Context: an optimization exercise on an open-source flow, tuned for small area, a short achievable clock period and few clock cycles. The choices shown serve that exercise and are no tape-out recipe. The RTL was checked by simulation tests, not by an equivalence proof against the original design. Some runs may be left out. An edit can pass the tests and still lose a function that they never use.

==> design/flow/design.v <==
`timescale 1ns / 1ps
module alu_v(
	input wire [31:0] A,
	input wire [31:0] B,
	output wire [31:0] S,
	output wire [31:0] C
);
wire one0, two0, neg0;
wire [31:0] pp0;
wire one1, two1, neg1;
wire [29:0] pp1;
wire one2, two2, neg2;
wire [27:0] pp2;
wire one3, two3, neg3;
wire [25:0] pp3;
wire one4, two4, neg4;
wire [23:0] pp4;
wire one5, two5, neg5;
wire [21:0] pp5;
wire one6, two6, neg6;
wire [19:0] pp6;
wire one7, two7, neg7;
wire [17:0] pp7;
wire one8, two8, neg8;
wire [15:0] pp8;
wire one9, two9, neg9;
wire [13:0] pp9;
wire one10, two10, neg10;
wire [11:0] pp10;
wire one11, two11, neg11;
wire [9:0] pp11;
wire one12, two12, neg12;
wire [7:0] pp12;
wire one13, two13, neg13;
wire [5:0] pp13;
wire one14, two14, neg14;
wire [3:0] pp14;
wire one15, two15, neg15;
wire [1:0] pp15;
wire s1, c2;
wire s3, c4;
wire s5, c6;
wire s7, c8;
wire s9, c10;
wire s11, c12;
wire s13, c14;
wire s15, c16;
wire s17, c18;
wire s19, c20;
wire s21, c22;
wire s23, c24;
wire s25, c26;
wire s27, c28;
wire s29, c30;
wire s31, c32;
wire s33, c34;
wire s35, c36;
wire s37, c38;
wire s39, c40;
wire s41, c42;
wire s43, c44;
wire s45, c46;
wire s47, c48;
wire s49, c50;
wire s51, c52;
wire s53, c54;
wire s55, c56;
wire s57, c58;
wire s59, c60;
wire s61, c62;
wire s63, c64;
wire s65, c66;
wire s67, c68;
wire s69, c70;
wire s71, c72;
wire s73, c74;
wire s75, c76;
wire s77, c78;
wire s79, c80;
wire s81, c82;
wire s83, c84;
wire s85, c86;
wire s87, c88;
wire s89, c90;
wire s91, c92;
wire s93, c94;
wire s95, c96;
wire s97, c98;
wire s99, c100;
wire s101, c102;
wire s103, c104;
wire s105, c106;
wire s107, c108;
wire s109, c110;
wire s111, c112;
wire s113, c114;
wire s115, c116;
wire s117, c118;
wire s119, c120;
wire s121, c122;
wire s123, c124;
wire s125, c126;
wire s127, c128;
wire s129, c130;
wire s131, c132;
wire s133, c134;
wire s135, c136;
wire s137, c138;
wire s139, c140;
wire s141, c142;
wire s143, c144;
wire s145, c146;
wire s147, c148;
wire s149, c150;
wire s151, c152;
wire s153, c154;
wire s155, c156;
wire s157, c158;
wire s159, c160;
wire s161, c162;
wire s163, c164;
wire s165, c166;
wire s167, c168;
wire s169, c170;
wire s171, c172;
wire s173, c174;
wire s175, c176;
wire s177, c178;
wire s179, c180;
wire s181, c182;
wire s183, c184;
wire s185, c186;
wire s187, c188;
wire s189, c190;
wire s191, c192;
wire s193, c194;
wire s195, c196;
wire s197, c198;
wire s199, c200;
wire s201, c202;
wire s203, c204;
wire s205, c206;
wire s207, c208;
wire s209, c210;
wire s211, c212;
wire s213, c214;
wire s215, c216;
wire s217, c218;
wire s219, c220;
wire s221, c222;
wire s223, c224;
wire s225, c226;
wire s227, c228;
wire s229, c230;
wire s231, c232;
wire s233, c234;
wire s235, c236;
wire s237, c238;
wire s239, c240;
wire s241, c242;
wire s243, c244;
wire s245, c246;
wire s247, c248;
wire s249, c250;
wire s251, c252;
wire s253, c254;
wire s255, c256;
wire s257, c258;
wire s259, c260;
wire s261, c262;
wire s263, c264;
wire s265, c266;
wire s267, c268;
wire s269, c270;
wire s271, c272;
wire s273, c274;
wire s275, c276;
wire s277, c278;
wire s279, c280;
wire s281, c282;
wire s283, c284;
wire s285, c286;
wire s287, c288;
wire s289, c290;
wire s291, c292;
wire s293, c294;
wire s295, c296;
wire s297, c298;
wire s299, c300;
wire s301, c302;
wire s303, c304;
wire s305, c306;
wire s307, c308;
wire s309, c310;
wire s311, c312;
wire s313, c314;
wire s315, c316;
wire s317, c318;
wire s319, c320;
wire s321, c322;
wire s323, c324;
wire s325, c326;
wire s327, c328;
wire s329, c330;
wire s331, c332;
wire s333, c334;
wire s335, c336;
wire s337, c338;
wire s339, c340;
wire s341, c342;
wire s343, c344;
wire s345, c346;
wire s347, c348;
wire s349, c350;
wire s351, c352;
wire s353, c354;
wire s355, c356;
wire s357, c358;
wire s359, c360;
wire s361, c362;
wire s363, c364;
wire s365, c366;
wire s367, c368;
wire s369, c370;
wire s371, c372;
wire s373, c374;
wire s375, c376;
wire s377, c378;
wire s379, c380;
wire s381, c382;
wire s383, c384;
wire s385, c386;
wire s387, c388;
wire s389, c390;
wire s391, c392;
wire s393, c394;
wire s395, c396;
wire s397, c398;
wire s399, c400;
wire s401, c402;
wire s403, c404;
wire s405, c406;
wire s407, c408;
wire s409, c410;
wire s411, c412;
wire s413, c414;
wire s415, c416;
wire s417, c418;
wire s419, c420;
wire s421, c422;
wire s423, c424;
wire s425, c426;
wire s427, c428;
wire s429, c430;
wire s431, c432;
wire s433, c434;
wire s435, c436;
wire s437, c438;
wire s439, c440;
wire s441, c442;
wire s443, c444;
wire s445, c446;
wire s447, c448;
wire s449, c450;
wire x451;
wire x452;
wire x453;
wire x454;
wire x455;
wire x456;
wire x457;
wire x458;
wire x459;
wire x460;
wire x461;
wire x462;
wire x463;
wire x464;
wire x465;
wire x466;
wire x467;
wire x468;
wire x469;
wire x470;
wire x471;
wire x472;
wire x473;
wire x474;
wire x475;
wire x476;
wire x477;
wire x478;
wire x479;
assign one0 = B[0] ^ 1'b0;
assign two0 = (B[1] & ~B[0] & ~1'b0) | (~B[1] & B[0] & 1'b0);
assign neg0 = B[1];
assign pp0[0] = (one0 & A[0]) ^ neg0;
assign pp0[1] = ((one0 & A[1]) | (two0 & A[0])) ^ neg0;
assign pp0[2] = ((one0 & A[2]) | (two0 & A[1])) ^ neg0;
assign pp0[3] = ((one0 & A[3]) | (two0 & A[2])) ^ neg0;
assign pp0[4] = ((one0 & A[4]) | (two0 & A[3])) ^ neg0;
assign pp0[5] = ((one0 & A[5]) | (two0 & A[4])) ^ neg0;
assign pp0[6] = ((one0 & A[6]) | (two0 & A[5])) ^ neg0;
assign pp0[7] = ((one0 & A[7]) | (two0 & A[6])) ^ neg0;
assign pp0[8] = ((one0 & A[8]) | (two0 & A[7])) ^ neg0;
assign pp0[9] = ((one0 & A[9]) | (two0 & A[8])) ^ neg0;
assign pp0[10] = ((one0 & A[10]) | (two0 & A[9])) ^ neg0;
assign pp0[11] = ((one0 & A[11]) | (two0 & A[10])) ^ neg0;
assign pp0[12] = ((one0 & A[12]) | (two0 & A[11])) ^ neg0;
assign pp0[13] = ((one0 & A[13]) | (two0 & A[12])) ^ neg0;
assign pp0[14] = ((one0 & A[14]) | (two0 & A[13])) ^ neg0;
assign pp0[15] = ((one0 & A[15]) | (two0 & A[14])) ^ neg0;
assign pp0[16] = ((one0 & A[16]) | (two0 & A[15])) ^ neg0;
assign pp0[17] = ((one0 & A[17]) | (two0 & A[16])) ^ neg0;
assign pp0[18] = ((one0 & A[18]) | (two0 & A[17])) ^ neg0;
assign pp0[19] = ((one0 & A[19]) | (two0 & A[18])) ^ neg0;
assign pp0[20] = ((one0 & A[20]) | (two0 & A[19])) ^ neg0;
assign pp0[21] = ((one0 & A[21]) | (two0 & A[20])) ^ neg0;
assign pp0[22] = ((one0 & A[22]) | (two0 & A[21])) ^ neg0;
assign pp0[23] = ((one0 & A[23]) | (two0 & A[22])) ^ neg0;
assign pp0[24] = ((one0 & A[24]) | (two0 & A[23])) ^ neg0;
assign pp0[25] = ((one0 & A[25]) | (two0 & A[24])) ^ neg0;
assign pp0[26] = ((one0 & A[26]) | (two0 & A[25])) ^ neg0;
assign pp0[27] = ((one0 & A[27]) | (two0 & A[26])) ^ neg0;
assign pp0[28] = ((one0 & A[28]) | (two0 & A[27])) ^ neg0;
assign pp0[29] = ((one0 & A[29]) | (two0 & A[28])) ^ neg0;
assign pp0[30] = ((one0 & A[30]) | (two0 & A[29])) ^ neg0;
assign pp0[31] = ((one0 & A[31]) | (two0 & A[30])) ^ neg0;
assign one1 = B[2] ^ B[1];
assign two1 = (B[3] & ~B[2] & ~B[1]) | (~B[3] & B[2] & B[1]);
assign neg1 = B[3];
assign pp1[0] = (one1 & A[0]) ^ neg1;
assign pp1[1] = ((one1 & A[1]) | (two1 & A[0])) ^ neg1;
assign pp1[2] = ((one1 & A[2]) | (two1 & A[1])) ^ neg1;
assign pp1[3] = ((one1 & A[3]) | (two1 & A[2])) ^ neg1;
assign pp1[4] = ((one1 & A[4]) | (two1 & A[3])) ^ neg1;
assign pp1[5] = ((one1 & A[5]) | (two1 & A[4])) ^ neg1;
assign pp1[6] = ((one1 & A[6]) | (two1 & A[5])) ^ neg1;
assign pp1[7] = ((one1 & A[7]) | (two1 & A[6])) ^ neg1;
assign pp1[8] = ((one1 & A[8]) | (two1 & A[7])) ^ neg1;
assign pp1[9] = ((one1 & A[9]) | (two1 & A[8])) ^ neg1;
assign pp1[10] = ((one1 & A[10]) | (two1 & A[9])) ^ neg1;
assign pp1[11] = ((one1 & A[11]) | (two1 & A[10])) ^ neg1;
assign pp1[12] = ((one1 & A[12]) | (two1 & A[11])) ^ neg1;
assign pp1[13] = ((one1 & A[13]) | (two1 & A[12])) ^ neg1;
assign pp1[14] = ((one1 & A[14]) | (two1 & A[13])) ^ neg1;
assign pp1[15] = ((one1 & A[15]) | (two1 & A[14])) ^ neg1;
assign pp1[16] = ((one1 & A[16]) | (two1 & A[15])) ^ neg1;
assign pp1[17] = ((one1 & A[17]) | (two1 & A[16])) ^ neg1;
assign pp1[18] = ((one1 & A[18]) | (two1 & A[17])) ^ neg1;
assign pp1[19] = ((one1 & A[19]) | (two1 & A[18])) ^ neg1;
assign pp1[20] = ((one1 & A[20]) | (two1 & A[19])) ^ neg1;
assign pp1[21] = ((one1 & A[21]) | (two1 & A[20])) ^ neg1;
assign pp1[22] = ((one1 & A[22]) | (two1 & A[21])) ^ neg1;
assign pp1[23] = ((one1 & A[23]) | (two1 & A[22])) ^ neg1;
assign pp1[24] = ((one1 & A[24]) | (two1 & A[23])) ^ neg1;
assign pp1[25] = ((one1 & A[25]) | (two1 & A[24])) ^ neg1;
assign pp1[26] = ((one1 & A[26]) | (two1 & A[25])) ^ neg1;
assign pp1[27] = ((one1 & A[27]) | (two1 & A[26])) ^ neg1;
assign pp1[28] = ((one1 & A[28]) | (two1 & A[27])) ^ neg1;
assign pp1[29] = ((one1 & A[29]) | (two1 & A[28])) ^ neg1;
assign one2 = B[4] ^ B[3];
assign two2 = (B[5] & ~B[4] & ~B[3]) | (~B[5] & B[4] & B[3]);
assign neg2 = B[5];
assign pp2[0] = (one2 & A[0]) ^ neg2;
assign pp2[1] = ((one2 & A[1]) | (two2 & A[0])) ^ neg2;
assign pp2[2] = ((one2 & A[2]) | (two2 & A[1])) ^ neg2;
assign pp2[3] = ((one2 & A[3]) | (two2 & A[2])) ^ neg2;
assign pp2[4] = ((one2 & A[4]) | (two2 & A[3])) ^ neg2;
assign pp2[5] = ((one2 & A[5]) | (two2 & A[4])) ^ neg2;
assign pp2[6] = ((one2 & A[6]) | (two2 & A[5])) ^ neg2;
assign pp2[7] = ((one2 & A[7]) | (two2 & A[6])) ^ neg2;
assign pp2[8] = ((one2 & A[8]) | (two2 & A[7])) ^ neg2;
assign pp2[9] = ((one2 & A[9]) | (two2 & A[8])) ^ neg2;
assign pp2[10] = ((one2 & A[10]) | (two2 & A[9])) ^ neg2;
assign pp2[11] = ((one2 & A[11]) | (two2 & A[10])) ^ neg2;
assign pp2[12] = ((one2 & A[12]) | (two2 & A[11])) ^ neg2;
assign pp2[13] = ((one2 & A[13]) | (two2 & A[12])) ^ neg2;
assign pp2[14] = ((one2 & A[14]) | (two2 & A[13])) ^ neg2;
assign pp2[15] = ((one2 & A[15]) | (two2 & A[14])) ^ neg2;
assign pp2[16] = ((one2 & A[16]) | (two2 & A[15])) ^ neg2;
assign pp2[17] = ((one2 & A[17]) | (two2 & A[16])) ^ neg2;
assign pp2[18] = ((one2 & A[18]) | (two2 & A[17])) ^ neg2;
assign pp2[19] = ((one2 & A[19]) | (two2 & A[18])) ^ neg2;
assign pp2[20] = ((one2 & A[20]) | (two2 & A[19])) ^ neg2;
assign pp2[21] = ((one2 & A[21]) | (two2 & A[20])) ^ neg2;
assign pp2[22] = ((one2 & A[22]) | (two2 & A[21])) ^ neg2;
assign pp2[23] = ((one2 & A[23]) | (two2 & A[22])) ^ neg2;
assign pp2[24] = ((one2 & A[24]) | (two2 & A[23])) ^ neg2;
assign pp2[25] = ((one2 & A[25]) | (two2 & A[24])) ^ neg2;
assign pp2[26] = ((one2 & A[26]) | (two2 & A[25])) ^ neg2;
assign pp2[27] = ((one2 & A[27]) | (two2 & A[26])) ^ neg2;
assign one3 = B[6] ^ B[5];
assign two3 = (B[7] & ~B[6] & ~B[5]) | (~B[7] & B[6] & B[5]);
assign neg3 = B[7];
assign pp3[0] = (one3 & A[0]) ^ neg3;
assign pp3[1] = ((one3 & A[1]) | (two3 & A[0])) ^ neg3;
assign pp3[2] = ((one3 & A[2]) | (two3 & A[1])) ^ neg3;
assign pp3[3] = ((one3 & A[3]) | (two3 & A[2])) ^ neg3;
assign pp3[4] = ((one3 & A[4]) | (two3 & A[3])) ^ neg3;
assign pp3[5] = ((one3 & A[5]) | (two3 & A[4])) ^ neg3;
assign pp3[6] = ((one3 & A[6]) | (two3 & A[5])) ^ neg3;
assign pp3[7] = ((one3 & A[7]) | (two3 & A[6])) ^ neg3;
assign pp3[8] = ((one3 & A[8]) | (two3 & A[7])) ^ neg3;
assign pp3[9] = ((one3 & A[9]) | (two3 & A[8])) ^ neg3;
assign pp3[10] = ((one3 & A[10]) | (two3 & A[9])) ^ neg3;
assign pp3[11] = ((one3 & A[11]) | (two3 & A[10])) ^ neg3;
assign pp3[12] = ((one3 & A[12]) | (two3 & A[11])) ^ neg3;
assign pp3[13] = ((one3 & A[13]) | (two3 & A[12])) ^ neg3;
assign pp3[14] = ((one3 & A[14]) | (two3 & A[13])) ^ neg3;
assign pp3[15] = ((one3 & A[15]) | (two3 & A[14])) ^ neg3;
assign pp3[16] = ((one3 & A[16]) | (two3 & A[15])) ^ neg3;
assign pp3[17] = ((one3 & A[17]) | (two3 & A[16])) ^ neg3;
assign pp3[18] = ((one3 & A[18]) | (two3 & A[17])) ^ neg3;
assign pp3[19] = ((one3 & A[19]) | (two3 & A[18])) ^ neg3;
assign pp3[20] = ((one3 & A[20]) | (two3 & A[19])) ^ neg3;
assign pp3[21] = ((one3 & A[21]) | (two3 & A[20])) ^ neg3;
assign pp3[22] = ((one3 & A[22]) | (two3 & A[21])) ^ neg3;
assign pp3[23] = ((one3 & A[23]) | (two3 & A[22])) ^ neg3;
assign pp3[24] = ((one3 & A[24]) | (two3 & A[23])) ^ neg3;
assign pp3[25] = ((one3 & A[25]) | (two3 & A[24])) ^ neg3;
assign one4 = B[8] ^ B[7];
assign two4 = (B[9] & ~B[8] & ~B[7]) | (~B[9] & B[8] & B[7]);
assign neg4 = B[9];
assign pp4[0] = (one4 & A[0]) ^ neg4;
assign pp4[1] = ((one4 & A[1]) | (two4 & A[0])) ^ neg4;
assign pp4[2] = ((one4 & A[2]) | (two4 & A[1])) ^ neg4;
assign pp4[3] = ((one4 & A[3]) | (two4 & A[2])) ^ neg4;
assign pp4[4] = ((one4 & A[4]) | (two4 & A[3])) ^ neg4;
assign pp4[5] = ((one4 & A[5]) | (two4 & A[4])) ^ neg4;
assign pp4[6] = ((one4 & A[6]) | (two4 & A[5])) ^ neg4;
assign pp4[7] = ((one4 & A[7]) | (two4 & A[6])) ^ neg4;
assign pp4[8] = ((one4 & A[8]) | (two4 & A[7])) ^ neg4;
assign pp4[9] = ((one4 & A[9]) | (two4 & A[8])) ^ neg4;
assign pp4[10] = ((one4 & A[10]) | (two4 & A[9])) ^ neg4;
assign pp4[11] = ((one4 & A[11]) | (two4 & A[10])) ^ neg4;
assign pp4[12] = ((one4 & A[12]) | (two4 & A[11])) ^ neg4;
assign pp4[13] = ((one4 & A[13]) | (two4 & A[12])) ^ neg4;
assign pp4[14] = ((one4 & A[14]) | (two4 & A[13])) ^ neg4;
assign pp4[15] = ((one4 & A[15]) | (two4 & A[14])) ^ neg4;
assign pp4[16] = ((one4 & A[16]) | (two4 & A[15])) ^ neg4;
assign pp4[17] = ((one4 & A[17]) | (two4 & A[16])) ^ neg4;
assign pp4[18] = ((one4 & A[18]) | (two4 & A[17])) ^ neg4;
assign pp4[19] = ((one4 & A[19]) | (two4 & A[18])) ^ neg4;
assign pp4[20] = ((one4 & A[20]) | (two4 & A[19])) ^ neg4;
assign pp4[21] = ((one4 & A[21]) | (two4 & A[20])) ^ neg4;
assign pp4[22] = ((one4 & A[22]) | (two4 & A[21])) ^ neg4;
assign pp4[23] = ((one4 & A[23]) | (two4 & A[22])) ^ neg4;
assign one5 = B[10] ^ B[9];
assign two5 = (B[11] & ~B[10] & ~B[9]) | (~B[11] & B[10] & B[9]);
assign neg5 = B[11];
assign pp5[0] = (one5 & A[0]) ^ neg5;
assign pp5[1] = ((one5 & A[1]) | (two5 & A[0])) ^ neg5;
assign pp5[2] = ((one5 & A[2]) | (two5 & A[1])) ^ neg5;
assign pp5[3] = ((one5 & A[3]) | (two5 & A[2])) ^ neg5;
assign pp5[4] = ((one5 & A[4]) | (two5 & A[3])) ^ neg5;
assign pp5[5] = ((one5 & A[5]) | (two5 & A[4])) ^ neg5;
assign pp5[6] = ((one5 & A[6]) | (two5 & A[5])) ^ neg5;
assign pp5[7] = ((one5 & A[7]) | (two5 & A[6])) ^ neg5;
assign pp5[8] = ((one5 & A[8]) | (two5 & A[7])) ^ neg5;
assign pp5[9] = ((one5 & A[9]) | (two5 & A[8])) ^ neg5;
assign pp5[10] = ((one5 & A[10]) | (two5 & A[9])) ^ neg5;
assign pp5[11] = ((one5 & A[11]) | (two5 & A[10])) ^ neg5;
assign pp5[12] = ((one5 & A[12]) | (two5 & A[11])) ^ neg5;
assign pp5[13] = ((one5 & A[13]) | (two5 & A[12])) ^ neg5;
assign pp5[14] = ((one5 & A[14]) | (two5 & A[13])) ^ neg5;
assign pp5[15] = ((one5 & A[15]) | (two5 & A[14])) ^ neg5;
assign pp5[16] = ((one5 & A[16]) | (two5 & A[15])) ^ neg5;
assign pp5[17] = ((one5 & A[17]) | (two5 & A[16])) ^ neg5;
assign pp5[18] = ((one5 & A[18]) | (two5 & A[17])) ^ neg5;
assign pp5[19] = ((one5 & A[19]) | (two5 & A[18])) ^ neg5;
assign pp5[20] = ((one5 & A[20]) | (two5 & A[19])) ^ neg5;
assign pp5[21] = ((one5 & A[21]) | (two5 & A[20])) ^ neg5;
assign one6 = B[12] ^ B[11];
assign two6 = (B[13] & ~B[12] & ~B[11]) | (~B[13] & B[12] & B[11]);
assign neg6 = B[13];
assign pp6[0] = (one6 & A[0]) ^ neg6;
assign pp6[1] = ((one6 & A[1]) | (two6 & A[0])) ^ neg6;
assign pp6[2] = ((one6 & A[2]) | (two6 & A[1])) ^ neg6;
assign pp6[3] = ((one6 & A[3]) | (two6 & A[2])) ^ neg6;
assign pp6[4] = ((one6 & A[4]) | (two6 & A[3])) ^ neg6;
assign pp6[5] = ((one6 & A[5]) | (two6 & A[4])) ^ neg6;
assign pp6[6] = ((one6 & A[6]) | (two6 & A[5])) ^ neg6;
assign pp6[7] = ((one6 & A[7]) | (two6 & A[6])) ^ neg6;
assign pp6[8] = ((one6 & A[8]) | (two6 & A[7])) ^ neg6;
assign pp6[9] = ((one6 & A[9]) | (two6 & A[8])) ^ neg6;
assign pp6[10] = ((one6 & A[10]) | (two6 & A[9])) ^ neg6;
assign pp6[11] = ((one6 & A[11]) | (two6 & A[10])) ^ neg6;
assign pp6[12] = ((one6 & A[12]) | (two6 & A[11])) ^ neg6;
assign pp6[13] = ((one6 & A[13]) | (two6 & A[12])) ^ neg6;
assign pp6[14] = ((one6 & A[14]) | (two6 & A[13])) ^ neg6;
assign pp6[15] = ((one6 & A[15]) | (two6 & A[14])) ^ neg6;
assign pp6[16] = ((one6 & A[16]) | (two6 & A[15])) ^ neg6;
assign pp6[17] = ((one6 & A[17]) | (two6 & A[16])) ^ neg6;
assign pp6[18] = ((one6 & A[18]) | (two6 & A[17])) ^ neg6;
assign pp6[19] = ((one6 & A[19]) | (two6 & A[18])) ^ neg6;
assign one7 = B[14] ^ B[13];
assign two7 = (B[15] & ~B[14] & ~B[13]) | (~B[15] & B[14] & B[13]);
assign neg7 = B[15];
assign pp7[0] = (one7 & A[0]) ^ neg7;
assign pp7[1] = ((one7 & A[1]) | (two7 & A[0])) ^ neg7;
assign pp7[2] = ((one7 & A[2]) | (two7 & A[1])) ^ neg7;
assign pp7[3] = ((one7 & A[3]) | (two7 & A[2])) ^ neg7;
assign pp7[4] = ((one7 & A[4]) | (two7 & A[3])) ^ neg7;
assign pp7[5] = ((one7 & A[5]) | (two7 & A[4])) ^ neg7;
assign pp7[6] = ((one7 & A[6]) | (two7 & A[5])) ^ neg7;
assign pp7[7] = ((one7 & A[7]) | (two7 & A[6])) ^ neg7;
assign pp7[8] = ((one7 & A[8]) | (two7 & A[7])) ^ neg7;
assign pp7[9] = ((one7 & A[9]) | (two7 & A[8])) ^ neg7;
assign pp7[10] = ((one7 & A[10]) | (two7 & A[9])) ^ neg7;
assign pp7[11] = ((one7 & A[11]) | (two7 & A[10])) ^ neg7;
assign pp7[12] = ((one7 & A[12]) | (two7 & A[11])) ^ neg7;
assign pp7[13] = ((one7 & A[13]) | (two7 & A[12])) ^ neg7;
assign pp7[14] = ((one7 & A[14]) | (two7 & A[13])) ^ neg7;
assign pp7[15] = ((one7 & A[15]) | (two7 & A[14])) ^ neg7;
assign pp7[16] = ((one7 & A[16]) | (two7 & A[15])) ^ neg7;
assign pp7[17] = ((one7 & A[17]) | (two7 & A[16])) ^ neg7;
assign one8 = B[16] ^ B[15];
assign two8 = (B[17] & ~B[16] & ~B[15]) | (~B[17] & B[16] & B[15]);
assign neg8 = B[17];
assign pp8[0] = (one8 & A[0]) ^ neg8;
assign pp8[1] = ((one8 & A[1]) | (two8 & A[0])) ^ neg8;
assign pp8[2] = ((one8 & A[2]) | (two8 & A[1])) ^ neg8;
assign pp8[3] = ((one8 & A[3]) | (two8 & A[2])) ^ neg8;
assign pp8[4] = ((one8 & A[4]) | (two8 & A[3])) ^ neg8;
assign pp8[5] = ((one8 & A[5]) | (two8 & A[4])) ^ neg8;
assign pp8[6] = ((one8 & A[6]) | (two8 & A[5])) ^ neg8;
assign pp8[7] = ((one8 & A[7]) | (two8 & A[6])) ^ neg8;
assign pp8[8] = ((one8 & A[8]) | (two8 & A[7])) ^ neg8;
assign pp8[9] = ((one8 & A[9]) | (two8 & A[8])) ^ neg8;
assign pp8[10] = ((one8 & A[10]) | (two8 & A[9])) ^ neg8;
assign pp8[11] = ((one8 & A[11]) | (two8 & A[10])) ^ neg8;
assign pp8[12] = ((one8 & A[12]) | (two8 & A[11])) ^ neg8;
assign pp8[13] = ((one8 & A[13]) | (two8 & A[12])) ^ neg8;
assign pp8[14] = ((one8 & A[14]) | (two8 & A[13])) ^ neg8;
assign pp8[15] = ((one8 & A[15]) | (two8 & A[14])) ^ neg8;
assign one9 = B[18] ^ B[17];
assign two9 = (B[19] & ~B[18] & ~B[17]) | (~B[19] & B[18] & B[17]);
assign neg9 = B[19];
assign pp9[0] = (one9 & A[0]) ^ neg9;
assign pp9[1] = ((one9 & A[1]) | (two9 & A[0])) ^ neg9;
assign pp9[2] = ((one9 & A[2]) | (two9 & A[1])) ^ neg9;
assign pp9[3] = ((one9 & A[3]) | (two9 & A[2])) ^ neg9;
assign pp9[4] = ((one9 & A[4]) | (two9 & A[3])) ^ neg9;
assign pp9[5] = ((one9 & A[5]) | (two9 & A[4])) ^ neg9;
assign pp9[6] = ((one9 & A[6]) | (two9 & A[5])) ^ neg9;
assign pp9[7] = ((one9 & A[7]) | (two9 & A[6])) ^ neg9;
assign pp9[8] = ((one9 & A[8]) | (two9 & A[7])) ^ neg9;
assign pp9[9] = ((one9 & A[9]) | (two9 & A[8])) ^ neg9;
assign pp9[10] = ((one9 & A[10]) | (two9 & A[9])) ^ neg9;
assign pp9[11] = ((one9 & A[11]) | (two9 & A[10])) ^ neg9;
assign pp9[12] = ((one9 & A[12]) | (two9 & A[11])) ^ neg9;
assign pp9[13] = ((one9 & A[13]) | (two9 & A[12])) ^ neg9;
assign one10 = B[20] ^ B[19];
assign two10 = (B[21] & ~B[20] & ~B[19]) | (~B[21] & B[20] & B[19]);
assign neg10 = B[21];
assign pp10[0] = (one10 & A[0]) ^ neg10;
assign pp10[1] = ((one10 & A[1]) | (two10 & A[0])) ^ neg10;
assign pp10[2] = ((one10 & A[2]) | (two10 & A[1])) ^ neg10;
assign pp10[3] = ((one10 & A[3]) | (two10 & A[2])) ^ neg10;
assign pp10[4] = ((one10 & A[4]) | (two10 & A[3])) ^ neg10;
assign pp10[5] = ((one10 & A[5]) | (two10 & A[4])) ^ neg10;
assign pp10[6] = ((one10 & A[6]) | (two10 & A[5])) ^ neg10;
assign pp10[7] = ((one10 & A[7]) | (two10 & A[6])) ^ neg10;
assign pp10[8] = ((one10 & A[8]) | (two10 & A[7])) ^ neg10;
assign pp10[9] = ((one10 & A[9]) | (two10 & A[8])) ^ neg10;
assign pp10[10] = ((one10 & A[10]) | (two10 & A[9])) ^ neg10;
assign pp10[11] = ((one10 & A[11]) | (two10 & A[10])) ^ neg10;
assign one11 = B[22] ^ B[21];
assign two11 = (B[23] & ~B[22] & ~B[21]) | (~B[23] & B[22] & B[21]);
assign neg11 = B[23];
assign pp11[0] = (one11 & A[0]) ^ neg11;
assign pp11[1] = ((one11 & A[1]) | (two11 & A[0])) ^ neg11;
assign pp11[2] = ((one11 & A[2]) | (two11 & A[1])) ^ neg11;
assign pp11[3] = ((one11 & A[3]) | (two11 & A[2])) ^ neg11;
assign pp11[4] = ((one11 & A[4]) | (two11 & A[3])) ^ neg11;
assign pp11[5] = ((one11 & A[5]) | (two11 & A[4])) ^ neg11;
assign pp11[6] = ((one11 & A[6]) | (two11 & A[5])) ^ neg11;
assign pp11[7] = ((one11 & A[7]) | (two11 & A[6])) ^ neg11;
assign pp11[8] = ((one11 & A[8]) | (two11 & A[7])) ^ neg11;
assign pp11[9] = ((one11 & A[9]) | (two11 & A[8])) ^ neg11;
assign one12 = B[24] ^ B[23];
assign two12 = (B[25] & ~B[24] & ~B[23]) | (~B[25] & B[24] & B[23]);
assign neg12 = B[25];
assign pp12[0] = (one12 & A[0]) ^ neg12;
assign pp12[1] = ((one12 & A[1]) | (two12 & A[0])) ^ neg12;
assign pp12[2] = ((one12 & A[2]) | (two12 & A[1])) ^ neg12;
assign pp12[3] = ((one12 & A[3]) | (two12 & A[2])) ^ neg12;
assign pp12[4] = ((one12 & A[4]) | (two12 & A[3])) ^ neg12;
assign pp12[5] = ((one12 & A[5]) | (two12 & A[4])) ^ neg12;
assign pp12[6] = ((one12 & A[6]) | (two12 & A[5])) ^ neg12;
assign pp12[7] = ((one12 & A[7]) | (two12 & A[6])) ^ neg12;
assign one13 = B[26] ^ B[25];
assign two13 = (B[27] & ~B[26] & ~B[25]) | (~B[27] & B[26] & B[25]);
assign neg13 = B[27];
assign pp13[0] = (one13 & A[0]) ^ neg13;
assign pp13[1] = ((one13 & A[1]) | (two13 & A[0])) ^ neg13;
assign pp13[2] = ((one13 & A[2]) | (two13 & A[1])) ^ neg13;
assign pp13[3] = ((one13 & A[3]) | (two13 & A[2])) ^ neg13;
assign pp13[4] = ((one13 & A[4]) | (two13 & A[3])) ^ neg13;
assign pp13[5] = ((one13 & A[5]) | (two13 & A[4])) ^ neg13;
assign one14 = B[28] ^ B[27];
assign two14 = (B[29] & ~B[28] & ~B[27]) | (~B[29] & B[28] & B[27]);
assign neg14 = B[29];
assign pp14[0] = (one14 & A[0]) ^ neg14;
assign pp14[1] = ((one14 & A[1]) | (two14 & A[0])) ^ neg14;
assign pp14[2] = ((one14 & A[2]) | (two14 & A[1])) ^ neg14;
assign pp14[3] = ((one14 & A[3]) | (two14 & A[2])) ^ neg14;
assign one15 = B[30] ^ B[29];
assign two15 = (B[31] & ~B[30] & ~B[29]) | (~B[31] & B[30] & B[29]);
assign neg15 = B[31];
assign pp15[0] = (one15 & A[0]) ^ neg15;
assign pp15[1] = ((one15 & A[1]) | (two15 & A[0])) ^ neg15;
assign s1 = pp0[24] ^ pp1[22];
assign c2 = pp0[24] & pp1[22];
assign s3 = pp0[25] ^ pp1[23];
assign c4 = pp0[25] & pp1[23];
assign s5 = pp0[26] ^ pp1[24] ^ pp2[22];
assign c6 = (pp0[26] & pp1[24]) | (pp0[26] & pp2[22]) | (pp1[24] & pp2[22]);
assign s7 = pp3[20] ^ pp4[18];
assign c8 = pp3[20] & pp4[18];
assign s9 = pp0[27] ^ pp1[25] ^ pp2[23];
assign c10 = (pp0[27] & pp1[25]) | (pp0[27] & pp2[23]) | (pp1[25] & pp2[23]);
assign s11 = pp3[21] ^ pp4[19];
assign c12 = pp3[21] & pp4[19];
assign s13 = pp0[28] ^ pp1[26] ^ pp2[24];
assign c14 = (pp0[28] & pp1[26]) | (pp0[28] & pp2[24]) | (pp1[26] & pp2[24]);
assign s15 = pp3[22] ^ pp4[20] ^ pp5[18];
assign c16 = (pp3[22] & pp4[20]) | (pp3[22] & pp5[18]) | (pp4[20] & pp5[18]);
assign s17 = pp6[16] ^ pp7[14];
assign c18 = pp6[16] & pp7[14];
assign s19 = pp0[29] ^ pp1[27] ^ pp2[25];
assign c20 = (pp0[29] & pp1[27]) | (pp0[29] & pp2[25]) | (pp1[27] & pp2[25]);
assign s21 = pp3[23] ^ pp4[21] ^ pp5[19];
assign c22 = (pp3[23] & pp4[21]) | (pp3[23] & pp5[19]) | (pp4[21] & pp5[19]);
assign s23 = pp6[17] ^ pp7[15];
assign c24 = pp6[17] & pp7[15];
assign s25 = pp0[30] ^ pp1[28] ^ pp2[26];
assign c26 = (pp0[30] & pp1[28]) | (pp0[30] & pp2[26]) | (pp1[28] & pp2[26]);
assign s27 = pp3[24] ^ pp4[22] ^ pp5[20];
assign c28 = (pp3[24] & pp4[22]) | (pp3[24] & pp5[20]) | (pp4[22] & pp5[20]);
assign s29 = pp6[18] ^ pp7[16] ^ pp8[14];
assign c30 = (pp6[18] & pp7[16]) | (pp6[18] & pp8[14]) | (pp7[16] & pp8[14]);
assign s31 = pp9[12] ^ pp10[10];
assign c32 = pp9[12] & pp10[10];
assign s33 = pp0[16] ^ pp1[14];
assign c34 = pp0[16] & pp1[14];
assign s35 = pp0[17] ^ pp1[15];
assign c36 = pp0[17] & pp1[15];
assign s37 = pp0[18] ^ pp1[16] ^ pp2[14];
assign c38 = (pp0[18] & pp1[16]) | (pp0[18] & pp2[14]) | (pp1[16] & pp2[14]);
assign s39 = pp3[12] ^ pp4[10];
assign c40 = pp3[12] & pp4[10];
assign s41 = pp0[19] ^ pp1[17] ^ pp2[15];
assign c42 = (pp0[19] & pp1[17]) | (pp0[19] & pp2[15]) | (pp1[17] & pp2[15]);
assign s43 = pp3[13] ^ pp4[11];
assign c44 = pp3[13] & pp4[11];
assign s45 = pp0[20] ^ pp1[18] ^ pp2[16];
assign c46 = (pp0[20] & pp1[18]) | (pp0[20] & pp2[16]) | (pp1[18] & pp2[16]);
assign s47 = pp3[14] ^ pp4[12] ^ pp5[10];
assign c48 = (pp3[14] & pp4[12]) | (pp3[14] & pp5[10]) | (pp4[12] & pp5[10]);
assign s49 = pp6[8] ^ pp7[6];
assign c50 = pp6[8] & pp7[6];
assign s51 = pp0[21] ^ pp1[19] ^ pp2[17];
assign c52 = (pp0[21] & pp1[19]) | (pp0[21] & pp2[17]) | (pp1[19] & pp2[17]);
assign s53 = pp3[15] ^ pp4[13] ^ pp5[11];
assign c54 = (pp3[15] & pp4[13]) | (pp3[15] & pp5[11]) | (pp4[13] & pp5[11]);
assign s55 = pp6[9] ^ pp7[7];
assign c56 = pp6[9] & pp7[7];
assign s57 = pp0[22] ^ pp1[20] ^ pp2[18];
assign c58 = (pp0[22] & pp1[20]) | (pp0[22] & pp2[18]) | (pp1[20] & pp2[18]);
assign s59 = pp3[16] ^ pp4[14] ^ pp5[12];
assign c60 = (pp3[16] & pp4[14]) | (pp3[16] & pp5[12]) | (pp4[14] & pp5[12]);
assign s61 = pp6[10] ^ pp7[8] ^ pp8[6];
assign c62 = (pp6[10] & pp7[8]) | (pp6[10] & pp8[6]) | (pp7[8] & pp8[6]);
assign s63 = pp9[4] ^ pp10[2];
assign c64 = pp9[4] & pp10[2];
assign s65 = pp0[23] ^ pp1[21] ^ pp2[19];
assign c66 = (pp0[23] & pp1[21]) | (pp0[23] & pp2[19]) | (pp1[21] & pp2[19]);
assign s67 = pp3[17] ^ pp4[15] ^ pp5[13];
assign c68 = (pp3[17] & pp4[15]) | (pp3[17] & pp5[13]) | (pp4[15] & pp5[13]);
assign s69 = pp6[11] ^ pp7[9] ^ pp8[7];
assign c70 = (pp6[11] & pp7[9]) | (pp6[11] & pp8[7]) | (pp7[9] & pp8[7]);
assign s71 = pp9[5] ^ pp10[3];
assign c72 = pp9[5] & pp10[3];
assign s73 = s1 ^ pp2[20] ^ pp3[18];
assign c74 = (s1 & pp2[20]) | (s1 & pp3[18]) | (pp2[20] & pp3[18]);
assign s75 = pp4[16] ^ pp5[14] ^ pp6[12];
assign c76 = (pp4[16] & pp5[14]) | (pp4[16] & pp6[12]) | (pp5[14] & pp6[12]);
assign s77 = pp7[10] ^ pp8[8] ^ pp9[6];
assign c78 = (pp7[10] & pp8[8]) | (pp7[10] & pp9[6]) | (pp8[8] & pp9[6]);
assign s79 = pp10[4] ^ pp11[2] ^ pp12[0];
assign c80 = (pp10[4] & pp11[2]) | (pp10[4] & pp12[0]) | (pp11[2] & pp12[0]);
assign s81 = s3 ^ pp2[21] ^ pp3[19];
assign c82 = (s3 & pp2[21]) | (s3 & pp3[19]) | (pp2[21] & pp3[19]);
assign s83 = pp4[17] ^ pp5[15] ^ pp6[13];
assign c84 = (pp4[17] & pp5[15]) | (pp4[17] & pp6[13]) | (pp5[15] & pp6[13]);
assign s85 = pp7[11] ^ pp8[9] ^ pp9[7];
assign c86 = (pp7[11] & pp8[9]) | (pp7[11] & pp9[7]) | (pp8[9] & pp9[7]);
assign s87 = pp10[5] ^ pp11[3] ^ pp12[1];
assign c88 = (pp10[5] & pp11[3]) | (pp10[5] & pp12[1]) | (pp11[3] & pp12[1]);
assign s89 = s5 ^ s7 ^ pp5[16];
assign c90 = (s5 & s7) | (s5 & pp5[16]) | (s7 & pp5[16]);
assign s91 = pp6[14] ^ pp7[12] ^ pp8[10];
assign c92 = (pp6[14] & pp7[12]) | (pp6[14] & pp8[10]) | (pp7[12] & pp8[10]);
assign s93 = pp9[8] ^ pp10[6] ^ pp11[4];
assign c94 = (pp9[8] & pp10[6]) | (pp9[8] & pp11[4]) | (pp10[6] & pp11[4]);
assign s95 = pp12[2] ^ pp13[0] ^ neg13;
assign c96 = (pp12[2] & pp13[0]) | (pp12[2] & neg13) | (pp13[0] & neg13);
assign s97 = s9 ^ s11 ^ pp5[17];
assign c98 = (s9 & s11) | (s9 & pp5[17]) | (s11 & pp5[17]);
assign s99 = pp6[15] ^ pp7[13] ^ pp8[11];
assign c100 = (pp6[15] & pp7[13]) | (pp6[15] & pp8[11]) | (pp7[13] & pp8[11]);
assign s101 = pp9[9] ^ pp10[7] ^ pp11[5];
assign c102 = (pp9[9] & pp10[7]) | (pp9[9] & pp11[5]) | (pp10[7] & pp11[5]);
assign s103 = pp12[3] ^ pp13[1] ^ c6;
assign c104 = (pp12[3] & pp13[1]) | (pp12[3] & c6) | (pp13[1] & c6);
assign s105 = s13 ^ s15 ^ s17;
assign c106 = (s13 & s15) | (s13 & s17) | (s15 & s17);
assign s107 = pp8[12] ^ pp9[10] ^ pp10[8];
assign c108 = (pp8[12] & pp9[10]) | (pp8[12] & pp10[8]) | (pp9[10] & pp10[8]);
assign s109 = pp11[6] ^ pp12[4] ^ pp13[2];
assign c110 = (pp11[6] & pp12[4]) | (pp11[6] & pp13[2]) | (pp12[4] & pp13[2]);
assign s111 = pp14[0] ^ neg14 ^ c10;
assign c112 = (pp14[0] & neg14) | (pp14[0] & c10) | (neg14 & c10);
assign s113 = s19 ^ s21 ^ s23;
assign c114 = (s19 & s21) | (s19 & s23) | (s21 & s23);
assign s115 = pp8[13] ^ pp9[11] ^ pp10[9];
assign c116 = (pp8[13] & pp9[11]) | (pp8[13] & pp10[9]) | (pp9[11] & pp10[9]);
assign s117 = pp11[7] ^ pp12[5] ^ pp13[3];
assign c118 = (pp11[7] & pp12[5]) | (pp11[7] & pp13[3]) | (pp12[5] & pp13[3]);
assign s119 = pp14[1] ^ c14 ^ c16;
assign c120 = (pp14[1] & c14) | (pp14[1] & c16) | (c14 & c16);
assign s121 = s25 ^ s27 ^ s29;
assign c122 = (s25 & s27) | (s25 & s29) | (s27 & s29);
assign s123 = s31 ^ pp11[8] ^ pp12[6];
assign c124 = (s31 & pp11[8]) | (s31 & pp12[6]) | (pp11[8] & pp12[6]);
assign s125 = pp13[4] ^ pp14[2] ^ pp15[0];
assign c126 = (pp13[4] & pp14[2]) | (pp13[4] & pp15[0]) | (pp14[2] & pp15[0]);
assign s127 = neg15 ^ c20 ^ c22;
assign c128 = (neg15 & c20) | (neg15 & c22) | (c20 & c22);
assign s129 = pp0[10] ^ pp1[8];
assign c130 = pp0[10] & pp1[8];
assign s131 = pp0[11] ^ pp1[9];
assign c132 = pp0[11] & pp1[9];
assign s133 = pp0[12] ^ pp1[10] ^ pp2[8];
assign c134 = (pp0[12] & pp1[10]) | (pp0[12] & pp2[8]) | (pp1[10] & pp2[8]);
assign s135 = pp3[6] ^ pp4[4];
assign c136 = pp3[6] & pp4[4];
assign s137 = pp0[13] ^ pp1[11] ^ pp2[9];
assign c138 = (pp0[13] & pp1[11]) | (pp0[13] & pp2[9]) | (pp1[11] & pp2[9]);
assign s139 = pp3[7] ^ pp4[5];
assign c140 = pp3[7] & pp4[5];
assign s141 = pp0[14] ^ pp1[12] ^ pp2[10];
assign c142 = (pp0[14] & pp1[12]) | (pp0[14] & pp2[10]) | (pp1[12] & pp2[10]);
assign s143 = pp3[8] ^ pp4[6] ^ pp5[4];
assign c144 = (pp3[8] & pp4[6]) | (pp3[8] & pp5[4]) | (pp4[6] & pp5[4]);
assign s145 = pp6[2] ^ pp7[0];
assign c146 = pp6[2] & pp7[0];
assign s147 = pp0[15] ^ pp1[13] ^ pp2[11];
assign c148 = (pp0[15] & pp1[13]) | (pp0[15] & pp2[11]) | (pp1[13] & pp2[11]);
assign s149 = pp3[9] ^ pp4[7] ^ pp5[5];
assign c150 = (pp3[9] & pp4[7]) | (pp3[9] & pp5[5]) | (pp4[7] & pp5[5]);
assign s151 = pp6[3] ^ pp7[1];
assign c152 = pp6[3] & pp7[1];
assign s153 = s33 ^ pp2[12] ^ pp3[10];
assign c154 = (s33 & pp2[12]) | (s33 & pp3[10]) | (pp2[12] & pp3[10]);
assign s155 = pp4[8] ^ pp5[6] ^ pp6[4];
assign c156 = (pp4[8] & pp5[6]) | (pp4[8] & pp6[4]) | (pp5[6] & pp6[4]);
assign s157 = pp7[2] ^ pp8[0] ^ neg8;
assign c158 = (pp7[2] & pp8[0]) | (pp7[2] & neg8) | (pp8[0] & neg8);
assign s159 = s35 ^ pp2[13] ^ pp3[11];
assign c160 = (s35 & pp2[13]) | (s35 & pp3[11]) | (pp2[13] & pp3[11]);
assign s161 = pp4[9] ^ pp5[7] ^ pp6[5];
assign c162 = (pp4[9] & pp5[7]) | (pp4[9] & pp6[5]) | (pp5[7] & pp6[5]);
assign s163 = pp7[3] ^ pp8[1] ^ c34;
assign c164 = (pp7[3] & pp8[1]) | (pp7[3] & c34) | (pp8[1] & c34);
assign s165 = s37 ^ s39 ^ pp5[8];
assign c166 = (s37 & s39) | (s37 & pp5[8]) | (s39 & pp5[8]);
assign s167 = pp6[6] ^ pp7[4] ^ pp8[2];
assign c168 = (pp6[6] & pp7[4]) | (pp6[6] & pp8[2]) | (pp7[4] & pp8[2]);
assign s169 = pp9[0] ^ neg9 ^ c36;
assign c170 = (pp9[0] & neg9) | (pp9[0] & c36) | (neg9 & c36);
assign s171 = s41 ^ s43 ^ pp5[9];
assign c172 = (s41 & s43) | (s41 & pp5[9]) | (s43 & pp5[9]);
assign s173 = pp6[7] ^ pp7[5] ^ pp8[3];
assign c174 = (pp6[7] & pp7[5]) | (pp6[7] & pp8[3]) | (pp7[5] & pp8[3]);
assign s175 = pp9[1] ^ c38 ^ c40;
assign c176 = (pp9[1] & c38) | (pp9[1] & c40) | (c38 & c40);
assign s177 = s45 ^ s47 ^ s49;
assign c178 = (s45 & s47) | (s45 & s49) | (s47 & s49);
assign s179 = pp8[4] ^ pp9[2] ^ pp10[0];
assign c180 = (pp8[4] & pp9[2]) | (pp8[4] & pp10[0]) | (pp9[2] & pp10[0]);
assign s181 = neg10 ^ c42 ^ c44;
assign c182 = (neg10 & c42) | (neg10 & c44) | (c42 & c44);
assign s183 = s51 ^ s53 ^ s55;
assign c184 = (s51 & s53) | (s51 & s55) | (s53 & s55);
assign s185 = pp8[5] ^ pp9[3] ^ pp10[1];
assign c186 = (pp8[5] & pp9[3]) | (pp8[5] & pp10[1]) | (pp9[3] & pp10[1]);
assign s187 = c46 ^ c48 ^ c50;
assign c188 = (c46 & c48) | (c46 & c50) | (c48 & c50);
assign s189 = s57 ^ s59 ^ s61;
assign c190 = (s57 & s59) | (s57 & s61) | (s59 & s61);
assign s191 = s63 ^ pp11[0] ^ neg11;
assign c192 = (s63 & pp11[0]) | (s63 & neg11) | (pp11[0] & neg11);
assign s193 = c52 ^ c54 ^ c56;
assign c194 = (c52 & c54) | (c52 & c56) | (c54 & c56);
assign s195 = s65 ^ s67 ^ s69;
assign c196 = (s65 & s67) | (s65 & s69) | (s67 & s69);
assign s197 = s71 ^ pp11[1] ^ c58;
assign c198 = (s71 & pp11[1]) | (s71 & c58) | (pp11[1] & c58);
assign s199 = c60 ^ c62 ^ c64;
assign c200 = (c60 & c62) | (c60 & c64) | (c62 & c64);
assign s201 = s73 ^ s75 ^ s77;
assign c202 = (s73 & s75) | (s73 & s77) | (s75 & s77);
assign s203 = s79 ^ neg12 ^ c66;
assign c204 = (s79 & neg12) | (s79 & c66) | (neg12 & c66);
assign s205 = c68 ^ c70 ^ c72;
assign c206 = (c68 & c70) | (c68 & c72) | (c70 & c72);
assign s207 = s81 ^ s83 ^ s85;
assign c208 = (s81 & s83) | (s81 & s85) | (s83 & s85);
assign s209 = s87 ^ c2 ^ c74;
assign c210 = (s87 & c2) | (s87 & c74) | (c2 & c74);
assign s211 = c76 ^ c78 ^ c80;
assign c212 = (c76 & c78) | (c76 & c80) | (c78 & c80);
assign s213 = s89 ^ s91 ^ s93;
assign c214 = (s89 & s91) | (s89 & s93) | (s91 & s93);
assign s215 = s95 ^ c4 ^ c82;
assign c216 = (s95 & c4) | (s95 & c82) | (c4 & c82);
assign s217 = c84 ^ c86 ^ c88;
assign c218 = (c84 & c86) | (c84 & c88) | (c86 & c88);
assign s219 = s97 ^ s99 ^ s101;
assign c220 = (s97 & s99) | (s97 & s101) | (s99 & s101);
assign s221 = s103 ^ c8 ^ c90;
assign c222 = (s103 & c8) | (s103 & c90) | (c8 & c90);
assign s223 = c92 ^ c94 ^ c96;
assign c224 = (c92 & c94) | (c92 & c96) | (c94 & c96);
assign s225 = s105 ^ s107 ^ s109;
assign c226 = (s105 & s107) | (s105 & s109) | (s107 & s109);
assign s227 = s111 ^ c12 ^ c98;
assign c228 = (s111 & c12) | (s111 & c98) | (c12 & c98);
assign s229 = c100 ^ c102 ^ c104;
assign c230 = (c100 & c102) | (c100 & c104) | (c102 & c104);
assign s231 = s113 ^ s115 ^ s117;
assign c232 = (s113 & s115) | (s113 & s117) | (s115 & s117);
assign s233 = s119 ^ c18 ^ c106;
assign c234 = (s119 & c18) | (s119 & c106) | (c18 & c106);
assign s235 = c108 ^ c110 ^ c112;
assign c236 = (c108 & c110) | (c108 & c112) | (c110 & c112);
assign s237 = s121 ^ s123 ^ s125;
assign c238 = (s121 & s123) | (s121 & s125) | (s123 & s125);
assign s239 = s127 ^ c24 ^ c114;
assign c240 = (s127 & c24) | (s127 & c114) | (c24 & c114);
assign s241 = c116 ^ c118 ^ c120;
assign c242 = (c116 & c118) | (c116 & c120) | (c118 & c120);
assign s243 = pp0[6] ^ pp1[4];
assign c244 = pp0[6] & pp1[4];
assign s245 = pp0[7] ^ pp1[5];
assign c246 = pp0[7] & pp1[5];
assign s247 = pp0[8] ^ pp1[6] ^ pp2[4];
assign c248 = (pp0[8] & pp1[6]) | (pp0[8] & pp2[4]) | (pp1[6] & pp2[4]);
assign s249 = pp3[2] ^ pp4[0];
assign c250 = pp3[2] & pp4[0];
assign s251 = pp0[9] ^ pp1[7] ^ pp2[5];
assign c252 = (pp0[9] & pp1[7]) | (pp0[9] & pp2[5]) | (pp1[7] & pp2[5]);
assign s253 = pp3[3] ^ pp4[1];
assign c254 = pp3[3] & pp4[1];
assign s255 = s129 ^ pp2[6] ^ pp3[4];
assign c256 = (s129 & pp2[6]) | (s129 & pp3[4]) | (pp2[6] & pp3[4]);
assign s257 = pp4[2] ^ pp5[0] ^ neg5;
assign c258 = (pp4[2] & pp5[0]) | (pp4[2] & neg5) | (pp5[0] & neg5);
assign s259 = s131 ^ pp2[7] ^ pp3[5];
assign c260 = (s131 & pp2[7]) | (s131 & pp3[5]) | (pp2[7] & pp3[5]);
assign s261 = pp4[3] ^ pp5[1] ^ c130;
assign c262 = (pp4[3] & pp5[1]) | (pp4[3] & c130) | (pp5[1] & c130);
assign s263 = s133 ^ s135 ^ pp5[2];
assign c264 = (s133 & s135) | (s133 & pp5[2]) | (s135 & pp5[2]);
assign s265 = pp6[0] ^ neg6 ^ c132;
assign c266 = (pp6[0] & neg6) | (pp6[0] & c132) | (neg6 & c132);
assign s267 = s137 ^ s139 ^ pp5[3];
assign c268 = (s137 & s139) | (s137 & pp5[3]) | (s139 & pp5[3]);
assign s269 = pp6[1] ^ c134 ^ c136;
assign c270 = (pp6[1] & c134) | (pp6[1] & c136) | (c134 & c136);
assign s271 = s141 ^ s143 ^ s145;
assign c272 = (s141 & s143) | (s141 & s145) | (s143 & s145);
assign s273 = neg7 ^ c138 ^ c140;
assign c274 = (neg7 & c138) | (neg7 & c140) | (c138 & c140);
assign s275 = s147 ^ s149 ^ s151;
assign c276 = (s147 & s149) | (s147 & s151) | (s149 & s151);
assign s277 = c142 ^ c144 ^ c146;
assign c278 = (c142 & c144) | (c142 & c146) | (c144 & c146);
assign s279 = s153 ^ s155 ^ s157;
assign c280 = (s153 & s155) | (s153 & s157) | (s155 & s157);
assign s281 = c148 ^ c150 ^ c152;
assign c282 = (c148 & c150) | (c148 & c152) | (c150 & c152);
assign s283 = s159 ^ s161 ^ s163;
assign c284 = (s159 & s161) | (s159 & s163) | (s161 & s163);
assign s285 = c154 ^ c156 ^ c158;
assign c286 = (c154 & c156) | (c154 & c158) | (c156 & c158);
assign s287 = s165 ^ s167 ^ s169;
assign c288 = (s165 & s167) | (s165 & s169) | (s167 & s169);
assign s289 = c160 ^ c162 ^ c164;
assign c290 = (c160 & c162) | (c160 & c164) | (c162 & c164);
assign s291 = s171 ^ s173 ^ s175;
assign c292 = (s171 & s173) | (s171 & s175) | (s173 & s175);
assign s293 = c166 ^ c168 ^ c170;
assign c294 = (c166 & c168) | (c166 & c170) | (c168 & c170);
assign s295 = s177 ^ s179 ^ s181;
assign c296 = (s177 & s179) | (s177 & s181) | (s179 & s181);
assign s297 = c172 ^ c174 ^ c176;
assign c298 = (c172 & c174) | (c172 & c176) | (c174 & c176);
assign s299 = s183 ^ s185 ^ s187;
assign c300 = (s183 & s185) | (s183 & s187) | (s185 & s187);
assign s301 = c178 ^ c180 ^ c182;
assign c302 = (c178 & c180) | (c178 & c182) | (c180 & c182);
assign s303 = s189 ^ s191 ^ s193;
assign c304 = (s189 & s191) | (s189 & s193) | (s191 & s193);
assign s305 = c184 ^ c186 ^ c188;
assign c306 = (c184 & c186) | (c184 & c188) | (c186 & c188);
assign s307 = s195 ^ s197 ^ s199;
assign c308 = (s195 & s197) | (s195 & s199) | (s197 & s199);
assign s309 = c190 ^ c192 ^ c194;
assign c310 = (c190 & c192) | (c190 & c194) | (c192 & c194);
assign s311 = s201 ^ s203 ^ s205;
assign c312 = (s201 & s203) | (s201 & s205) | (s203 & s205);
assign s313 = c196 ^ c198 ^ c200;
assign c314 = (c196 & c198) | (c196 & c200) | (c198 & c200);
assign s315 = s207 ^ s209 ^ s211;
assign c316 = (s207 & s209) | (s207 & s211) | (s209 & s211);
assign s317 = c202 ^ c204 ^ c206;
assign c318 = (c202 & c204) | (c202 & c206) | (c204 & c206);
assign s319 = s213 ^ s215 ^ s217;
assign c320 = (s213 & s215) | (s213 & s217) | (s215 & s217);
assign s321 = c208 ^ c210 ^ c212;
assign c322 = (c208 & c210) | (c208 & c212) | (c210 & c212);
assign s323 = s219 ^ s221 ^ s223;
assign c324 = (s219 & s221) | (s219 & s223) | (s221 & s223);
assign s325 = c214 ^ c216 ^ c218;
assign c326 = (c214 & c216) | (c214 & c218) | (c216 & c218);
assign s327 = s225 ^ s227 ^ s229;
assign c328 = (s225 & s227) | (s225 & s229) | (s227 & s229);
assign s329 = c220 ^ c222 ^ c224;
assign c330 = (c220 & c222) | (c220 & c224) | (c222 & c224);
assign s331 = s231 ^ s233 ^ s235;
assign c332 = (s231 & s233) | (s231 & s235) | (s233 & s235);
assign s333 = c226 ^ c228 ^ c230;
assign c334 = (c226 & c228) | (c226 & c230) | (c228 & c230);
assign s335 = s237 ^ s239 ^ s241;
assign c336 = (s237 & s239) | (s237 & s241) | (s239 & s241);
assign s337 = c232 ^ c234 ^ c236;
assign c338 = (c232 & c234) | (c232 & c236) | (c234 & c236);
assign s339 = pp0[4] ^ pp1[2];
assign c340 = pp0[4] & pp1[2];
assign s341 = pp0[5] ^ pp1[3];
assign c342 = pp0[5] & pp1[3];
assign s343 = s243 ^ pp2[2] ^ pp3[0];
assign c344 = (s243 & pp2[2]) | (s243 & pp3[0]) | (pp2[2] & pp3[0]);
assign s345 = s245 ^ pp2[3] ^ pp3[1];
assign c346 = (s245 & pp2[3]) | (s245 & pp3[1]) | (pp2[3] & pp3[1]);
assign s347 = s247 ^ s249 ^ neg4;
assign c348 = (s247 & s249) | (s247 & neg4) | (s249 & neg4);
assign s349 = s251 ^ s253 ^ c248;
assign c350 = (s251 & s253) | (s251 & c248) | (s253 & c248);
assign s351 = s255 ^ s257 ^ c252;
assign c352 = (s255 & s257) | (s255 & c252) | (s257 & c252);
assign s353 = s259 ^ s261 ^ c256;
assign c354 = (s259 & s261) | (s259 & c256) | (s261 & c256);
assign s355 = s263 ^ s265 ^ c260;
assign c356 = (s263 & s265) | (s263 & c260) | (s265 & c260);
assign s357 = s267 ^ s269 ^ c264;
assign c358 = (s267 & s269) | (s267 & c264) | (s269 & c264);
assign s359 = s271 ^ s273 ^ c268;
assign c360 = (s271 & s273) | (s271 & c268) | (s273 & c268);
assign s361 = s275 ^ s277 ^ c272;
assign c362 = (s275 & s277) | (s275 & c272) | (s277 & c272);
assign s363 = s279 ^ s281 ^ c276;
assign c364 = (s279 & s281) | (s279 & c276) | (s281 & c276);
assign s365 = s283 ^ s285 ^ c280;
assign c366 = (s283 & s285) | (s283 & c280) | (s285 & c280);
assign s367 = s287 ^ s289 ^ c284;
assign c368 = (s287 & s289) | (s287 & c284) | (s289 & c284);
assign s369 = s291 ^ s293 ^ c288;
assign c370 = (s291 & s293) | (s291 & c288) | (s293 & c288);
assign s371 = s295 ^ s297 ^ c292;
assign c372 = (s295 & s297) | (s295 & c292) | (s297 & c292);
assign s373 = s299 ^ s301 ^ c296;
assign c374 = (s299 & s301) | (s299 & c296) | (s301 & c296);
assign s375 = s303 ^ s305 ^ c300;
assign c376 = (s303 & s305) | (s303 & c300) | (s305 & c300);
assign s377 = s307 ^ s309 ^ c304;
assign c378 = (s307 & s309) | (s307 & c304) | (s309 & c304);
assign s379 = s311 ^ s313 ^ c308;
assign c380 = (s311 & s313) | (s311 & c308) | (s313 & c308);
assign s381 = s315 ^ s317 ^ c312;
assign c382 = (s315 & s317) | (s315 & c312) | (s317 & c312);
assign s383 = s319 ^ s321 ^ c316;
assign c384 = (s319 & s321) | (s319 & c316) | (s321 & c316);
assign s385 = s323 ^ s325 ^ c320;
assign c386 = (s323 & s325) | (s323 & c320) | (s325 & c320);
assign s387 = s327 ^ s329 ^ c324;
assign c388 = (s327 & s329) | (s327 & c324) | (s329 & c324);
assign s389 = s331 ^ s333 ^ c328;
assign c390 = (s331 & s333) | (s331 & c328) | (s333 & c328);
assign s391 = s335 ^ s337 ^ c332;
assign c392 = (s335 & s337) | (s335 & c332) | (s337 & c332);
assign s393 = pp0[2] ^ pp1[0];
assign c394 = pp0[2] & pp1[0];
assign s395 = pp0[3] ^ pp1[1];
assign c396 = pp0[3] & pp1[1];
assign s397 = s339 ^ pp2[0] ^ neg2;
assign c398 = (s339 & pp2[0]) | (s339 & neg2) | (pp2[0] & neg2);
assign s399 = s341 ^ pp2[1] ^ c340;
assign c400 = (s341 & pp2[1]) | (s341 & c340) | (pp2[1] & c340);
assign s401 = s343 ^ neg3 ^ c342;
assign c402 = (s343 & neg3) | (s343 & c342) | (neg3 & c342);
assign s403 = s345 ^ c244 ^ c344;
assign c404 = (s345 & c244) | (s345 & c344) | (c244 & c344);
assign s405 = s347 ^ c246 ^ c346;
assign c406 = (s347 & c246) | (s347 & c346) | (c246 & c346);
assign s407 = s349 ^ c250 ^ c348;
assign c408 = (s349 & c250) | (s349 & c348) | (c250 & c348);
assign s409 = s351 ^ c254 ^ c350;
assign c410 = (s351 & c254) | (s351 & c350) | (c254 & c350);
assign s411 = s353 ^ c258 ^ c352;
assign c412 = (s353 & c258) | (s353 & c352) | (c258 & c352);
assign s413 = s355 ^ c262 ^ c354;
assign c414 = (s355 & c262) | (s355 & c354) | (c262 & c354);
assign s415 = s357 ^ c266 ^ c356;
assign c416 = (s357 & c266) | (s357 & c356) | (c266 & c356);
assign s417 = s359 ^ c270 ^ c358;
assign c418 = (s359 & c270) | (s359 & c358) | (c270 & c358);
assign s419 = s361 ^ c274 ^ c360;
assign c420 = (s361 & c274) | (s361 & c360) | (c274 & c360);
assign s421 = s363 ^ c278 ^ c362;
assign c422 = (s363 & c278) | (s363 & c362) | (c278 & c362);
assign s423 = s365 ^ c282 ^ c364;
assign c424 = (s365 & c282) | (s365 & c364) | (c282 & c364);
assign s425 = s367 ^ c286 ^ c366;
assign c426 = (s367 & c286) | (s367 & c366) | (c286 & c366);
assign s427 = s369 ^ c290 ^ c368;
assign c428 = (s369 & c290) | (s369 & c368) | (c290 & c368);
assign s429 = s371 ^ c294 ^ c370;
assign c430 = (s371 & c294) | (s371 & c370) | (c294 & c370);
assign s431 = s373 ^ c298 ^ c372;
assign c432 = (s373 & c298) | (s373 & c372) | (c298 & c372);
assign s433 = s375 ^ c302 ^ c374;
assign c434 = (s375 & c302) | (s375 & c374) | (c302 & c374);
assign s435 = s377 ^ c306 ^ c376;
assign c436 = (s377 & c306) | (s377 & c376) | (c306 & c376);
assign s437 = s379 ^ c310 ^ c378;
assign c438 = (s379 & c310) | (s379 & c378) | (c310 & c378);
assign s439 = s381 ^ c314 ^ c380;
assign c440 = (s381 & c314) | (s381 & c380) | (c314 & c380);
assign s441 = s383 ^ c318 ^ c382;
assign c442 = (s383 & c318) | (s383 & c382) | (c318 & c382);
assign s443 = s385 ^ c322 ^ c384;
assign c444 = (s385 & c322) | (s385 & c384) | (c322 & c384);
assign s445 = s387 ^ c326 ^ c386;
assign c446 = (s387 & c326) | (s387 & c386) | (c326 & c386);
assign s447 = s389 ^ c330 ^ c388;
assign c448 = (s389 & c330) | (s389 & c388) | (c330 & c388);
assign s449 = s391 ^ c334 ^ c390;
assign c450 = (s391 & c334) | (s391 & c390) | (c334 & c390);
assign x451 = pp0[31] ^ pp1[29];
assign x452 = pp2[27] ^ pp3[25];
assign x453 = pp4[23] ^ pp5[21];
assign x454 = pp6[19] ^ pp7[17];
assign x455 = pp8[15] ^ pp9[13];
assign x456 = pp10[11] ^ pp11[9];
assign x457 = pp12[7] ^ pp13[5];
assign x458 = pp14[3] ^ pp15[1];
assign x459 = c32 ^ x451;
assign x460 = x452 ^ x453;
assign x461 = x454 ^ x455;
assign x462 = x456 ^ x457;
assign x463 = x458 ^ c26;
assign x464 = c28 ^ c30;
assign x465 = c126 ^ x459;
assign x466 = x460 ^ x461;
assign x467 = x462 ^ c124;
assign x468 = x463 ^ x464;
assign x469 = x465 ^ x466;
assign x470 = c122 ^ c128;
assign x471 = x467 ^ x468;
assign x472 = x469 ^ x470;
assign x473 = x471 ^ c238;
assign x474 = c240 ^ c242;
assign x475 = x472 ^ x473;
assign x476 = x474 ^ c336;
assign x477 = c338 ^ x475;
assign x478 = x476 ^ x477;
assign x479 = c392 ^ x478;
assign S = {c450, s449, s447, s445, s443, s441, s439, s437, s435, s433, s431, s429, s427, s425, s423, s421, s419, s417, s415, s413, s411, s409, s407, s405, s403, s401, s399, s397, s395, s393, pp0[1], pp0[0]};
assign C = {x479, c448, c446, c444, c442, c440, c438, c436, c434, c432, c430, c428, c426, c424, c422, c420, c418, c416, c414, c412, c410, c408, c406, c404, c402, c400, c398, c396, c394, neg1, 1'b0, neg0};
endmodule
`timescale 1ns / 1ps
module arm_v(
	input wire clk,
	input wire reset,
	input wire [31:0] Instr,
	input wire [31:0] ReadData,
	output wire MemWrite,
	output wire [31:0] PC,
	output wire [31:0] DataAdr,
	output wire [31:0] WriteData
);
reg  [31:0] pcF;             
reg         vD;
reg  [31:0] irD;
reg  [31:0] A, B;            
reg  [31:0] mA, mB;          
reg         xWr;             
reg         xPc;             
reg         xLd;             
reg         xMul1;           
reg         xSub, xAnd, xOrr;
reg         xNZ, xCV;        
reg         xMemW;
reg  [3:0]  xRd;
reg  [3:0]  flags;           
reg  [31:0] rf [0:14];
wire [31:0] Bx  = xSub ? ~B : B;
wire [32:0] sum = {1'b0, A} + {1'b0, Bx} + {32'd0, xSub};
wire [31:0] lg  = xAnd ? (A & B) : (A | B);
wire        xLg = xAnd | xOrr;
wire [31:0] alu = xLg ? lg : sum[31:0];
wire [31:0] res = xLd ? ReadData : alu;
wire p31 = A[31] ^ Bx[31];
wire c31 = sum[31] ^ p31;
wire c32 = sum[32];
wire [31:0] zt  = {A[30:0] | Bx[30:0], xSub};
wire        zAdd = &(~(A ^ Bx ^ zt));
wire        zLg  = ~|lg;
wire fN = alu[31];
wire fZ = xLg ? zLg : zAdd;
wire fC = c32;
wire fV = c31 ^ c32;
wire [31:0] mS, mC;
alu_v mul( .A(mA), .B(mB), .S(mS), .C(mC) );
wire xPcEff = xPc & ~xMul1;
wire [3:0] cond = irD[31:28];
wire [1:0] op   = irD[27:26];
wire       dI   = irD[25];
wire [3:0] cmd  = irD[24:21];
wire       dS   = irD[20];
wire [3:0] rn   = irD[19:16];
wire [3:0] rd   = irD[15:12];
wire [3:0] rm   = irD[3:0];
wire dDP  = (op == 2'b00);
wire dMem = (op == 2'b01);
wire dBr  = (op == 2'b10);
wire dLdr = dMem & irD[20];
wire dStr = dMem & ~irD[20];
wire cMul = (cmd == 4'b0001);
wire cCmp = (cmd == 4'b1111);
wire cSub = (cmd == 4'b0010);
wire cAnd = (cmd == 4'b0000);
wire cOrr = (cmd == 4'b1100);
wire dRegW = (dDP & ~cCmp) | dLdr;
wire [3:0] rb = dStr ? rd : rm;
wire useRn = dDP | dMem;
wire useRb = (dDP & ~dI) | dStr;
function automatic cc(input [3:0] c, input n, input z, input cy, input v);
	case (c)
		4'b0000: cc = z;
		4'b0001: cc = ~z;
		4'b0010: cc = cy;
		4'b0011: cc = ~cy;
		4'b0100: cc = n;
		4'b0101: cc = ~n;
		4'b0110: cc = v;
		4'b0111: cc = ~v;
		4'b1000: cc = cy & ~z;
		4'b1001: cc = ~(cy & ~z);
		4'b1010: cc = (n == v);
		4'b1011: cc = (n != v);
		4'b1100: cc = ~z & (n == v);
		4'b1101: cc = ~(~z & (n == v));
		4'b1110: cc = 1'b1;
		default: cc = 1'b0;
	endcase
endfunction
wire eZ  = xNZ ? fZ : flags[2];
wire eN0 = xNZ ? (xLg ? lg[31] : p31)  : flags[3];    
wire eN1 = xNZ ? (xLg ? lg[31] : ~p31) : flags[3];    
wire eC0 = xCV ? 1'b0 : flags[1];
wire eC1 = xCV ? 1'b1 : flags[1];
wire eV00 = xCV ? 1'b0 : flags[0];
wire eV01 = xCV ? 1'b1 : flags[0];
wire eV10 = xCV ? 1'b1 : flags[0];
wire eV11 = xCV ? 1'b0 : flags[0];
wire cd00 = cc(cond, eN0, eZ, eC0, eV00);
wire cd01 = cc(cond, eN0, eZ, eC1, eV01);
wire cd10 = cc(cond, eN1, eZ, eC0, eV10);
wire cd11 = cc(cond, eN1, eZ, eC1, eV11);
wire condD = c31 ? (c32 ? cd11 : cd10) : (c32 ? cd01 : cd00);
wire [31:0] pcF4 = pcF + 32'd4;
wire [31:0] rnRf = (rn == 4'd15) ? pcF4 : rf[rn];
wire [31:0] rbRf = (rb == 4'd15) ? pcF4 : rf[rb];
wire fwdA = xWr & (xRd == rn);
wire fwdB = xWr & (xRd == rb);
wire [31:0] adr  = rnRf + {20'd0, irD[11:0]};
wire [31:0] aNew = dMem ? adr : (fwdA ? alu : rnRf);
wire [31:0] bNew = (dDP & dI) ? {24'd0, irD[7:0]} : (fwdB ? alu : rbRf);
wire stall = vD & ( xMul1
                  | (xWr & xLd & ((useRn & (rn == xRd)) | (useRb & (rb == xRd))))
                  | (xWr & dMem & (rn == xRd)) );
wire advD  = vD & ~stall & ~xPcEff;
wire brOk  = vD & dBr & ~(&irD[23:0]) & ~xMul1 & ~xPcEff;
wire [31:0] target = pcF4 + {{6{irD[23]}}, irD[23:0], 2'b00};
always @(posedge clk, posedge reset) begin
	if (reset) begin
		pcF   <= 32'd0;
		vD    <= 1'b0;
		xWr   <= 1'b0;
		xPc   <= 1'b0;
		xMul1 <= 1'b0;
		xNZ   <= 1'b0;
		xCV   <= 1'b0;
		xMemW <= 1'b0;
		flags <= 4'd0;
	end else begin
		if (xPcEff) begin
			pcF <= res;
			vD  <= 1'b0;
		end else if (!stall) begin
			pcF <= (condD & brOk) ? target : pcF4;
			vD  <= ~(condD & brOk);
		end
		if (~xMul1) begin
			if (xNZ) flags[3:2] <= {fN, fZ};
			if (xCV) flags[1:0] <= {fC, fV};
		end
		if (xMul1) begin
			xMul1 <= 1'b0;
		end else if (advD) begin
			xWr   <= dRegW & condD & (rd != 4'd15);
			xPc   <= dRegW & condD & (rd == 4'd15);
			xMul1 <= dDP & cMul & condD;
			xNZ   <= dDP & dS & condD;
			xCV   <= dDP & dS & condD & ~(cMul | cAnd | cOrr);
			xMemW <= dStr & condD;
		end else begin
			xWr   <= 1'b0;
			xPc   <= 1'b0;
			xNZ   <= 1'b0;
			xCV   <= 1'b0;
			xMemW <= 1'b0;
		end
	end
end
always @(posedge clk) begin
	if (~stall) irD <= Instr;
	mA <= aNew;
	mB <= bNew;
	if (xMul1) begin
		A <= mS;
		B <= mC;
	end else if (advD) begin
		A    <= aNew;
		B    <= bNew;
		xRd  <= rd;
		xLd  <= dLdr;
		xSub <= dDP & (cSub | cCmp);
		xAnd <= dDP & cAnd;
		xOrr <= dDP & cOrr;
	end
	if (xWr & ~xMul1) rf[xRd] <= res;
end
assign PC        = pcF;
assign DataAdr   = A;
assign WriteData = B;
assign MemWrite  = xMemW;
endmodule
==> design/flow/flow/run.sh <==
#!/bin/bash
# The standard layout, with timing repair aiming below the design's clock period:
# repair_timing treats paths with less than SETUP_SLACK_MARGIN ns of slack as violating.
set -euo pipefail
bash standard.sh synth > synth.log 2>&1
bash standard.sh SETUP_SLACK_MARGIN=14.8 finish > layout.log 2>&1
==> design/flow/standard.sh <==
#!/bin/bash
# synth_recipe.tcl (not shown) runs the flow's synth.tcl, then flattens the netlist and writes it again
# the make line also repeats each setting of config.mk as NAME=value (left out here)
make -C /OpenROAD-flow-scripts/flow DESIGN_CONFIG=/design/flow/config.mk WORK_HOME=/design/flow/orfs CLKGATE_MAP_FILE= SYNTH_SCRIPT=/design/flow/synth_recipe.tcl "${@:-finish}"
==> design/flow/config.mk <==
export PLATFORM = sky130hd
export DESIGN_NAME = arm_v
export DESIGN_NICKNAME = arm_v
export VERILOG_FILES = /design/flow/design.v
export SDC_FILE = /design/flow/constraint.sdc
export NUM_CORES = 4
export LEC_CHECK = 0
export CAP_MARGIN = 20
export CORE_MARGIN = 2
export CORE_UTILIZATION = 40
export SLEW_MARGIN = 20
==> design/flow/constraint.sdc <==
create_clock -name core_clock -period 20.0 [get_ports {clk}]
set_input_delay 4.0000 -clock core_clock [delete_from_list [all_inputs] [get_ports {clk}]]
set_output_delay 4.0000 -clock core_clock [all_outputs]
set_load 0.01 [all_outputs]
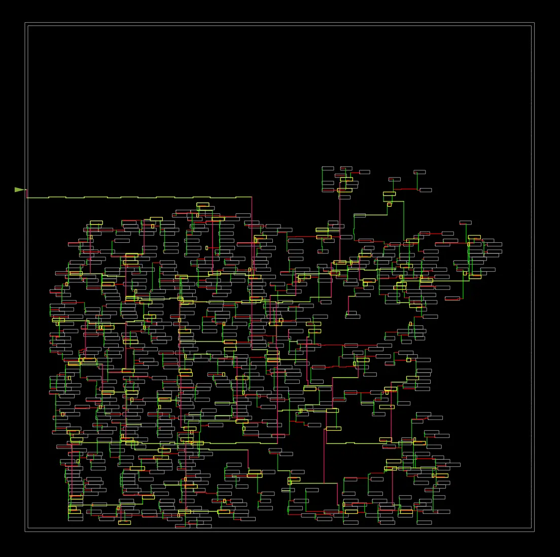
*The clock network, run 1*
flip-flop and latch count: 695
clkbuf count: 87
Clock Latency Late Sink: 0.67 ns

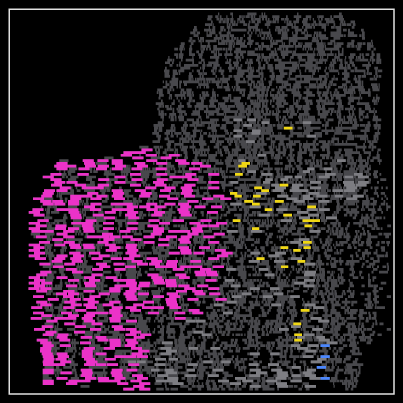
*Sequential cells grouped by signal name, run 1*
Scale: 1 px per um. Other sequential cells in the stronger gray, the rest of the logic in the fainter gray.
netlist name	color	sequential cells
mA	yellow	32
rf	magenta	480
flags	blue	4
not colored	179

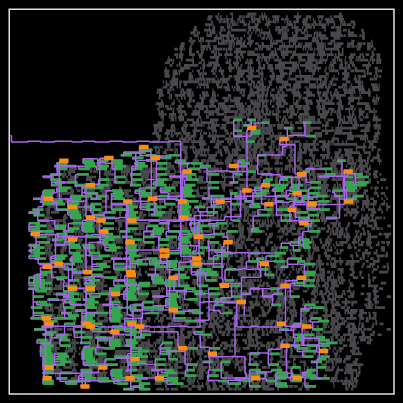
*Clock wires, drivers and flops, run 1*
Scale: 1 px per um.
[clock drivers] orange | count: 76
[flip-flops] green | count: 695
[clock wires] purple | length: 9290 um
routed clock nets	77
Clock Skew: 0.0333 ns

==> run summary, run 1 <==
* Status: complete, no violations
* Max-slew violation count at 0
* Peak Freq at roughly 180 MHz
* Buffers plus inverters on the worst setup path at 1
* Hold WS at between 0.5 and 0.6 ns
* Commonest non-fill, non-tap cells in the layout: nand2_1 (1195), edfxtp_1 (583), o21ai_0 (571)
* Mapped Nets at ~7k
* Synthesized flop and latch total at 695
* Yosys top cell area share at 0.304
* Crit path DAT at ~1.4 ns
* Routed length per instance at 27.6 um
* Number of global-route vias before repair at ~48k
* Htree depth at 3
* Post-synthesis cell count at between 6k and 7k
* Synth Cell Area at around 58000 sq um
* Yosys top cell by area: edfxtp_1
* Core Region at 143000 sq um
* CTS tree: done
* Port Buffers at 162
* Top cells by area, synth: edfxtp_1 (30%), nand2_1 (7.8%), fa_1 (6.6%), o21ai_0 (5.2%), mux4_2 (4.8%)
* Drt drc at 0
* Crit-path max FO at 4
* Post-synth EDFFs at 583
* Worst-path clk slew at 0.06 ns
* Die X at 383 um
* Most common cell after layout, fill and taps aside: nand2_1
* Setup WS pre-CTS at 13.42 ns
* Mean Syn Cell Area at ~8.7 sq um
* CP endpoint kind: output pin
* Vias per Instance at around 6.3
* Boundary pin count at around 160
* CTS buffer count at 76
* Register area share after synthesis at 0.347
* # rows at around 140
* First-pass GRT wire length at 329000 um
* Hpwl dp at 151000 um
* Layout cell share with drive strength beyond 1 at 0.139
* Grt ovf at 0
* Top FF cell, synth: edfxtp_1
* Gp weighted congestion at 1.02
* Final WS setup at roughly 15 ns
* Worst reg2reg setup slack at around 15 ns
* Crit-path cells: buf_2
* Count of final setup violators at 0
* Slew margin rel. at 0.142
* Worst EP required at 16.00 ns
* Final period util at 0.271
* Clk buf depth at 3
* RSZ-0062 raised after global routing: true
* Crit path time final at between 5 and 6 ns
* Nets at ~7k
* Worst-margin pin slew at ~1.3 ns
* Initial antenna violation count at 6
* Synth cell types at 90
* CP top delay family: flip-flops
* GRT Util Overall at 0.302
* Setup_tns at 0 ns
* Ys async rst share at 0.0619
* Total number of vias at 53.3k
* Crit Path Category: reg2out
* Yosys warns at 1
* DRT Wirelength at 234000 um
* DR pass1 iterations at 9
* Die H at around 380 um
* Largest net degree at the start of global routing at roughly 130
* CTS sink cnt at about 700
* Max incr delay on CP at 0.55 ns
* Initial Util at 0.402
* Final hold vios at 0
* Root Driver: clkbuf_16
* Full die area at 147000 sq um
* Synth-to-Final Area Change at 14.6%
* Post-route ant nets at 0
* Type of origin of the critical path: flip-flop
* Hold Path Class: reg2reg
* DR iter-0 viols at about 7.8k
* Max Cap Violations at 0
* Worst-path cell with the longest stage delay: edfxtp_1
Testbench counts for the RTL of run 1, summed over its fixed seeds: cycles 33,391.
==> run 1: metrics by stage <==
stage	util	instances	cell area [sq um]
3_3_place_gp	0.422	8160	60400
2_1_floorplan	-	6589	57600
6_report	0.461	8503	65900
3_5_place_dp	0.422	8163	60400
5_1_grt	0.461	8502	65900
4_1_cts	0.450	8425	64400
==> run 1: Yosys cell counts (all sizes together) (27+ instances only) <==
| cell | count |
|---|---|
| a22oi | 34 |
| o22ai | 121 |
| and3 | 59 |
| mux2 | 44 |
| mux4 | 129 |
| xor2 | 121 |
| dfrtp | 43 |
| or3 | 27 |
| nor2 | 504 |
| nor2b | 49 |
| a31oi | 59 |
| xnor2 | 134 |
| clkbuf | 471 |
| inv | 288 |
| nand4 | 33 |
| a221oi | 46 |
| fa | 191 |
| o21ai | 609 |
| mux2i | 98 |
| nand3 | 192 |
| a21o | 31 |
| edfxtp | 583 |
| ha | 133 |
| nand2b | 50 |
| maj3 | 197 |
| a311oi | 54 |
| a22o | 31 |
| nor3 | 38 |
| a21oi | 407 |
| nand2 | 1201 |
| dfxtp | 69 |
| o211ai | 115 |
| a211oi | 54 |
| buf | 153 |
==> run 1: state kept, by name, indices dropped and copies added (netlist names), 4 cells and up, named ones only <==
| register | cells |
|---|---|
| A | 32 |
| pcF | 32 |
| mA | 32 |
| rf | 480 |
| xRd | 4 |
| irD | 32 |
| mB | 32 |
| flags | 4 |
| B | 32 |
==> run 1: cell families after synthesis <==
logic type,after synthesis,share of synthesized area
AOI/OAI and AO/OA,1704,0.180
xor gates and xnor gates,255,0.0392
adders and majority gates,521,0.130
buffers and inverters,914,0.0617
DFF,695,0.347
muxes,271,0.0766
and+or+nand+nor,2229,0.165
==> run 1: cell type report <==
type | count | area (sq um)
fill | 13539 | 77200
multi-input combinational | 4980 | 34500
sequential | 695 | 20200
timing repair buffer | 494 | 5210
tap | 1903 | 2380
clock buffer | 87 | 1960
inverter | 290 | 1100
clock inverter | 53 | 583
antenna | 1 | 2.50
==> run 1: worst paths after layout <==
path                           from           to  cells past startpoint
max                           A[14]  DataAdr[14]                      1
min                        flags[3]     flags[3]                      1
max reg2reg                 irD[20]         B[8]                     12
min reg2reg                flags[3]     flags[3]                      1
max in group asynchronous     reset      pcF[20]                      3
min in group asynchronous     reset      pcF[12]                      3
==> run 1: metal layers <==
metal  wire [um]  vias up  track usage
met5           0        -            0
met1       91800    26057        0.414
met3       28600      579       0.0687
met2      100000     3263        0.450
li1            -    23405            -
met4       13700        0        0.145
==> run 1: timing repair <==
action,CTS,global route
hold buffers,0,0
resized for setup,552,136
gates cloned,6,10
hold endpoints to repair,0,0
pin swaps,0,18
endpoints found under the setup margin,218,179
buffers inserted,116,66
--- run 2: outline of the changes from run 1 ---
design/flow/design.v: 1274 -> 1262 lines; modules unchanged: 0
  booth_enc: new, 55 lines
  alu_v: edited, 1094 -> 990 lines
  arm_v: edited, 178 -> 215 lines
==> module booth_enc as of run 2 <==
module booth_enc(
	input wire [31:0] B,
	output wire [15:0] ONE,
	output wire [15:0] TWO,
	output wire [15:0] NEG
);
assign ONE[0] = B[0] ^ 1'b0;
assign TWO[0] = (B[1] & ~B[0] & ~1'b0) | (~B[1] & B[0] & 1'b0);
assign NEG[0] = B[1];
assign ONE[1] = B[2] ^ B[1];
assign TWO[1] = (B[3] & ~B[2] & ~B[1]) | (~B[3] & B[2] & B[1]);
assign NEG[1] = B[3];
assign ONE[2] = B[4] ^ B[3];
assign TWO[2] = (B[5] & ~B[4] & ~B[3]) | (~B[5] & B[4] & B[3]);
assign NEG[2] = B[5];
assign ONE[3] = B[6] ^ B[5];
assign TWO[3] = (B[7] & ~B[6] & ~B[5]) | (~B[7] & B[6] & B[5]);
assign NEG[3] = B[7];
assign ONE[4] = B[8] ^ B[7];
assign TWO[4] = (B[9] & ~B[8] & ~B[7]) | (~B[9] & B[8] & B[7]);
assign NEG[4] = B[9];
assign ONE[5] = B[10] ^ B[9];
assign TWO[5] = (B[11] & ~B[10] & ~B[9]) | (~B[11] & B[10] & B[9]);
assign NEG[5] = B[11];
assign ONE[6] = B[12] ^ B[11];
assign TWO[6] = (B[13] & ~B[12] & ~B[11]) | (~B[13] & B[12] & B[11]);
assign NEG[6] = B[13];
assign ONE[7] = B[14] ^ B[13];
assign TWO[7] = (B[15] & ~B[14] & ~B[13]) | (~B[15] & B[14] & B[13]);
assign NEG[7] = B[15];
assign ONE[8] = B[16] ^ B[15];
assign TWO[8] = (B[17] & ~B[16] & ~B[15]) | (~B[17] & B[16] & B[15]);
assign NEG[8] = B[17];
assign ONE[9] = B[18] ^ B[17];
assign TWO[9] = (B[19] & ~B[18] & ~B[17]) | (~B[19] & B[18] & B[17]);
assign NEG[9] = B[19];
assign ONE[10] = B[20] ^ B[19];
assign TWO[10] = (B[21] & ~B[20] & ~B[19]) | (~B[21] & B[20] & B[19]);
assign NEG[10] = B[21];
assign ONE[11] = B[22] ^ B[21];
assign TWO[11] = (B[23] & ~B[22] & ~B[21]) | (~B[23] & B[22] & B[21]);
assign NEG[11] = B[23];
assign ONE[12] = B[24] ^ B[23];
assign TWO[12] = (B[25] & ~B[24] & ~B[23]) | (~B[25] & B[24] & B[23]);
assign NEG[12] = B[25];
assign ONE[13] = B[26] ^ B[25];
assign TWO[13] = (B[27] & ~B[26] & ~B[25]) | (~B[27] & B[26] & B[25]);
assign NEG[13] = B[27];
assign ONE[14] = B[28] ^ B[27];
assign TWO[14] = (B[29] & ~B[28] & ~B[27]) | (~B[29] & B[28] & B[27]);
assign NEG[14] = B[29];
assign ONE[15] = B[30] ^ B[29];
assign TWO[15] = (B[31] & ~B[30] & ~B[29]) | (~B[31] & B[30] & B[29]);
assign NEG[15] = B[31];
endmodule
==> module arm_v as of run 2 <==
module arm_v(
	input wire clk,
	input wire reset,
	input wire [31:0] Instr,
	input wire [31:0] ReadData,
	output wire MemWrite,
	output wire [31:0] PC,
	output wire [31:0] DataAdr,
	output wire [31:0] WriteData
);
reg  [31:0] pcF;             
reg         vD;
reg  [31:0] irD;
reg  [31:0] A, B;            
reg  [31:0] mA;              
reg  [15:0] mOne, mTwo, mNeg;
reg         xWr;             
reg         xPc;             
reg         xLd;             
reg         xMul1;           
reg         xSub, xAnd, xOrr;
reg         xNZ, xCV;        
reg         xMemW;
reg  [3:0]  xRd;
reg  [3:0]  flags;           
reg  [31:0] rf [0:14];
function automatic [32:0] bkadd(input [31:0] a, input [31:0] b, input cin);
	reg [31:0] g, p, gg, pp;
	integer d, i;
	begin
		g  = a & b;
		p  = a ^ b;
		gg = g;
		pp = p;
		gg[0] = g[0] | (p[0] & cin);
		for (d = 1; d < 32; d = d * 2)
			for (i = 2 * d - 1; i < 32; i = i + 2 * d) begin
				gg[i] = gg[i] | (pp[i] & gg[i - d]);
				pp[i] = pp[i] & pp[i - d];
			end
		for (d = 8; d >= 1; d = d / 2)
			for (i = 3 * d - 1; i < 32; i = i + 2 * d) begin
				gg[i] = gg[i] | (pp[i] & gg[i - d]);
				pp[i] = pp[i] & pp[i - d];
			end
		bkadd = {gg[31], p ^ {gg[30:0], cin}};
	end
endfunction
wire [31:0] Bx  = xSub ? ~B : B;
wire [32:0] sum = bkadd(A, Bx, xSub);
wire [31:0] lg  = xAnd ? (A & B) : (A | B);
wire        xLg = xAnd | xOrr;
wire [31:0] alu = xLg ? lg : sum[31:0];
wire [31:0] res = xLd ? ReadData : alu;
wire p31 = A[31] ^ Bx[31];
wire c31 = sum[31] ^ p31;
wire c32 = sum[32];
wire [31:0] zt  = {A[30:0] | Bx[30:0], xSub};
wire        zAdd = &(~(A ^ Bx ^ zt));
wire        zLg  = ~|lg;
wire fN = alu[31];
wire fZ = xLg ? zLg : zAdd;
wire fC = c32;
wire fV = c31 ^ c32;
wire [31:0] mS, mC;
alu_v mul( .A(mA), .ONE(mOne), .TWO(mTwo), .NEG(mNeg), .S(mS), .C(mC) );
wire xPcEff = xPc & ~xMul1;
wire [3:0] cond = irD[31:28];
wire [1:0] op   = irD[27:26];
wire       dI   = irD[25];
wire [3:0] cmd  = irD[24:21];
wire       dS   = irD[20];
wire [3:0] rn   = irD[19:16];
wire [3:0] rd   = irD[15:12];
wire [3:0] rm   = irD[3:0];
wire dDP  = (op == 2'b00);
wire dMem = (op == 2'b01);
wire dBr  = (op == 2'b10);
wire dLdr = dMem & irD[20];
wire dStr = dMem & ~irD[20];
wire cMul = (cmd == 4'b0001);
wire cCmp = (cmd == 4'b1111);
wire cSub = (cmd == 4'b0010);
wire cAnd = (cmd == 4'b0000);
wire cOrr = (cmd == 4'b1100);
wire dRegW = (dDP & ~cCmp) | dLdr;
wire [3:0] rb = dStr ? rd : rm;
wire useRn = dDP | dMem;
wire useRb = (dDP & ~dI) | dStr;
function automatic cc(input [3:0] c, input n, input z, input cy, input v);
	case (c)
		4'b0000: cc = z;
		4'b0001: cc = ~z;
		4'b0010: cc = cy;
		4'b0011: cc = ~cy;
		4'b0100: cc = n;
		4'b0101: cc = ~n;
		4'b0110: cc = v;
		4'b0111: cc = ~v;
		4'b1000: cc = cy & ~z;
		4'b1001: cc = ~(cy & ~z);
		4'b1010: cc = (n == v);
		4'b1011: cc = (n != v);
		4'b1100: cc = ~z & (n == v);
		4'b1101: cc = ~(~z & (n == v));
		4'b1110: cc = 1'b1;
		default: cc = 1'b0;
	endcase
endfunction
wire eZ  = xNZ ? fZ : flags[2];
wire eN0 = xNZ ? (xLg ? lg[31] : p31)  : flags[3];    
wire eN1 = xNZ ? (xLg ? lg[31] : ~p31) : flags[3];    
wire eC0 = xCV ? 1'b0 : flags[1];
wire eC1 = xCV ? 1'b1 : flags[1];
wire eV00 = xCV ? 1'b0 : flags[0];
wire eV01 = xCV ? 1'b1 : flags[0];
wire eV10 = xCV ? 1'b1 : flags[0];
wire eV11 = xCV ? 1'b0 : flags[0];
wire cd00 = cc(cond, eN0, eZ, eC0, eV00);
wire cd01 = cc(cond, eN0, eZ, eC1, eV01);
wire cd10 = cc(cond, eN1, eZ, eC0, eV10);
wire cd11 = cc(cond, eN1, eZ, eC1, eV11);
wire condD = c31 ? (c32 ? cd11 : cd10) : (c32 ? cd01 : cd00);
wire [32:0] pcF4s = bkadd(pcF, 32'd4, 1'b0);
wire [31:0] pcF4 = pcF4s[31:0];
wire [15:0] rnOH = 16'd1 << rn;
wire [15:0] rbOH = 16'd1 << rb;
reg  [31:0] rnRf, rbRf;
integer k;
always @(*) begin
	rnRf = {32{rnOH[15]}} & pcF4;
	rbRf = {32{rbOH[15]}} & pcF4;
	for (k = 0; k < 15; k = k + 1) begin
		rnRf = rnRf | ({32{rnOH[k]}} & rf[k]);
		rbRf = rbRf | ({32{rbOH[k]}} & rf[k]);
	end
end
wire fwdA = xWr & (xRd == rn);
wire fwdB = xWr & (xRd == rb);
wire [32:0] adrs = bkadd(rnRf, {20'd0, irD[11:0]}, 1'b0);
wire [31:0] adr  = adrs[31:0];
wire [31:0] aNew = dMem ? adr : (fwdA ? alu : rnRf);
wire [31:0] bNew = (dDP & dI) ? {24'd0, irD[7:0]} : (fwdB ? alu : rbRf);
wire [15:0] eOne, eTwo, eNeg;
booth_enc benc( .B(bNew), .ONE(eOne), .TWO(eTwo), .NEG(eNeg) );
wire stall = vD & ( xMul1
                  | (xWr & xLd & ((useRn & (rn == xRd)) | (useRb & (rb == xRd))))
                  | (xWr & dMem & (rn == xRd)) );
wire advD  = vD & ~stall & ~xPcEff;
wire brOk  = vD & dBr & ~(&irD[23:0]) & ~xMul1 & ~xPcEff;
wire [32:0] tgts = bkadd(pcF4, {{6{irD[23]}}, irD[23:0], 2'b00}, 1'b0);
wire [31:0] target = tgts[31:0];
always @(posedge clk, posedge reset) begin
	if (reset) begin
		pcF   <= 32'd0;
		vD    <= 1'b0;
		xWr   <= 1'b0;
		xPc   <= 1'b0;
		xMul1 <= 1'b0;
		xNZ   <= 1'b0;
		xCV   <= 1'b0;
		xMemW <= 1'b0;
		flags <= 4'd0;
	end else begin
		if (xPcEff) begin
			pcF <= res;
			vD  <= 1'b0;
		end else if (!stall) begin
			pcF <= (condD & brOk) ? target : pcF4;
			vD  <= ~(condD & brOk);
		end
		if (~xMul1) begin
			if (xNZ) flags[3:2] <= {fN, fZ};
			if (xCV) flags[1:0] <= {fC, fV};
		end
		if (xMul1) begin
			xMul1 <= 1'b0;
		end else if (advD) begin
			xWr   <= dRegW & condD & (rd != 4'd15);
			xPc   <= dRegW & condD & (rd == 4'd15);
			xMul1 <= dDP & cMul & condD;
			xNZ   <= dDP & dS & condD;
			xCV   <= dDP & dS & condD & ~(cMul | cAnd | cOrr);
			xMemW <= dStr & condD;
		end else begin
			xWr   <= 1'b0;
			xPc   <= 1'b0;
			xNZ   <= 1'b0;
			xCV   <= 1'b0;
			xMemW <= 1'b0;
		end
	end
end
always @(posedge clk) begin
	if (~stall) irD <= Instr;
	mA <= aNew;
	mOne <= eOne;
	mTwo <= eTwo;
	mNeg <= eNeg;
	A <= xMul1 ? mS : aNew;
	B <= xMul1 ? mC : bNew;
	if (~xMul1 & advD) begin
		xRd  <= rd;
		xLd  <= dLdr;
		xSub <= dDP & (cSub | cCmp);
		xAnd <= dDP & cAnd;
		xOrr <= dDP & cOrr;
	end
	if (xWr & ~xMul1) rf[xRd] <= res;
end
assign PC        = pcF;
assign DataAdr   = A;
assign WriteData = B;
assign MemWrite  = xMemW;
endmodule
--- a/design/flow/config.mk
+++ b/design/flow/config.mk
@@ -6,4 +6,5 @@
 export NUM_CORES = 4
 export LEC_CHECK = 0
+export ABC_AREA = 1
 export CAP_MARGIN = 20
 export CORE_MARGIN = 2
==> run summary, run 2 <==
* Status: complete, no violations
* Max incr delay on CP at 0.43 ns (-0.12 ns)
* Top FF cell, synth: edfxtp_1
* Yosys top cell by area: edfxtp_1
* Synth-to-Final Area Change at 20.0%
* Final hold vios at 0 (unchanged)
* Total number of vias at 43.6k (-18%)
* Root Driver: clkbuf_16
* Post-route ant nets at 0 (unchanged)
* Biggest register: rf
* DRT Wirelength at 220000 um (-6.1%)
* Crit-path cells: buf_2
* Core Region at 116000 sq um (-19%)
* Yosys warns at 1 (unchanged)
* # rows at 125 (-10%)
* Max reg flops at 480 (unchanged)
* Largest net degree at the start of global routing at 67 (-48%)
* Vias per Instance at 6.11 (-2.5%)
* Crit Path Category: reg2out
* Mean Syn Cell Area at 9.06 sq um (+3.8%)
* Boundary pin count at 163 (unchanged)
* Drt drc at 0 (unchanged)
* Register area share after synthesis at 0.416 (+0.0694)
* Hold buffers post-CTS at 0 (unchanged)
* Number of global-route vias before repair at 40.4k (-16%)
* Peak Freq at 190 MHz (+3.0%)
* Crit path time final at 5.27 ns (-0.158 ns)
* Nets at 5975 (-14%)
* Commonest non-fill, non-tap cells in the layout: nand2_1 (1134), inv_1 (653), edfxtp_1 (520)
* Max Cap Violations at 0 (unchanged)
* Mapped Nets at 5630 (-19%)
* Synth top cells by count: nand2_1 (1145), inv_1 (687), edfxtp_1 (520)
* Post-Place Cells at 6758 (-17%)
* Post-synth EDFFs at 520 (-11%)
* Crit-path max FO at 2 (-2)
* CP top delay family: flip-flops
* Area of the multi-input gates at 24400 sq um (-29%)
* GRT Util Overall at 0.353 (+0.0502)
* Layout cell share with drive strength beyond 1 at 0.167 (+0.0278)
* Full die area at 120000 sq um (-18%)
* Final Cell Area at 56400 sq um (-14%)
* Synthesized flop and latch total at 707 (+1.7%)
* Synth cell types at 70 (-22%)
* Type of origin of the critical path: flip-flop
* Crit path DAT at 1.27 ns (-0.15 ns)
* Final period util at 0.263 (-0.00790)
* Setup_tns at 0 ns (unchanged)
* Hold Path Class: reg2reg
* FF/Latch Area at 19900 sq um (-1.4%)
* Grt ovf at 0 (unchanged)
* Yosys top cell area share at 0.332 (+0.0279)
* RSZ-0062 raised after global routing: true
* Hpwl dp at 153000 um (+1.7%)
* Synth Cell Area at 47000 sq um (-18%)
* Routed length per instance at 30.9 um (+12%)
* DR iter-0 viols at 7110 (-9.1%)
* Ys async rst share at 0.0608 (-0.00105)
* Max-slew violation count at 0 (unchanged)
* Worst EP required at 16.00 ns (about the same)
* DR pass1 iterations at 9 (unchanged)
* Gp weighted congestion at 1.05 (+3.3%)
* Cell with the most instances after synthesis: nand2_1
* Top cells by area, synth: edfxtp_1 (33%), fa_1 (9.6%), nand2_1 (9.1%), xor2_1 (6.4%), dfxtp_1 (6.1%)
* Slew margin rel. at 0.195 (+0.0526)
* Buffers plus inverters on the worst setup path at 1 (unchanged)
* Area after DPL at 50600 sq um (-16%)
* Worst-margin pin slew at 1.20 ns (-0.0752 ns)
* Clk buf depth at 3 (unchanged)
* CTS tree: done
* Htree depth at 3 (unchanged)
* # fillers at 11.0k (-19%)
* Die X at 347 um (-9.5%)
Testbench counts for the RTL of run 2, summed over its fixed seeds: cycles 33,391.
-- run 2: cell families after synthesis --
kind of cell | synth area share
compound gates | 0.131
mux | 0.000719
fa+ha+maj | 0.137
buf+inv | 0.0829
simple gates | 0.155
flops | 0.416
xor+xnor | 0.0770
-- run 2: cell type report --
| class | instances | share of cell area |
|---|---|---|
| Antenna cell | 12 | 0.000533 |
| Multi-Input combinational cell | 3489 | 0.434 |
| Tap cell | 1524 | 0.0338 |
| Clock inverter | 49 | 0.0113 |
| Sequential cell | 707 | 0.352 |
| Timing Repair inverter | 4 | 0.000355 |
| Clock buffer | 94 | 0.0360 |
| Timing Repair Buffer | 506 | 0.0790 |
| Inverter | 745 | 0.0532 |
-- run 2: layer usage --
layer  GRT usage  vias to the layer above  part of all wire  wire length (um)
met5           0                        -           0.00029                64
met4       0.226                       10             0.079             17400
met3       0.115                      747              0.15             32100
met2       0.503                     3509              0.41             89900
met1       0.459                    21063              0.37             80700
li1            -                    18233                 -                 -
-- run 2: final timing paths --
| check | start | end | slack (ns) | depth (start not counted) |
|---|---|---|---|---|
| worst max-delay path | pcF[1] | PC[1] | 14.73 | 1 |
| worst min-delay path | flags[1] | flags[1] | 0.51 | 2 |
| worst max register to register | irD[17] | A[31] | 14.91 | 30 |
| worst min register to register | flags[1] | flags[1] | 0.51 | 2 |
| max in group asynchronous | reset | pcF[0] | 15.58 | 3 |
| min in group asynchronous | reset | pcF[14] | 3.85 | 3 |
-- run 2: timing repair --
item	4_1_cts	5_1_grt
buffers inserted	123	83
gates cloned	4	7
hold endpoints to repair	0	0
endpoints found under the setup margin	212	200
pin swaps	4	45
resized for setup	705	213
-- run 2: stage by stage --
step | util | hold WS (ns) | setup WS [ns]
global placement | 0.434 | 0.483 | 13.54
CTS | 0.470 | 0.507 | 14.72
global route | 0.484 | 0.534 | 14.72
floorplan | - | 0.445 | 14.81
finish | 0.484 | 0.508 | 14.73
detailed placement | 0.434 | 0.484 | 13.42
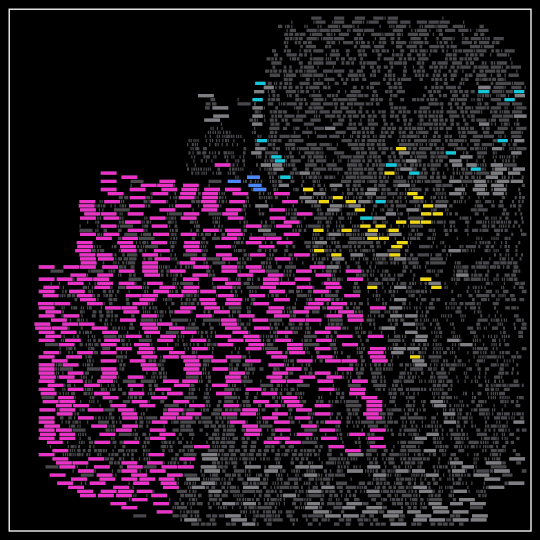
*Sequential cells grouped by signal name, run 2*
Scale: 1.5 px per um. Other sequential cells in the stronger gray, the rest of the logic in the fainter gray.
netlist name	color	sequential cells
mA	yellow	32
flags	blue	4
rf	magenta	480
mOne	cyan	16
not colored	175

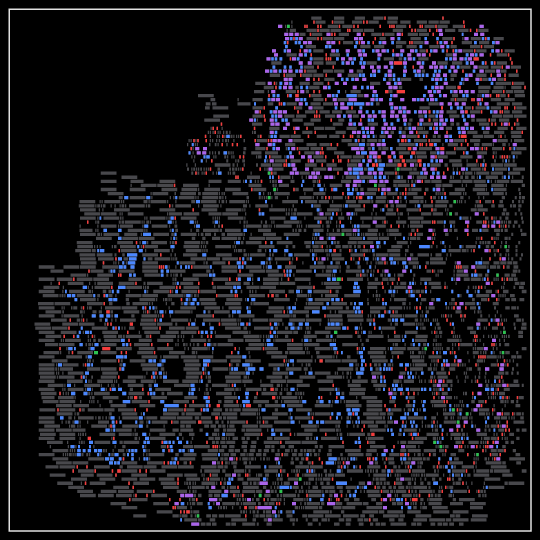
*Gate families picked out, run 2*
Scale: 1.5 px per um.
family	color	cells	most used
xor and xnor cells	purple	413	xor2_1
and/or cells	green	27	or2_2
inv cells	red	749	inv_1
aoi and oai cells	blue	927	o22ai_1
Cell Count, Final, Fillers Out: 7130
most common cell after layout, fill and taps aside: nand2_1
fraction of standard cell area in multi-input logic: 0.434

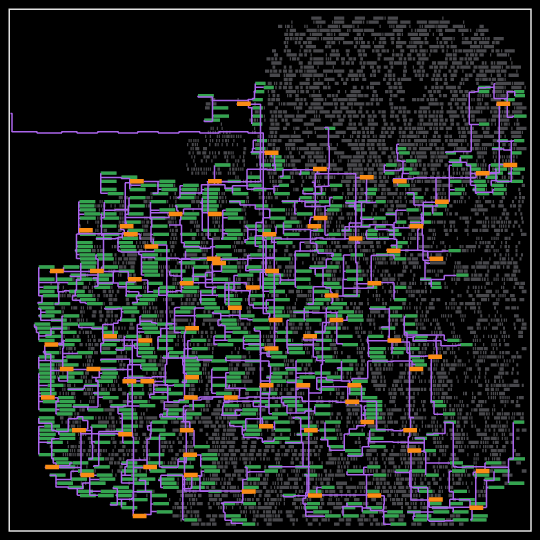
*Clock wires, drivers and flops, run 2*
Scale: 1.5 px per um.
[flip-flops] green | count: 707
[clock drivers] orange | count: 78
[clock wires] purple | length: 9520 um
routed clock nets	79
Clock Latency Late Sink: 0.70 ns
Clock Skew: 0.0515 ns

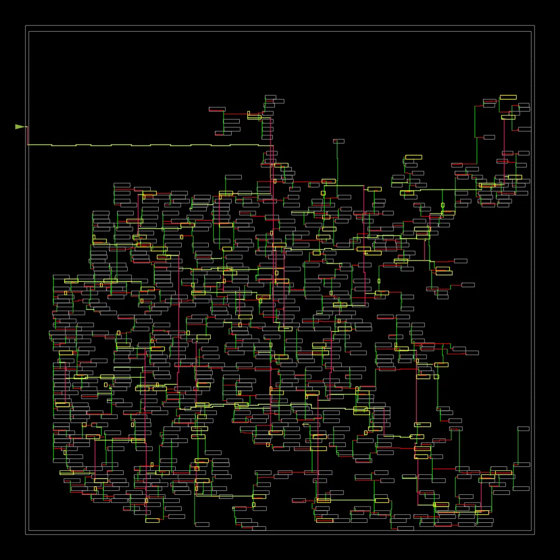
*The clock network, run 2*
clkbuf count: 94
CTS sink cnt: 707
CTS buffer count: 78
flip-flop and latch count: 707

==> run 2 -> run 3 <==
--- a/design/flow/config.mk
+++ b/design/flow/config.mk
@@ -9,4 +9,6 @@
 export CAP_MARGIN = 20
 export CORE_MARGIN = 2
 export CORE_UTILIZATION = 40
+export CTS_CLUSTER_DIAMETER = 100
+export CTS_CLUSTER_SIZE = 25
 export SLEW_MARGIN = 20
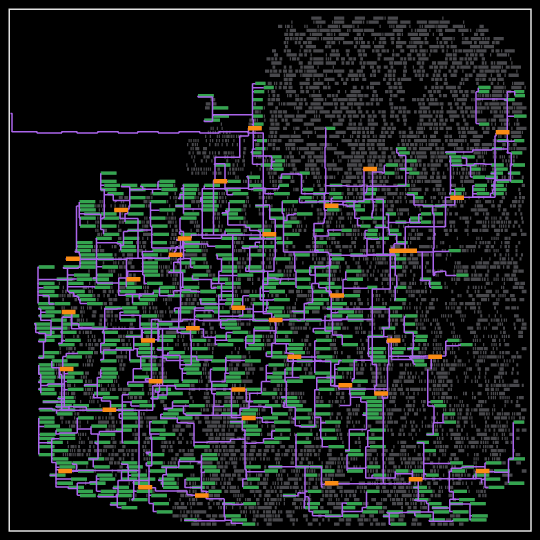
*Clock wires, drivers and flops, run 3*
Scale: 1.5 px per um.
[flip-flops] green | count: 707
[clock drivers] orange | count: 36
[clock wires] purple | length: 8810 um
routed clock nets	37

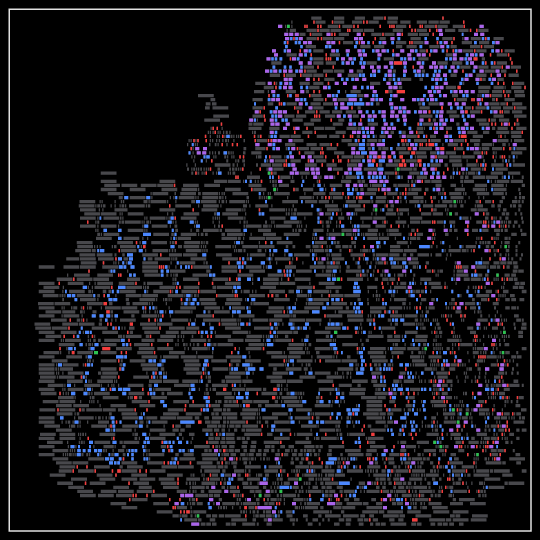
*Gate families picked out, run 3*
Scale: 1.5 px per um.
family	color	cells	most used
inv cells	red	749	inv_1
xor and xnor cells	purple	413	xor2_1
and/or cells	green	27	or2_2
aoi and oai cells	blue	927	o22ai_1
Cell Count, Final, Fillers Out: 7030
fraction of standard cell area in multi-input logic: 0.447

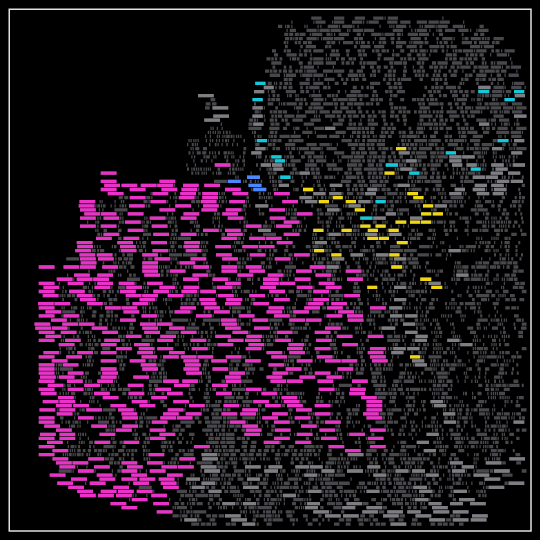
*Sequential cells grouped by signal name, run 3*
Scale: 1.5 px per um. Other sequential cells in the stronger gray, the rest of the logic in the fainter gray.
Seq area share: 0.364
post-layout util: 0.469
FF/Latch Area: 19900 sq um

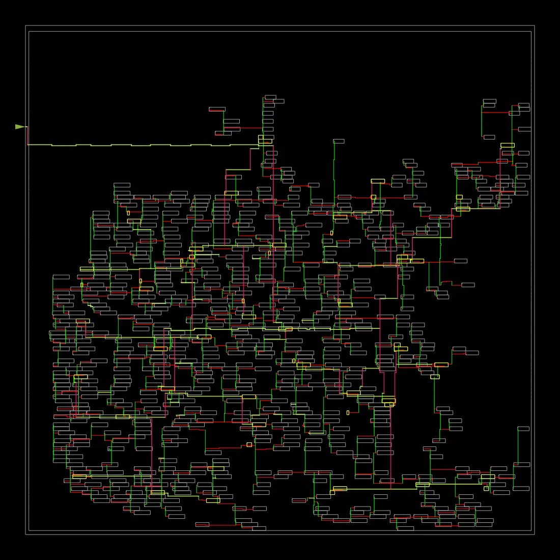
*The clock network, run 3*
Clock Latency Late Sink: 0.67 ns
Clock Skew: 0.0514 ns
clkbuf count: 46
CTS buffer count: 36

==> run summary, run 3 <==
* Status: complete, no violations
* # rows at 125 (unchanged)
* Max reg flops at 480 (unchanged)
* Top cells by area, synth: edfxtp_1 (33%), fa_1 (9.6%), nand2_1 (9.1%), xor2_1 (6.4%), dfxtp_1 (6.1%)
* Most common cell after layout, fill and taps aside: nand2_1
* Final Cell Area at 54600 sq um (-3.1%)
* CTS tree: done
* DR pass1 iterations at 9 (unchanged)
* Biggest register: rf
* Post-synth EDFFs at 520 (unchanged)
* Post-route ant nets at 0 (unchanged)
* Htree depth at 2 (-1)
* Synth Cell Area at 47000 sq um (unchanged)
* Simple-gate share of the synthesized area at 0.155 (unchanged)
* Register area share after synthesis at 0.416 (unchanged)
* DRT Wirelength at 219000 um (-0.65%)
* Die X at 347 um (unchanged)
* Area after DPL at 50600 sq um (unchanged)
* Setup WS pre-CTS at 13.42 ns (unchanged)
* Max-slew violation count at 0 (unchanged)
* Mean Syn Cell Area at 9.06 sq um (unchanged)
* Final WS setup at 14.70 ns (-0.0380 ns)
* CTS sink cnt at 707 (unchanged)
* Buffers plus inverters on the worst setup path at 2 (+1)
* Worst EP required at 16.00 ns (about the same)
* Yosys top cell by area: edfxtp_1
* Commonest non-fill, non-tap cells in the layout: nand2_1 (1133), inv_1 (656), edfxtp_1 (520)
* Post-synthesis mux area share at 0.000719 (unchanged)
* Complex-gate fraction of the synthesized area at 0.131 (unchanged)
* Mapped Nets at 5630 (unchanged)
* Type of origin of the critical path: flip-flop
* Synthesized flop and latch total at 707 (unchanged)
* Yosys warns at 1 (unchanged)
* RSZ-0062 raised after global routing: true
* Worst-margin pin slew at 1.18 ns (-0.0158 ns)
* Full die area at 120000 sq um (unchanged)
* Crit path time final at 5.30 ns (+0.0380 ns)
* GRT Util Overall at 0.350 (-0.00262)
* Hpwl dp at 153000 um (unchanged)
* Post-Synth Adder-Cell Area at 0.137 (unchanged)
* Drt drc at 0 (unchanged)
* Area of the multi-input gates at 24400 sq um (-0.19%)
* Crit path DAT at 1.30 ns (+0.03 ns)
* Peak Freq at 189 MHz (-0.72%)
* Max incr delay on CP at 0.42 ns (about the same)
* Clk buf depth at 3 (unchanged)
* Largest family of logic cells by synthesized area: simple AND/OR/NAND/NOR gates
* Yosys top cell area share at 0.332 (unchanged)
* Setup_tns at 0 ns (unchanged)
* Synth top cells by count: nand2_1 (1145), inv_1 (687), edfxtp_1 (520)
* Vias per Instance at 6.13 (+0.31%)
* Crit Path Category: reg2out
* Final hold vios at 0 (unchanged)
* Synth cell types at 70 (unchanged)
* CP top delay family: flip-flops
* Top FF cell, synth: edfxtp_1
* Ys async rst share at 0.0608 (unchanged)
* Layout cell share with drive strength beyond 1 at 0.154 (-0.0128)
* Synth-to-Final Area Change at 16.2%
* Final period util at 0.265 (+0.00190)
* Hold buffers post-CTS at 0 (unchanged)
* Hold Path Class: reg2reg
* Cell with the most instances after synthesis: nand2_1
* # fillers at 11.1k (+0.99%)
* Total number of vias at 43.1k (-1.1%)
* Root Driver: clkbuf_16
-- run 3: changes by cell type in the layout (fill, tap and decap cells not counted), sizes merged --
cell           before  now
bufinv             10    1
inv               702  706
clkinvlp           27   22
clkbuf             99   51
clkinv             59   32
clkdlybuf4s15       0    1
buf               434  418
-- run 3: routing by layer --
metal | share of wire | routed length (um) | vias up | GRT usage
li1 | - | - | 18072 | -
met1 | 0.37 | 81200 | 20867 | 0.463
met2 | 0.41 | 89500 | 3428 | 0.501
met3 | 0.14 | 31000 | 704 | 0.103
met4 | 0.077 | 16800 | 12 | 0.219
met5 | 0.0010 | 229 | - | 0
-- run 3: logic make-up after synthesis --
group | count (synthesis)
XOR/XNOR | 413
flip-flops | 707
AO/OA/AOI/OAI | 961
buffers and inverters | 990
multiplexers | 3
adder cells (fa/ha/maj) | 378
AND/OR/NAND/NOR | 1734
-- run 3: final cells by class --
class / count / area share
Inverter: 745 / 0.0547
Timing Repair inverter: 4 / 0.000366
Antenna cell: 12 / 0.000550
Sequential cell: 707 / 0.364
Timing Repair Buffer: 491 / 0.0792
Tap cell: 1524 / 0.0349
Clock buffer: 46 / 0.0172
Clock inverter: 12 / 0.00289
Multi-Input combinational cell: 3489 / 0.447
-- run 3: final timing paths --
check | from | endpoint | slack [ns] | depth (start not counted)
setup / recovery | pcF[2] | PC[2] | 14.70 | 2
hold / removal | flags[1] | flags[1] | 0.52 | 2
setup reg to reg | irD[19] | A[31] | 14.85 | 29
hold reg to reg | flags[1] | flags[1] | 0.52 | 2
max in group asynchronous | reset | pcF[0] | 15.57 | 3
min in group asynchronous | reset | pcF[21] | 3.88 | 3
-- run 3: timing repair --
| action | in CTS | in global routing |
|---|---|---|
| gates resized for setup | 689 | 212 |
| buffers inserted | 123 | 68 |
| cloned | 4 | 7 |
| endpoints found under the hold margin | 0 | 0 |
| setup endpoints to repair | 212 | 196 |
| pin swaps | 2 | 41 |
-- run 3: worst reg2reg max path: cells and delay by family, from the launching register on --
kind | cells | cell delay (ns)
buffers and inverters | 3 | 0.62
AOI/OAI and AO/OA | 8 | 1.50
and+or+nand+nor | 15 | 1.86
DFF | 1 | 0.47
adders and majority gates | 2 | 0.54
xor gates and xnor gates | 1 | 0.07
-- run 3: per-stage QoR --
stage | hold WS [ns] | instances
after floorplan | 0.445 | 5186
after global placement | 0.483 | 6758
after detailed placement | 0.484 | 6758
after CTS | 0.516 | 6943
after global routing | 0.544 | 7020
final | 0.520 | 7030
==> run 3 -> run 4 <==
--- a/design/flow/config.mk
+++ b/design/flow/config.mk
@@ -8,7 +8,7 @@
 export ABC_AREA = 1
 export CAP_MARGIN = 20
 export CORE_MARGIN = 2
-export CORE_UTILIZATION = 40
+export CORE_UTILIZATION = 60
 export CTS_CLUSTER_DIAMETER = 100
-export CTS_CLUSTER_SIZE = 25
+export CTS_CLUSTER_SIZE = 20
 export SLEW_MARGIN = 20
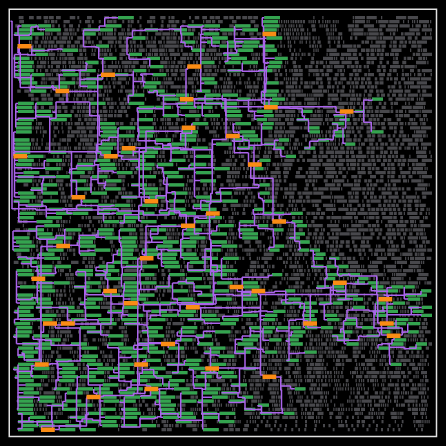
*Clock wires, drivers and flops, run 4*
Scale: 1.5 px per um.
[clock wires] purple | length: 7980 um
[flip-flops] green | count: 707
[clock drivers] orange | count: 42
routed clock nets	43

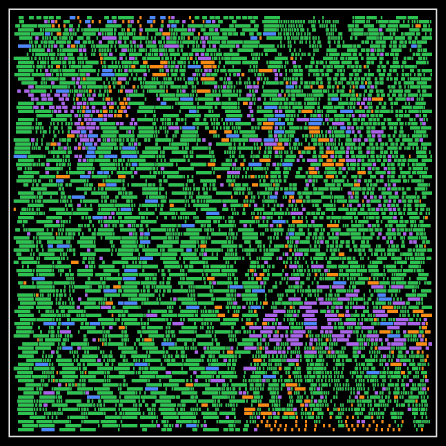
*Cells by drive strength, run 4*
Scale: 1.5 px per um.
size	color	cells
_3 and _4 cells	purple	482
_6 and larger	blue	106
_0 and _1 cells	green	4650
_2 cells	orange	292

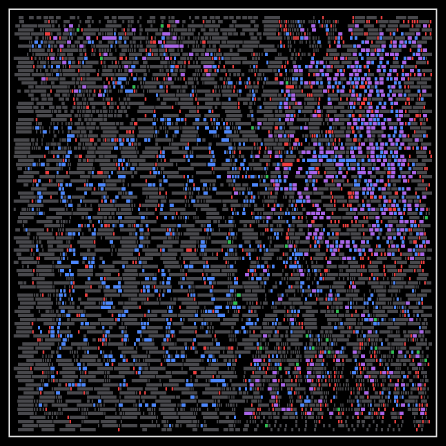
*Gate families picked out, run 4*
Scale: 1.5 px per um.
Cell Count, Final, Fillers Out: 6584
fraction of standard cell area in multi-input logic: 0.451

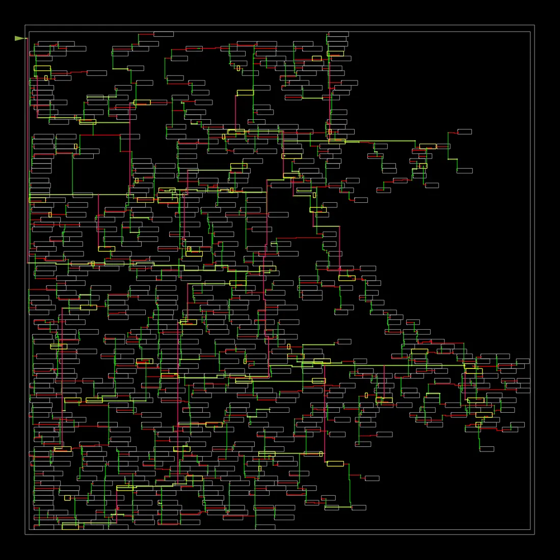
*The clock network, run 4*
clkbuf count: 59
Clock Latency Late Sink: 0.65 ns

==> run summary, run 4 <==
* Status: complete, no violations
* Biggest register: rf
* Worst reg2reg setup slack at 14.79 ns (-0.06 ns)
* Yosys top cell area share at 0.332 (unchanged)
* Worst r2r src: irD[16]
* Hold buffers post-CTS at 0 (unchanged)
* Final hold vios at 0 (unchanged)
* Hold WS at 0.530 ns (+0.0106 ns)
* Simple-gate share of the synthesized area at 0.155 (unchanged)
* Ys async rst share at 0.0608 (unchanged)
* Clock Skew at 0.0474 ns (-0.00404 ns)
* Top FF cell, synth: edfxtp_1
* Hpwl dp at 141000 um (-8.2%)
* Port Buffers at roughly 160
* Post-synth EDFFs at 520 (unchanged)
* Crit-path cells: buf_6 -> buf_6
* Crit Path Category: reg2out
* Final Cell Area at 54100 sq um (-0.91%)
* Cell with the most instances after synthesis: nand2_1
* FF/Latch Area at 19800 sq um (-0.11%)
* Post-synthesis cell count at between 5k and 6k
* Boundary pin count at between 150 and 200
* CTS buffer count at 42 (+17%)
* DR pass1 iterations at 9 (unchanged)
* Grt ovf at 0
* Layout cell share with drive strength beyond 1 at 0.159 (+0.00515)
* CP top delay family: flip-flops
* Crit path time final at 5.28 ns (-0.0205 ns)
* Synthesized flop and latch total at 707 (unchanged)
* DRT Wirelength at 211000 um (-3.3%)
* Max reg flops at 480 (unchanged)
* Largest net degree at the start of global routing at 82
* Crit path DAT at 1.28 ns (-0.02 ns)
* Setup_tns at 0 ns (unchanged)
* Htree depth at 2 (unchanged)
* Synth Cell Area at 47000 sq um (unchanged)
* Complex-gate fraction of the synthesized area at 0.131 (unchanged)
* Peak Freq at 189 MHz (+0.39%)
* HP Start: flags[1]
* Hold Path End: flags[1]
* Buffers plus inverters on the worst setup path at 2 (unchanged)
* # fillers at 6125 (-45%)
* Post-Synth Adder-Cell Area at 0.137 (unchanged)
* CTS tree: done
* Largest family of logic cells by synthesized area: simple AND/OR/NAND/NOR gates
* Total number of vias at 44.7k (+3.7%)
* Mapped Nets at 5630 (unchanged)
* Register area share after synthesis at 0.416 (unchanged)
* Full die area at 80600 sq um (-33%)
* Post-route ant nets at 0 (unchanged)
* CTS sink cnt at 707 (unchanged)
* Vias per Instance at 6.78 (+11%)
* Area of the multi-input gates at 24400 sq um (about the same)
* Type of origin of the critical path: flip-flop
* Synth cell types at 70 (unchanged)
* Hold Path Class: reg2reg
* GRT Util Overall at 0.508 (+0.159)
* Commonest non-fill, non-tap cells in the layout: nand2_1 (1133), inv_1 (646), edfxtp_1 (520)
* Top cells by area, synth: edfxtp_1 (33%), fa_1 (9.6%), nand2_1 (9.1%), xor2_1 (6.4%), dfxtp_1 (6.1%)
* Post-synthesis mux area share at 0.000719 (unchanged)
* RSZ-0062 raised after global routing: true
* Root Driver: clkbuf_16
* Worst-margin pin slew at 1.32 ns (+0.134 ns)
* Clk buf depth at 3 (unchanged)
* Synth top cells by count: nand2_1 (1145), inv_1 (687), edfxtp_1 (520)
* Max-slew violation count at 0 (unchanged)
* Worst EP required at 16.00 ns (about the same)
* Yosys top cell by area: edfxtp_1
* Worst r2r path cells at 30 (+3.4%)
* Mean Syn Cell Area at 9.06 sq um (unchanged)
* Drt drc at 0 (unchanged)
* Final period util at 0.264 (-0.00102)
* Most common cell after layout, fill and taps aside: nand2_1
* Post-Place Cells at 6264 (-7.3%)
* Initial antenna violation count at 15
==> run 4: through the flow <==
step	util	setup slack, ns
final	0.699	14.72
after global routing	0.698	14.70
after CTS	0.676	14.74
after detailed placement	0.644	13.41
after global placement	0.644	13.53
after floorplan	-	14.81
==> run 4: cell type report <==
cell class | count | share of cell area
Antenna cell | 14 | 0.000647
Clock buffer | 59 | 0.0208
Clock inverter | 7 | 0.00229
Inverter | 745 | 0.0562
Multi-Input combinational cell | 3492 | 0.451
Sequential cell | 707 | 0.367
Tap cell | 1040 | 0.0240
Timing Repair Buffer | 511 | 0.0778
Timing Repair inverter | 9 | 0.000832
==> run 4: metal layers <==
metal	track usage	part of all wire	up-vias
met5	0	0.000061	-
met4	0.466	0.12	2
met3	0.169	0.15	1357
met2	0.747	0.42	4285
met1	0.589	0.31	20861
li1	-	-	18163
==> run 4: worst min-delay path, stage by stage (launching register included) <==
cell	delay [ns]
dfrtp_1	0.35
nand2_1	0.05
o21ai_0	0.09
==> run 4: repair_timing <==
| item | CTS | global route |
|---|---|---|
| setup buffers | 128 | 94 |
| pin swaps | 7 | 39 |
| endpoints found under the setup margin | 221 | 160 |
| gates cloned | 6 | 11 |
| gates resized for setup | 631 | 230 |
==> run 4: worst max-delay path by stage <==
stage / startpoint / end / slack [ns] / depth (start not counted)
5_1_grt: irD[16] / A[30] / 14.70 / 30
4_1_cts: pcF[2] / PC[2] / 14.74 / 1
3_3_place_gp: irD[19] / A[31] / 13.53 / 30
3_5_place_dp: irD[19] / A[30] / 13.41 / 28
6_report: pcF[3] / PC[3] / 14.72 / 2
2_1_floorplan: mNeg[7] / B[31] / 14.81 / 17
==> run 4: logic make-up after synthesis <==
family                   Yosys count
AND/OR/NAND/NOR                 1734
buffers and inverters            990
AO/OA/AOI/OAI                    961
flip-flops                       707
XOR/XNOR                         413
adder cells (fa/ha/maj)          378
multiplexers                       3
==> run 4 -> run 5 <==
--- a/design/flow/design.v
+++ b/design/flow/design.v
@@ -1059,8 +1059,7 @@
 reg         vD;
 reg  [31:0] irD;
 reg  [31:0] A, B;            
-reg  [31:0] mA;              
-reg  [15:0] mOne, mTwo, mNeg;
+reg  [15:0] mOne, mTwo;      
 reg         xWr;             
 reg         xPc;             
 reg         xLd;             
@@ -1110,7 +1109,8 @@
 wire fC = c32;
 wire fV = c31 ^ c32;
 wire [31:0] mS, mC;
-alu_v mul( .A(mA), .ONE(mOne), .TWO(mTwo), .NEG(mNeg), .S(mS), .C(mC) );
+alu_v mul( .A(A), .ONE(mOne), .TWO(mTwo), .NEG({B[31], B[29], B[27], B[25], B[23], B[21], B[19], B[17],
+                                            B[15], B[13], B[11], B[9], B[7], B[5], B[3], B[1]}), .S(mS), .C(mC) );
 wire xPcEff = xPc & ~xMul1;
 wire [3:0] cond = irD[31:28];
 wire [1:0] op   = irD[27:26];
@@ -1240,10 +1240,8 @@
 end
 always @(posedge clk) begin
 	if (~stall) irD <= Instr;
-	mA <= aNew;
 	mOne <= eOne;
 	mTwo <= eTwo;
-	mNeg <= eNeg;
 	A <= xMul1 ? mS : aNew;
 	B <= xMul1 ? mC : bNew;
 	if (~xMul1 & advD) begin
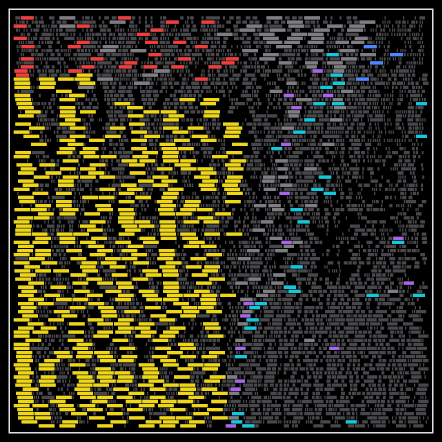
*Sequential cells grouped by signal name, run 5*
Scale: 1.5 px per um. Other sequential cells in the stronger gray, the rest of the logic in the fainter gray.
netlist name	color	sequential cells
mOne	purple	16
flags	blue	4
B	cyan	31
rf	yellow	480
pcF	red	32
not colored	96
FF/Latch Area: 18800 sq um
post-layout util: 0.697
Seq area share: 0.355

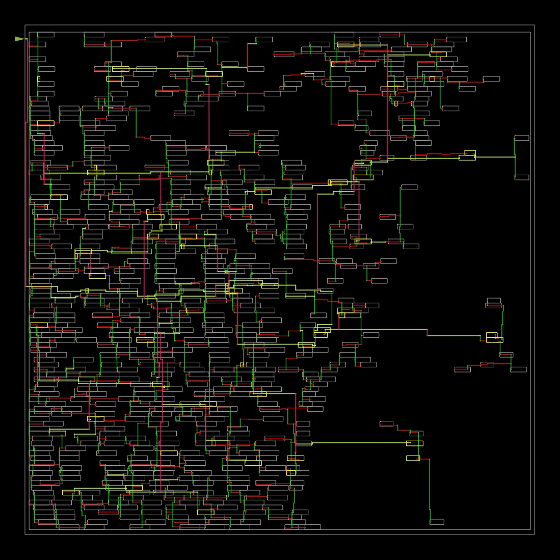
*The clock network, run 5*
CTS buffer count: 41
clkbuf count: 58
CTS sink cnt: 659
Clock Latency Late Sink: 0.67 ns

==> run summary, run 5 <==
* Core Region at between 70000 and 80000 sq um
* Crit path DAT at 1.32 ns (+0.04 ns)
* Buffers plus inverters on the worst setup path at 2 (unchanged)
* Register area share after synthesis at 0.403 (-0.0131)
* Top FF cell, synth: edfxtp_1
* Cell with the most instances after synthesis: nand2_1
* Nets at slightly below 6k
* Simple-gate share of the synthesized area at 0.151 (-0.00440)
* Final hold vios at 0 (unchanged)
* Biggest register: rf
* Complex-gate fraction of the synthesized area at 0.141 (+0.00954)
* Post-synthesis mux area share at 0.00314 (+0.00242)
* Worst-path cell with the longest stage delay: dfxtp_4
* Routed length per instance at approximately 31 um
* CP endpoint kind: output pin
* Mapped Nets at 5601 (-0.52%)
* Synth Area in XOR/XNOR at 0.0760
* Gp weighted congestion at 1.09
* Synthesized flop and latch total at 659 (-6.8%)
* Hold Path Class: reg2reg
* Final period util at 0.266 (+0.00190)
* Htree depth at 2 (unchanged)
* Max Cap Violations at 0
* Crit-path cells: buf_4 -> buf_2
* Yosys warns at 1
* CP top delay family: flip-flops
* Worst-margin pin slew at 1.23 ns (-0.0894 ns)
* Top cells by area, synth: edfxtp_1 (34%), fa_1 (9.8%), nand2_1 (8.3%), xor2_1 (6.3%), inv_1 (5.6%)
* Largest net degree at the start of global routing at 60 (-27%)
* Hpwl dp at 134000 um (-4.5%)
* Most common cell after layout, fill and taps aside: nand2_1
* Commonest non-fill, non-tap cells in the layout: nand2_1 (1008), inv_1 (663), edfxtp_1 (521)
* DRT Wirelength at 204000 um (-3.3%)
* Post-synth EDFFs at 521 (+0.19%)
* Hold buffers post-CTS at 0 (unchanged)
* Yosys top cell by area: edfxtp_1
* RSZ-0062 raised after global routing: true
* Max reg flops at 480 (unchanged)
* Number of global-route vias before repair at around 40k
* GRT Util Overall at 0.509 (+0.000824)
* Boundary pin count at 163 (unchanged)
* Setup WS pre-CTS at 13.40 ns (-0.0133 ns)
* Total number of vias at 43.6k (-2.4%)
* Crit path time final at 5.32 ns (+0.0381 ns)
* Grt ovf at 0 (unchanged)
* Synth Cell Area at 46200 sq um (-1.8%)
* CTS tree: done
* Status: complete, no violations
* Setup_tns at 0 ns (unchanged)
* Synth cell types at 74 (+5.7%)
* DR pass1 iterations at 9 (unchanged)
* Port Buffers at 162 (unchanged)
* Die X at about 280 um
* Worst EP required at 16.00 ns (about the same)
* Root Driver: clkbuf_16
* Max incr delay on CP at approximately 0.38 ns
* Type of origin of the critical path: flip-flop
* Worst-path clk slew at roughly 0.10 ns
* Slew margin rel. at 0.172
* Mean Syn Cell Area at 8.95 sq um (-1.2%)
* Ys async rst share at 0.0653 (+0.00443)
* Drt drc at 0 (unchanged)
* Yosys top cell area share at 0.339 (+0.00662)
* # fillers at 5970 (-2.5%)
* Layout cell share with drive strength beyond 1 at 0.147 (-0.0121)
* Max-slew violation count at 0 (unchanged)
* Initial antenna violation count at 9 (-6)
* Die H at 281 um
* Post-route ant nets at 0 (unchanged)
* Crit Path Category: reg2out
* Synth top cells by count: nand2_1 (1015), inv_1 (693), edfxtp_1 (521)
* Post-synthesis cell count at 5157 (-0.56%)
* Crit-path max FO at 2
* Hold WS at 0.505 ns (-0.0249 ns)
* Peak Freq at 188 MHz (-0.72%)
* Post-Synth Adder-Cell Area at 0.139 (+0.00245)
* Area after DPL at a little under 50000 sq um
* Vias per Instance at 6.71 (-1.1%)
* Clk buf depth at 3 (unchanged)
* Largest family of logic cells by synthesized area: simple AND/OR/NAND/NOR gates
* Full die area at 79200 sq um (-1.7%)
Testbench counts for the RTL of run 5, summed over its fixed seeds: cycles 33,391.
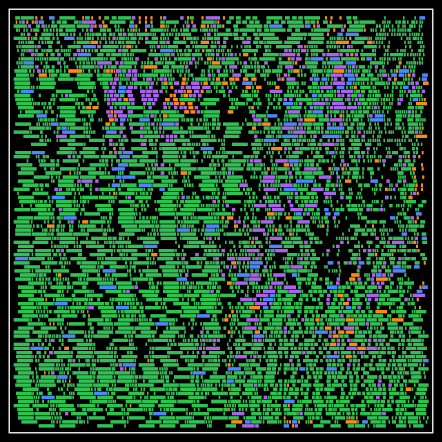
*Cells by drive strength, run 5*
Scale: 1.5 px per um.
size	color	cells
_3 and _4 cells	purple	440
_2 cells	orange	230
_6 and larger	blue	133
_0 and _1 cells	green	4657
Final WS setup: 14.68 ns
Final Cell Area: 53100 sq um
Synth-to-Final Area Change: 14.9%
number of non-clock buffers: 503

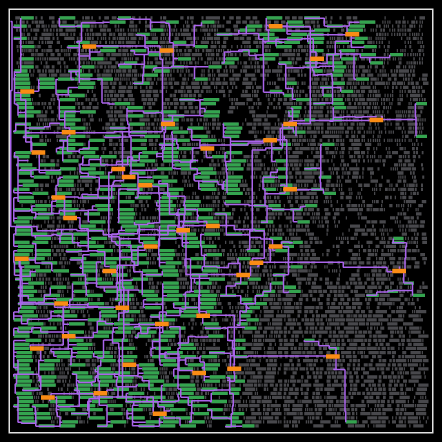
*Clock wires, drivers and flops, run 5*
Scale: 1.5 px per um.
Clock Skew: 0.0613 ns

[run 5: layout make-up]
cell class,count,area (sq um),share of cell area
clock inverters,7,128,0.00241
clock buffers,58,1120,0.0212
multi-input cells,3480,24300,0.458
repair buffers,503,4380,0.0826
inverters,753,2970,0.0560
diodes,12,30.0,0.000566
well taps,1030,1290,0.0243
flip-flops and latches,659,18800,0.355
[run 5: worst paths after layout]
path	start	endpoint	slack [ns]	depth (start not counted)
setup / recovery	A[22]	DataAdr[22]	14.68	2
hold / removal	irD[14]	xRd[2]	0.51	0
setup reg to reg	irD[27]	mTwo[13]	14.78	15
hold reg to reg	irD[14]	xRd[2]	0.51	0
max in group asynchronous	reset	xMul1	15.62	3
min in group asynchronous	reset	pcF[24]	3.85	3
[run 5: per-stage QoR]
stage,utilization,std cells
2_1_floorplan,-,5157
3_3_place_gp,0.645,6217
3_5_place_dp,0.645,6217
4_1_cts,0.679,6413
5_1_grt,0.697,6491
6_report,0.697,6502
[run 5: timing repair]
item,4_1_cts,5_1_grt
endpoints found under the hold margin,0,0
cloned,5,1
setup endpoints to repair,238,146
pin swaps,7,36
resized for setup,613,185
buffers inserted,126,75
[run 5: cell families (layout without fill, tap and decap cells)]
logic type               Yosys count  in the layout
adder cells (fa/ha/maj)          378            378
multiplexers                      13             13
other                              0             12
AO/OA/AOI/OAI                   1048           1048
flip-flops                       659            659
XOR/XNOR                         399            399
AND/OR/NAND/NOR                 1641           1642
buffers and inverters           1019           1321
[run 5: routing by layer]
| metal | vias to the layer above | GRT usage | wire, um |
|---|---|---|---|
| met5 | - | 0 | 24 |
| met4 | 4 | 0.438 | 22100 |
| met3 | 1172 | 0.186 | 32500 |
| met2 | 3993 | 0.733 | 84400 |
| met1 | 20413 | 0.605 | 65400 |
| li1 | 18023 | - | - |

## static timing again, ports no longer ideal
How much do the figures lean on ideal ports? The routed layouts below were timed once more, with nothing changed but the port constraints.
Step 1 assumes that a clkbuf_16 drives the clock port and a buf_2 every other input.
Step 2 also shifts input and output timing later by t, the mid clock arrival at the registers, as if the neighbouring blocks saw the same clock.
Slacks: ideal ports / drivers / drivers and shift; pairs: ideal ports / drivers.
run	t, ns	setup WS [ns]	worst hold slack (ns)
run 1	0.724	14.576 / 14.507 / 14.309	0.507 / 0.507 / 0.507
run 2	0.744	14.734 / 14.664 / 14.130	0.508 / 0.508 / 0.508
run 3	0.716	14.696 / 14.625 / 14.157	0.520 / 0.520 / 0.520
run 4	0.705	14.717 / 14.643 / 14.098	0.530 / 0.530 / 0.530
run 5	0.711	14.679 / 14.603 / 14.185	0.505 / 0.505 / 0.505
After both steps setup and hold are still met in every run listed. For run 4, which loses most, drivers alone change the setup slack by -0.074 ns; drivers and shift together by -0.619 ns.
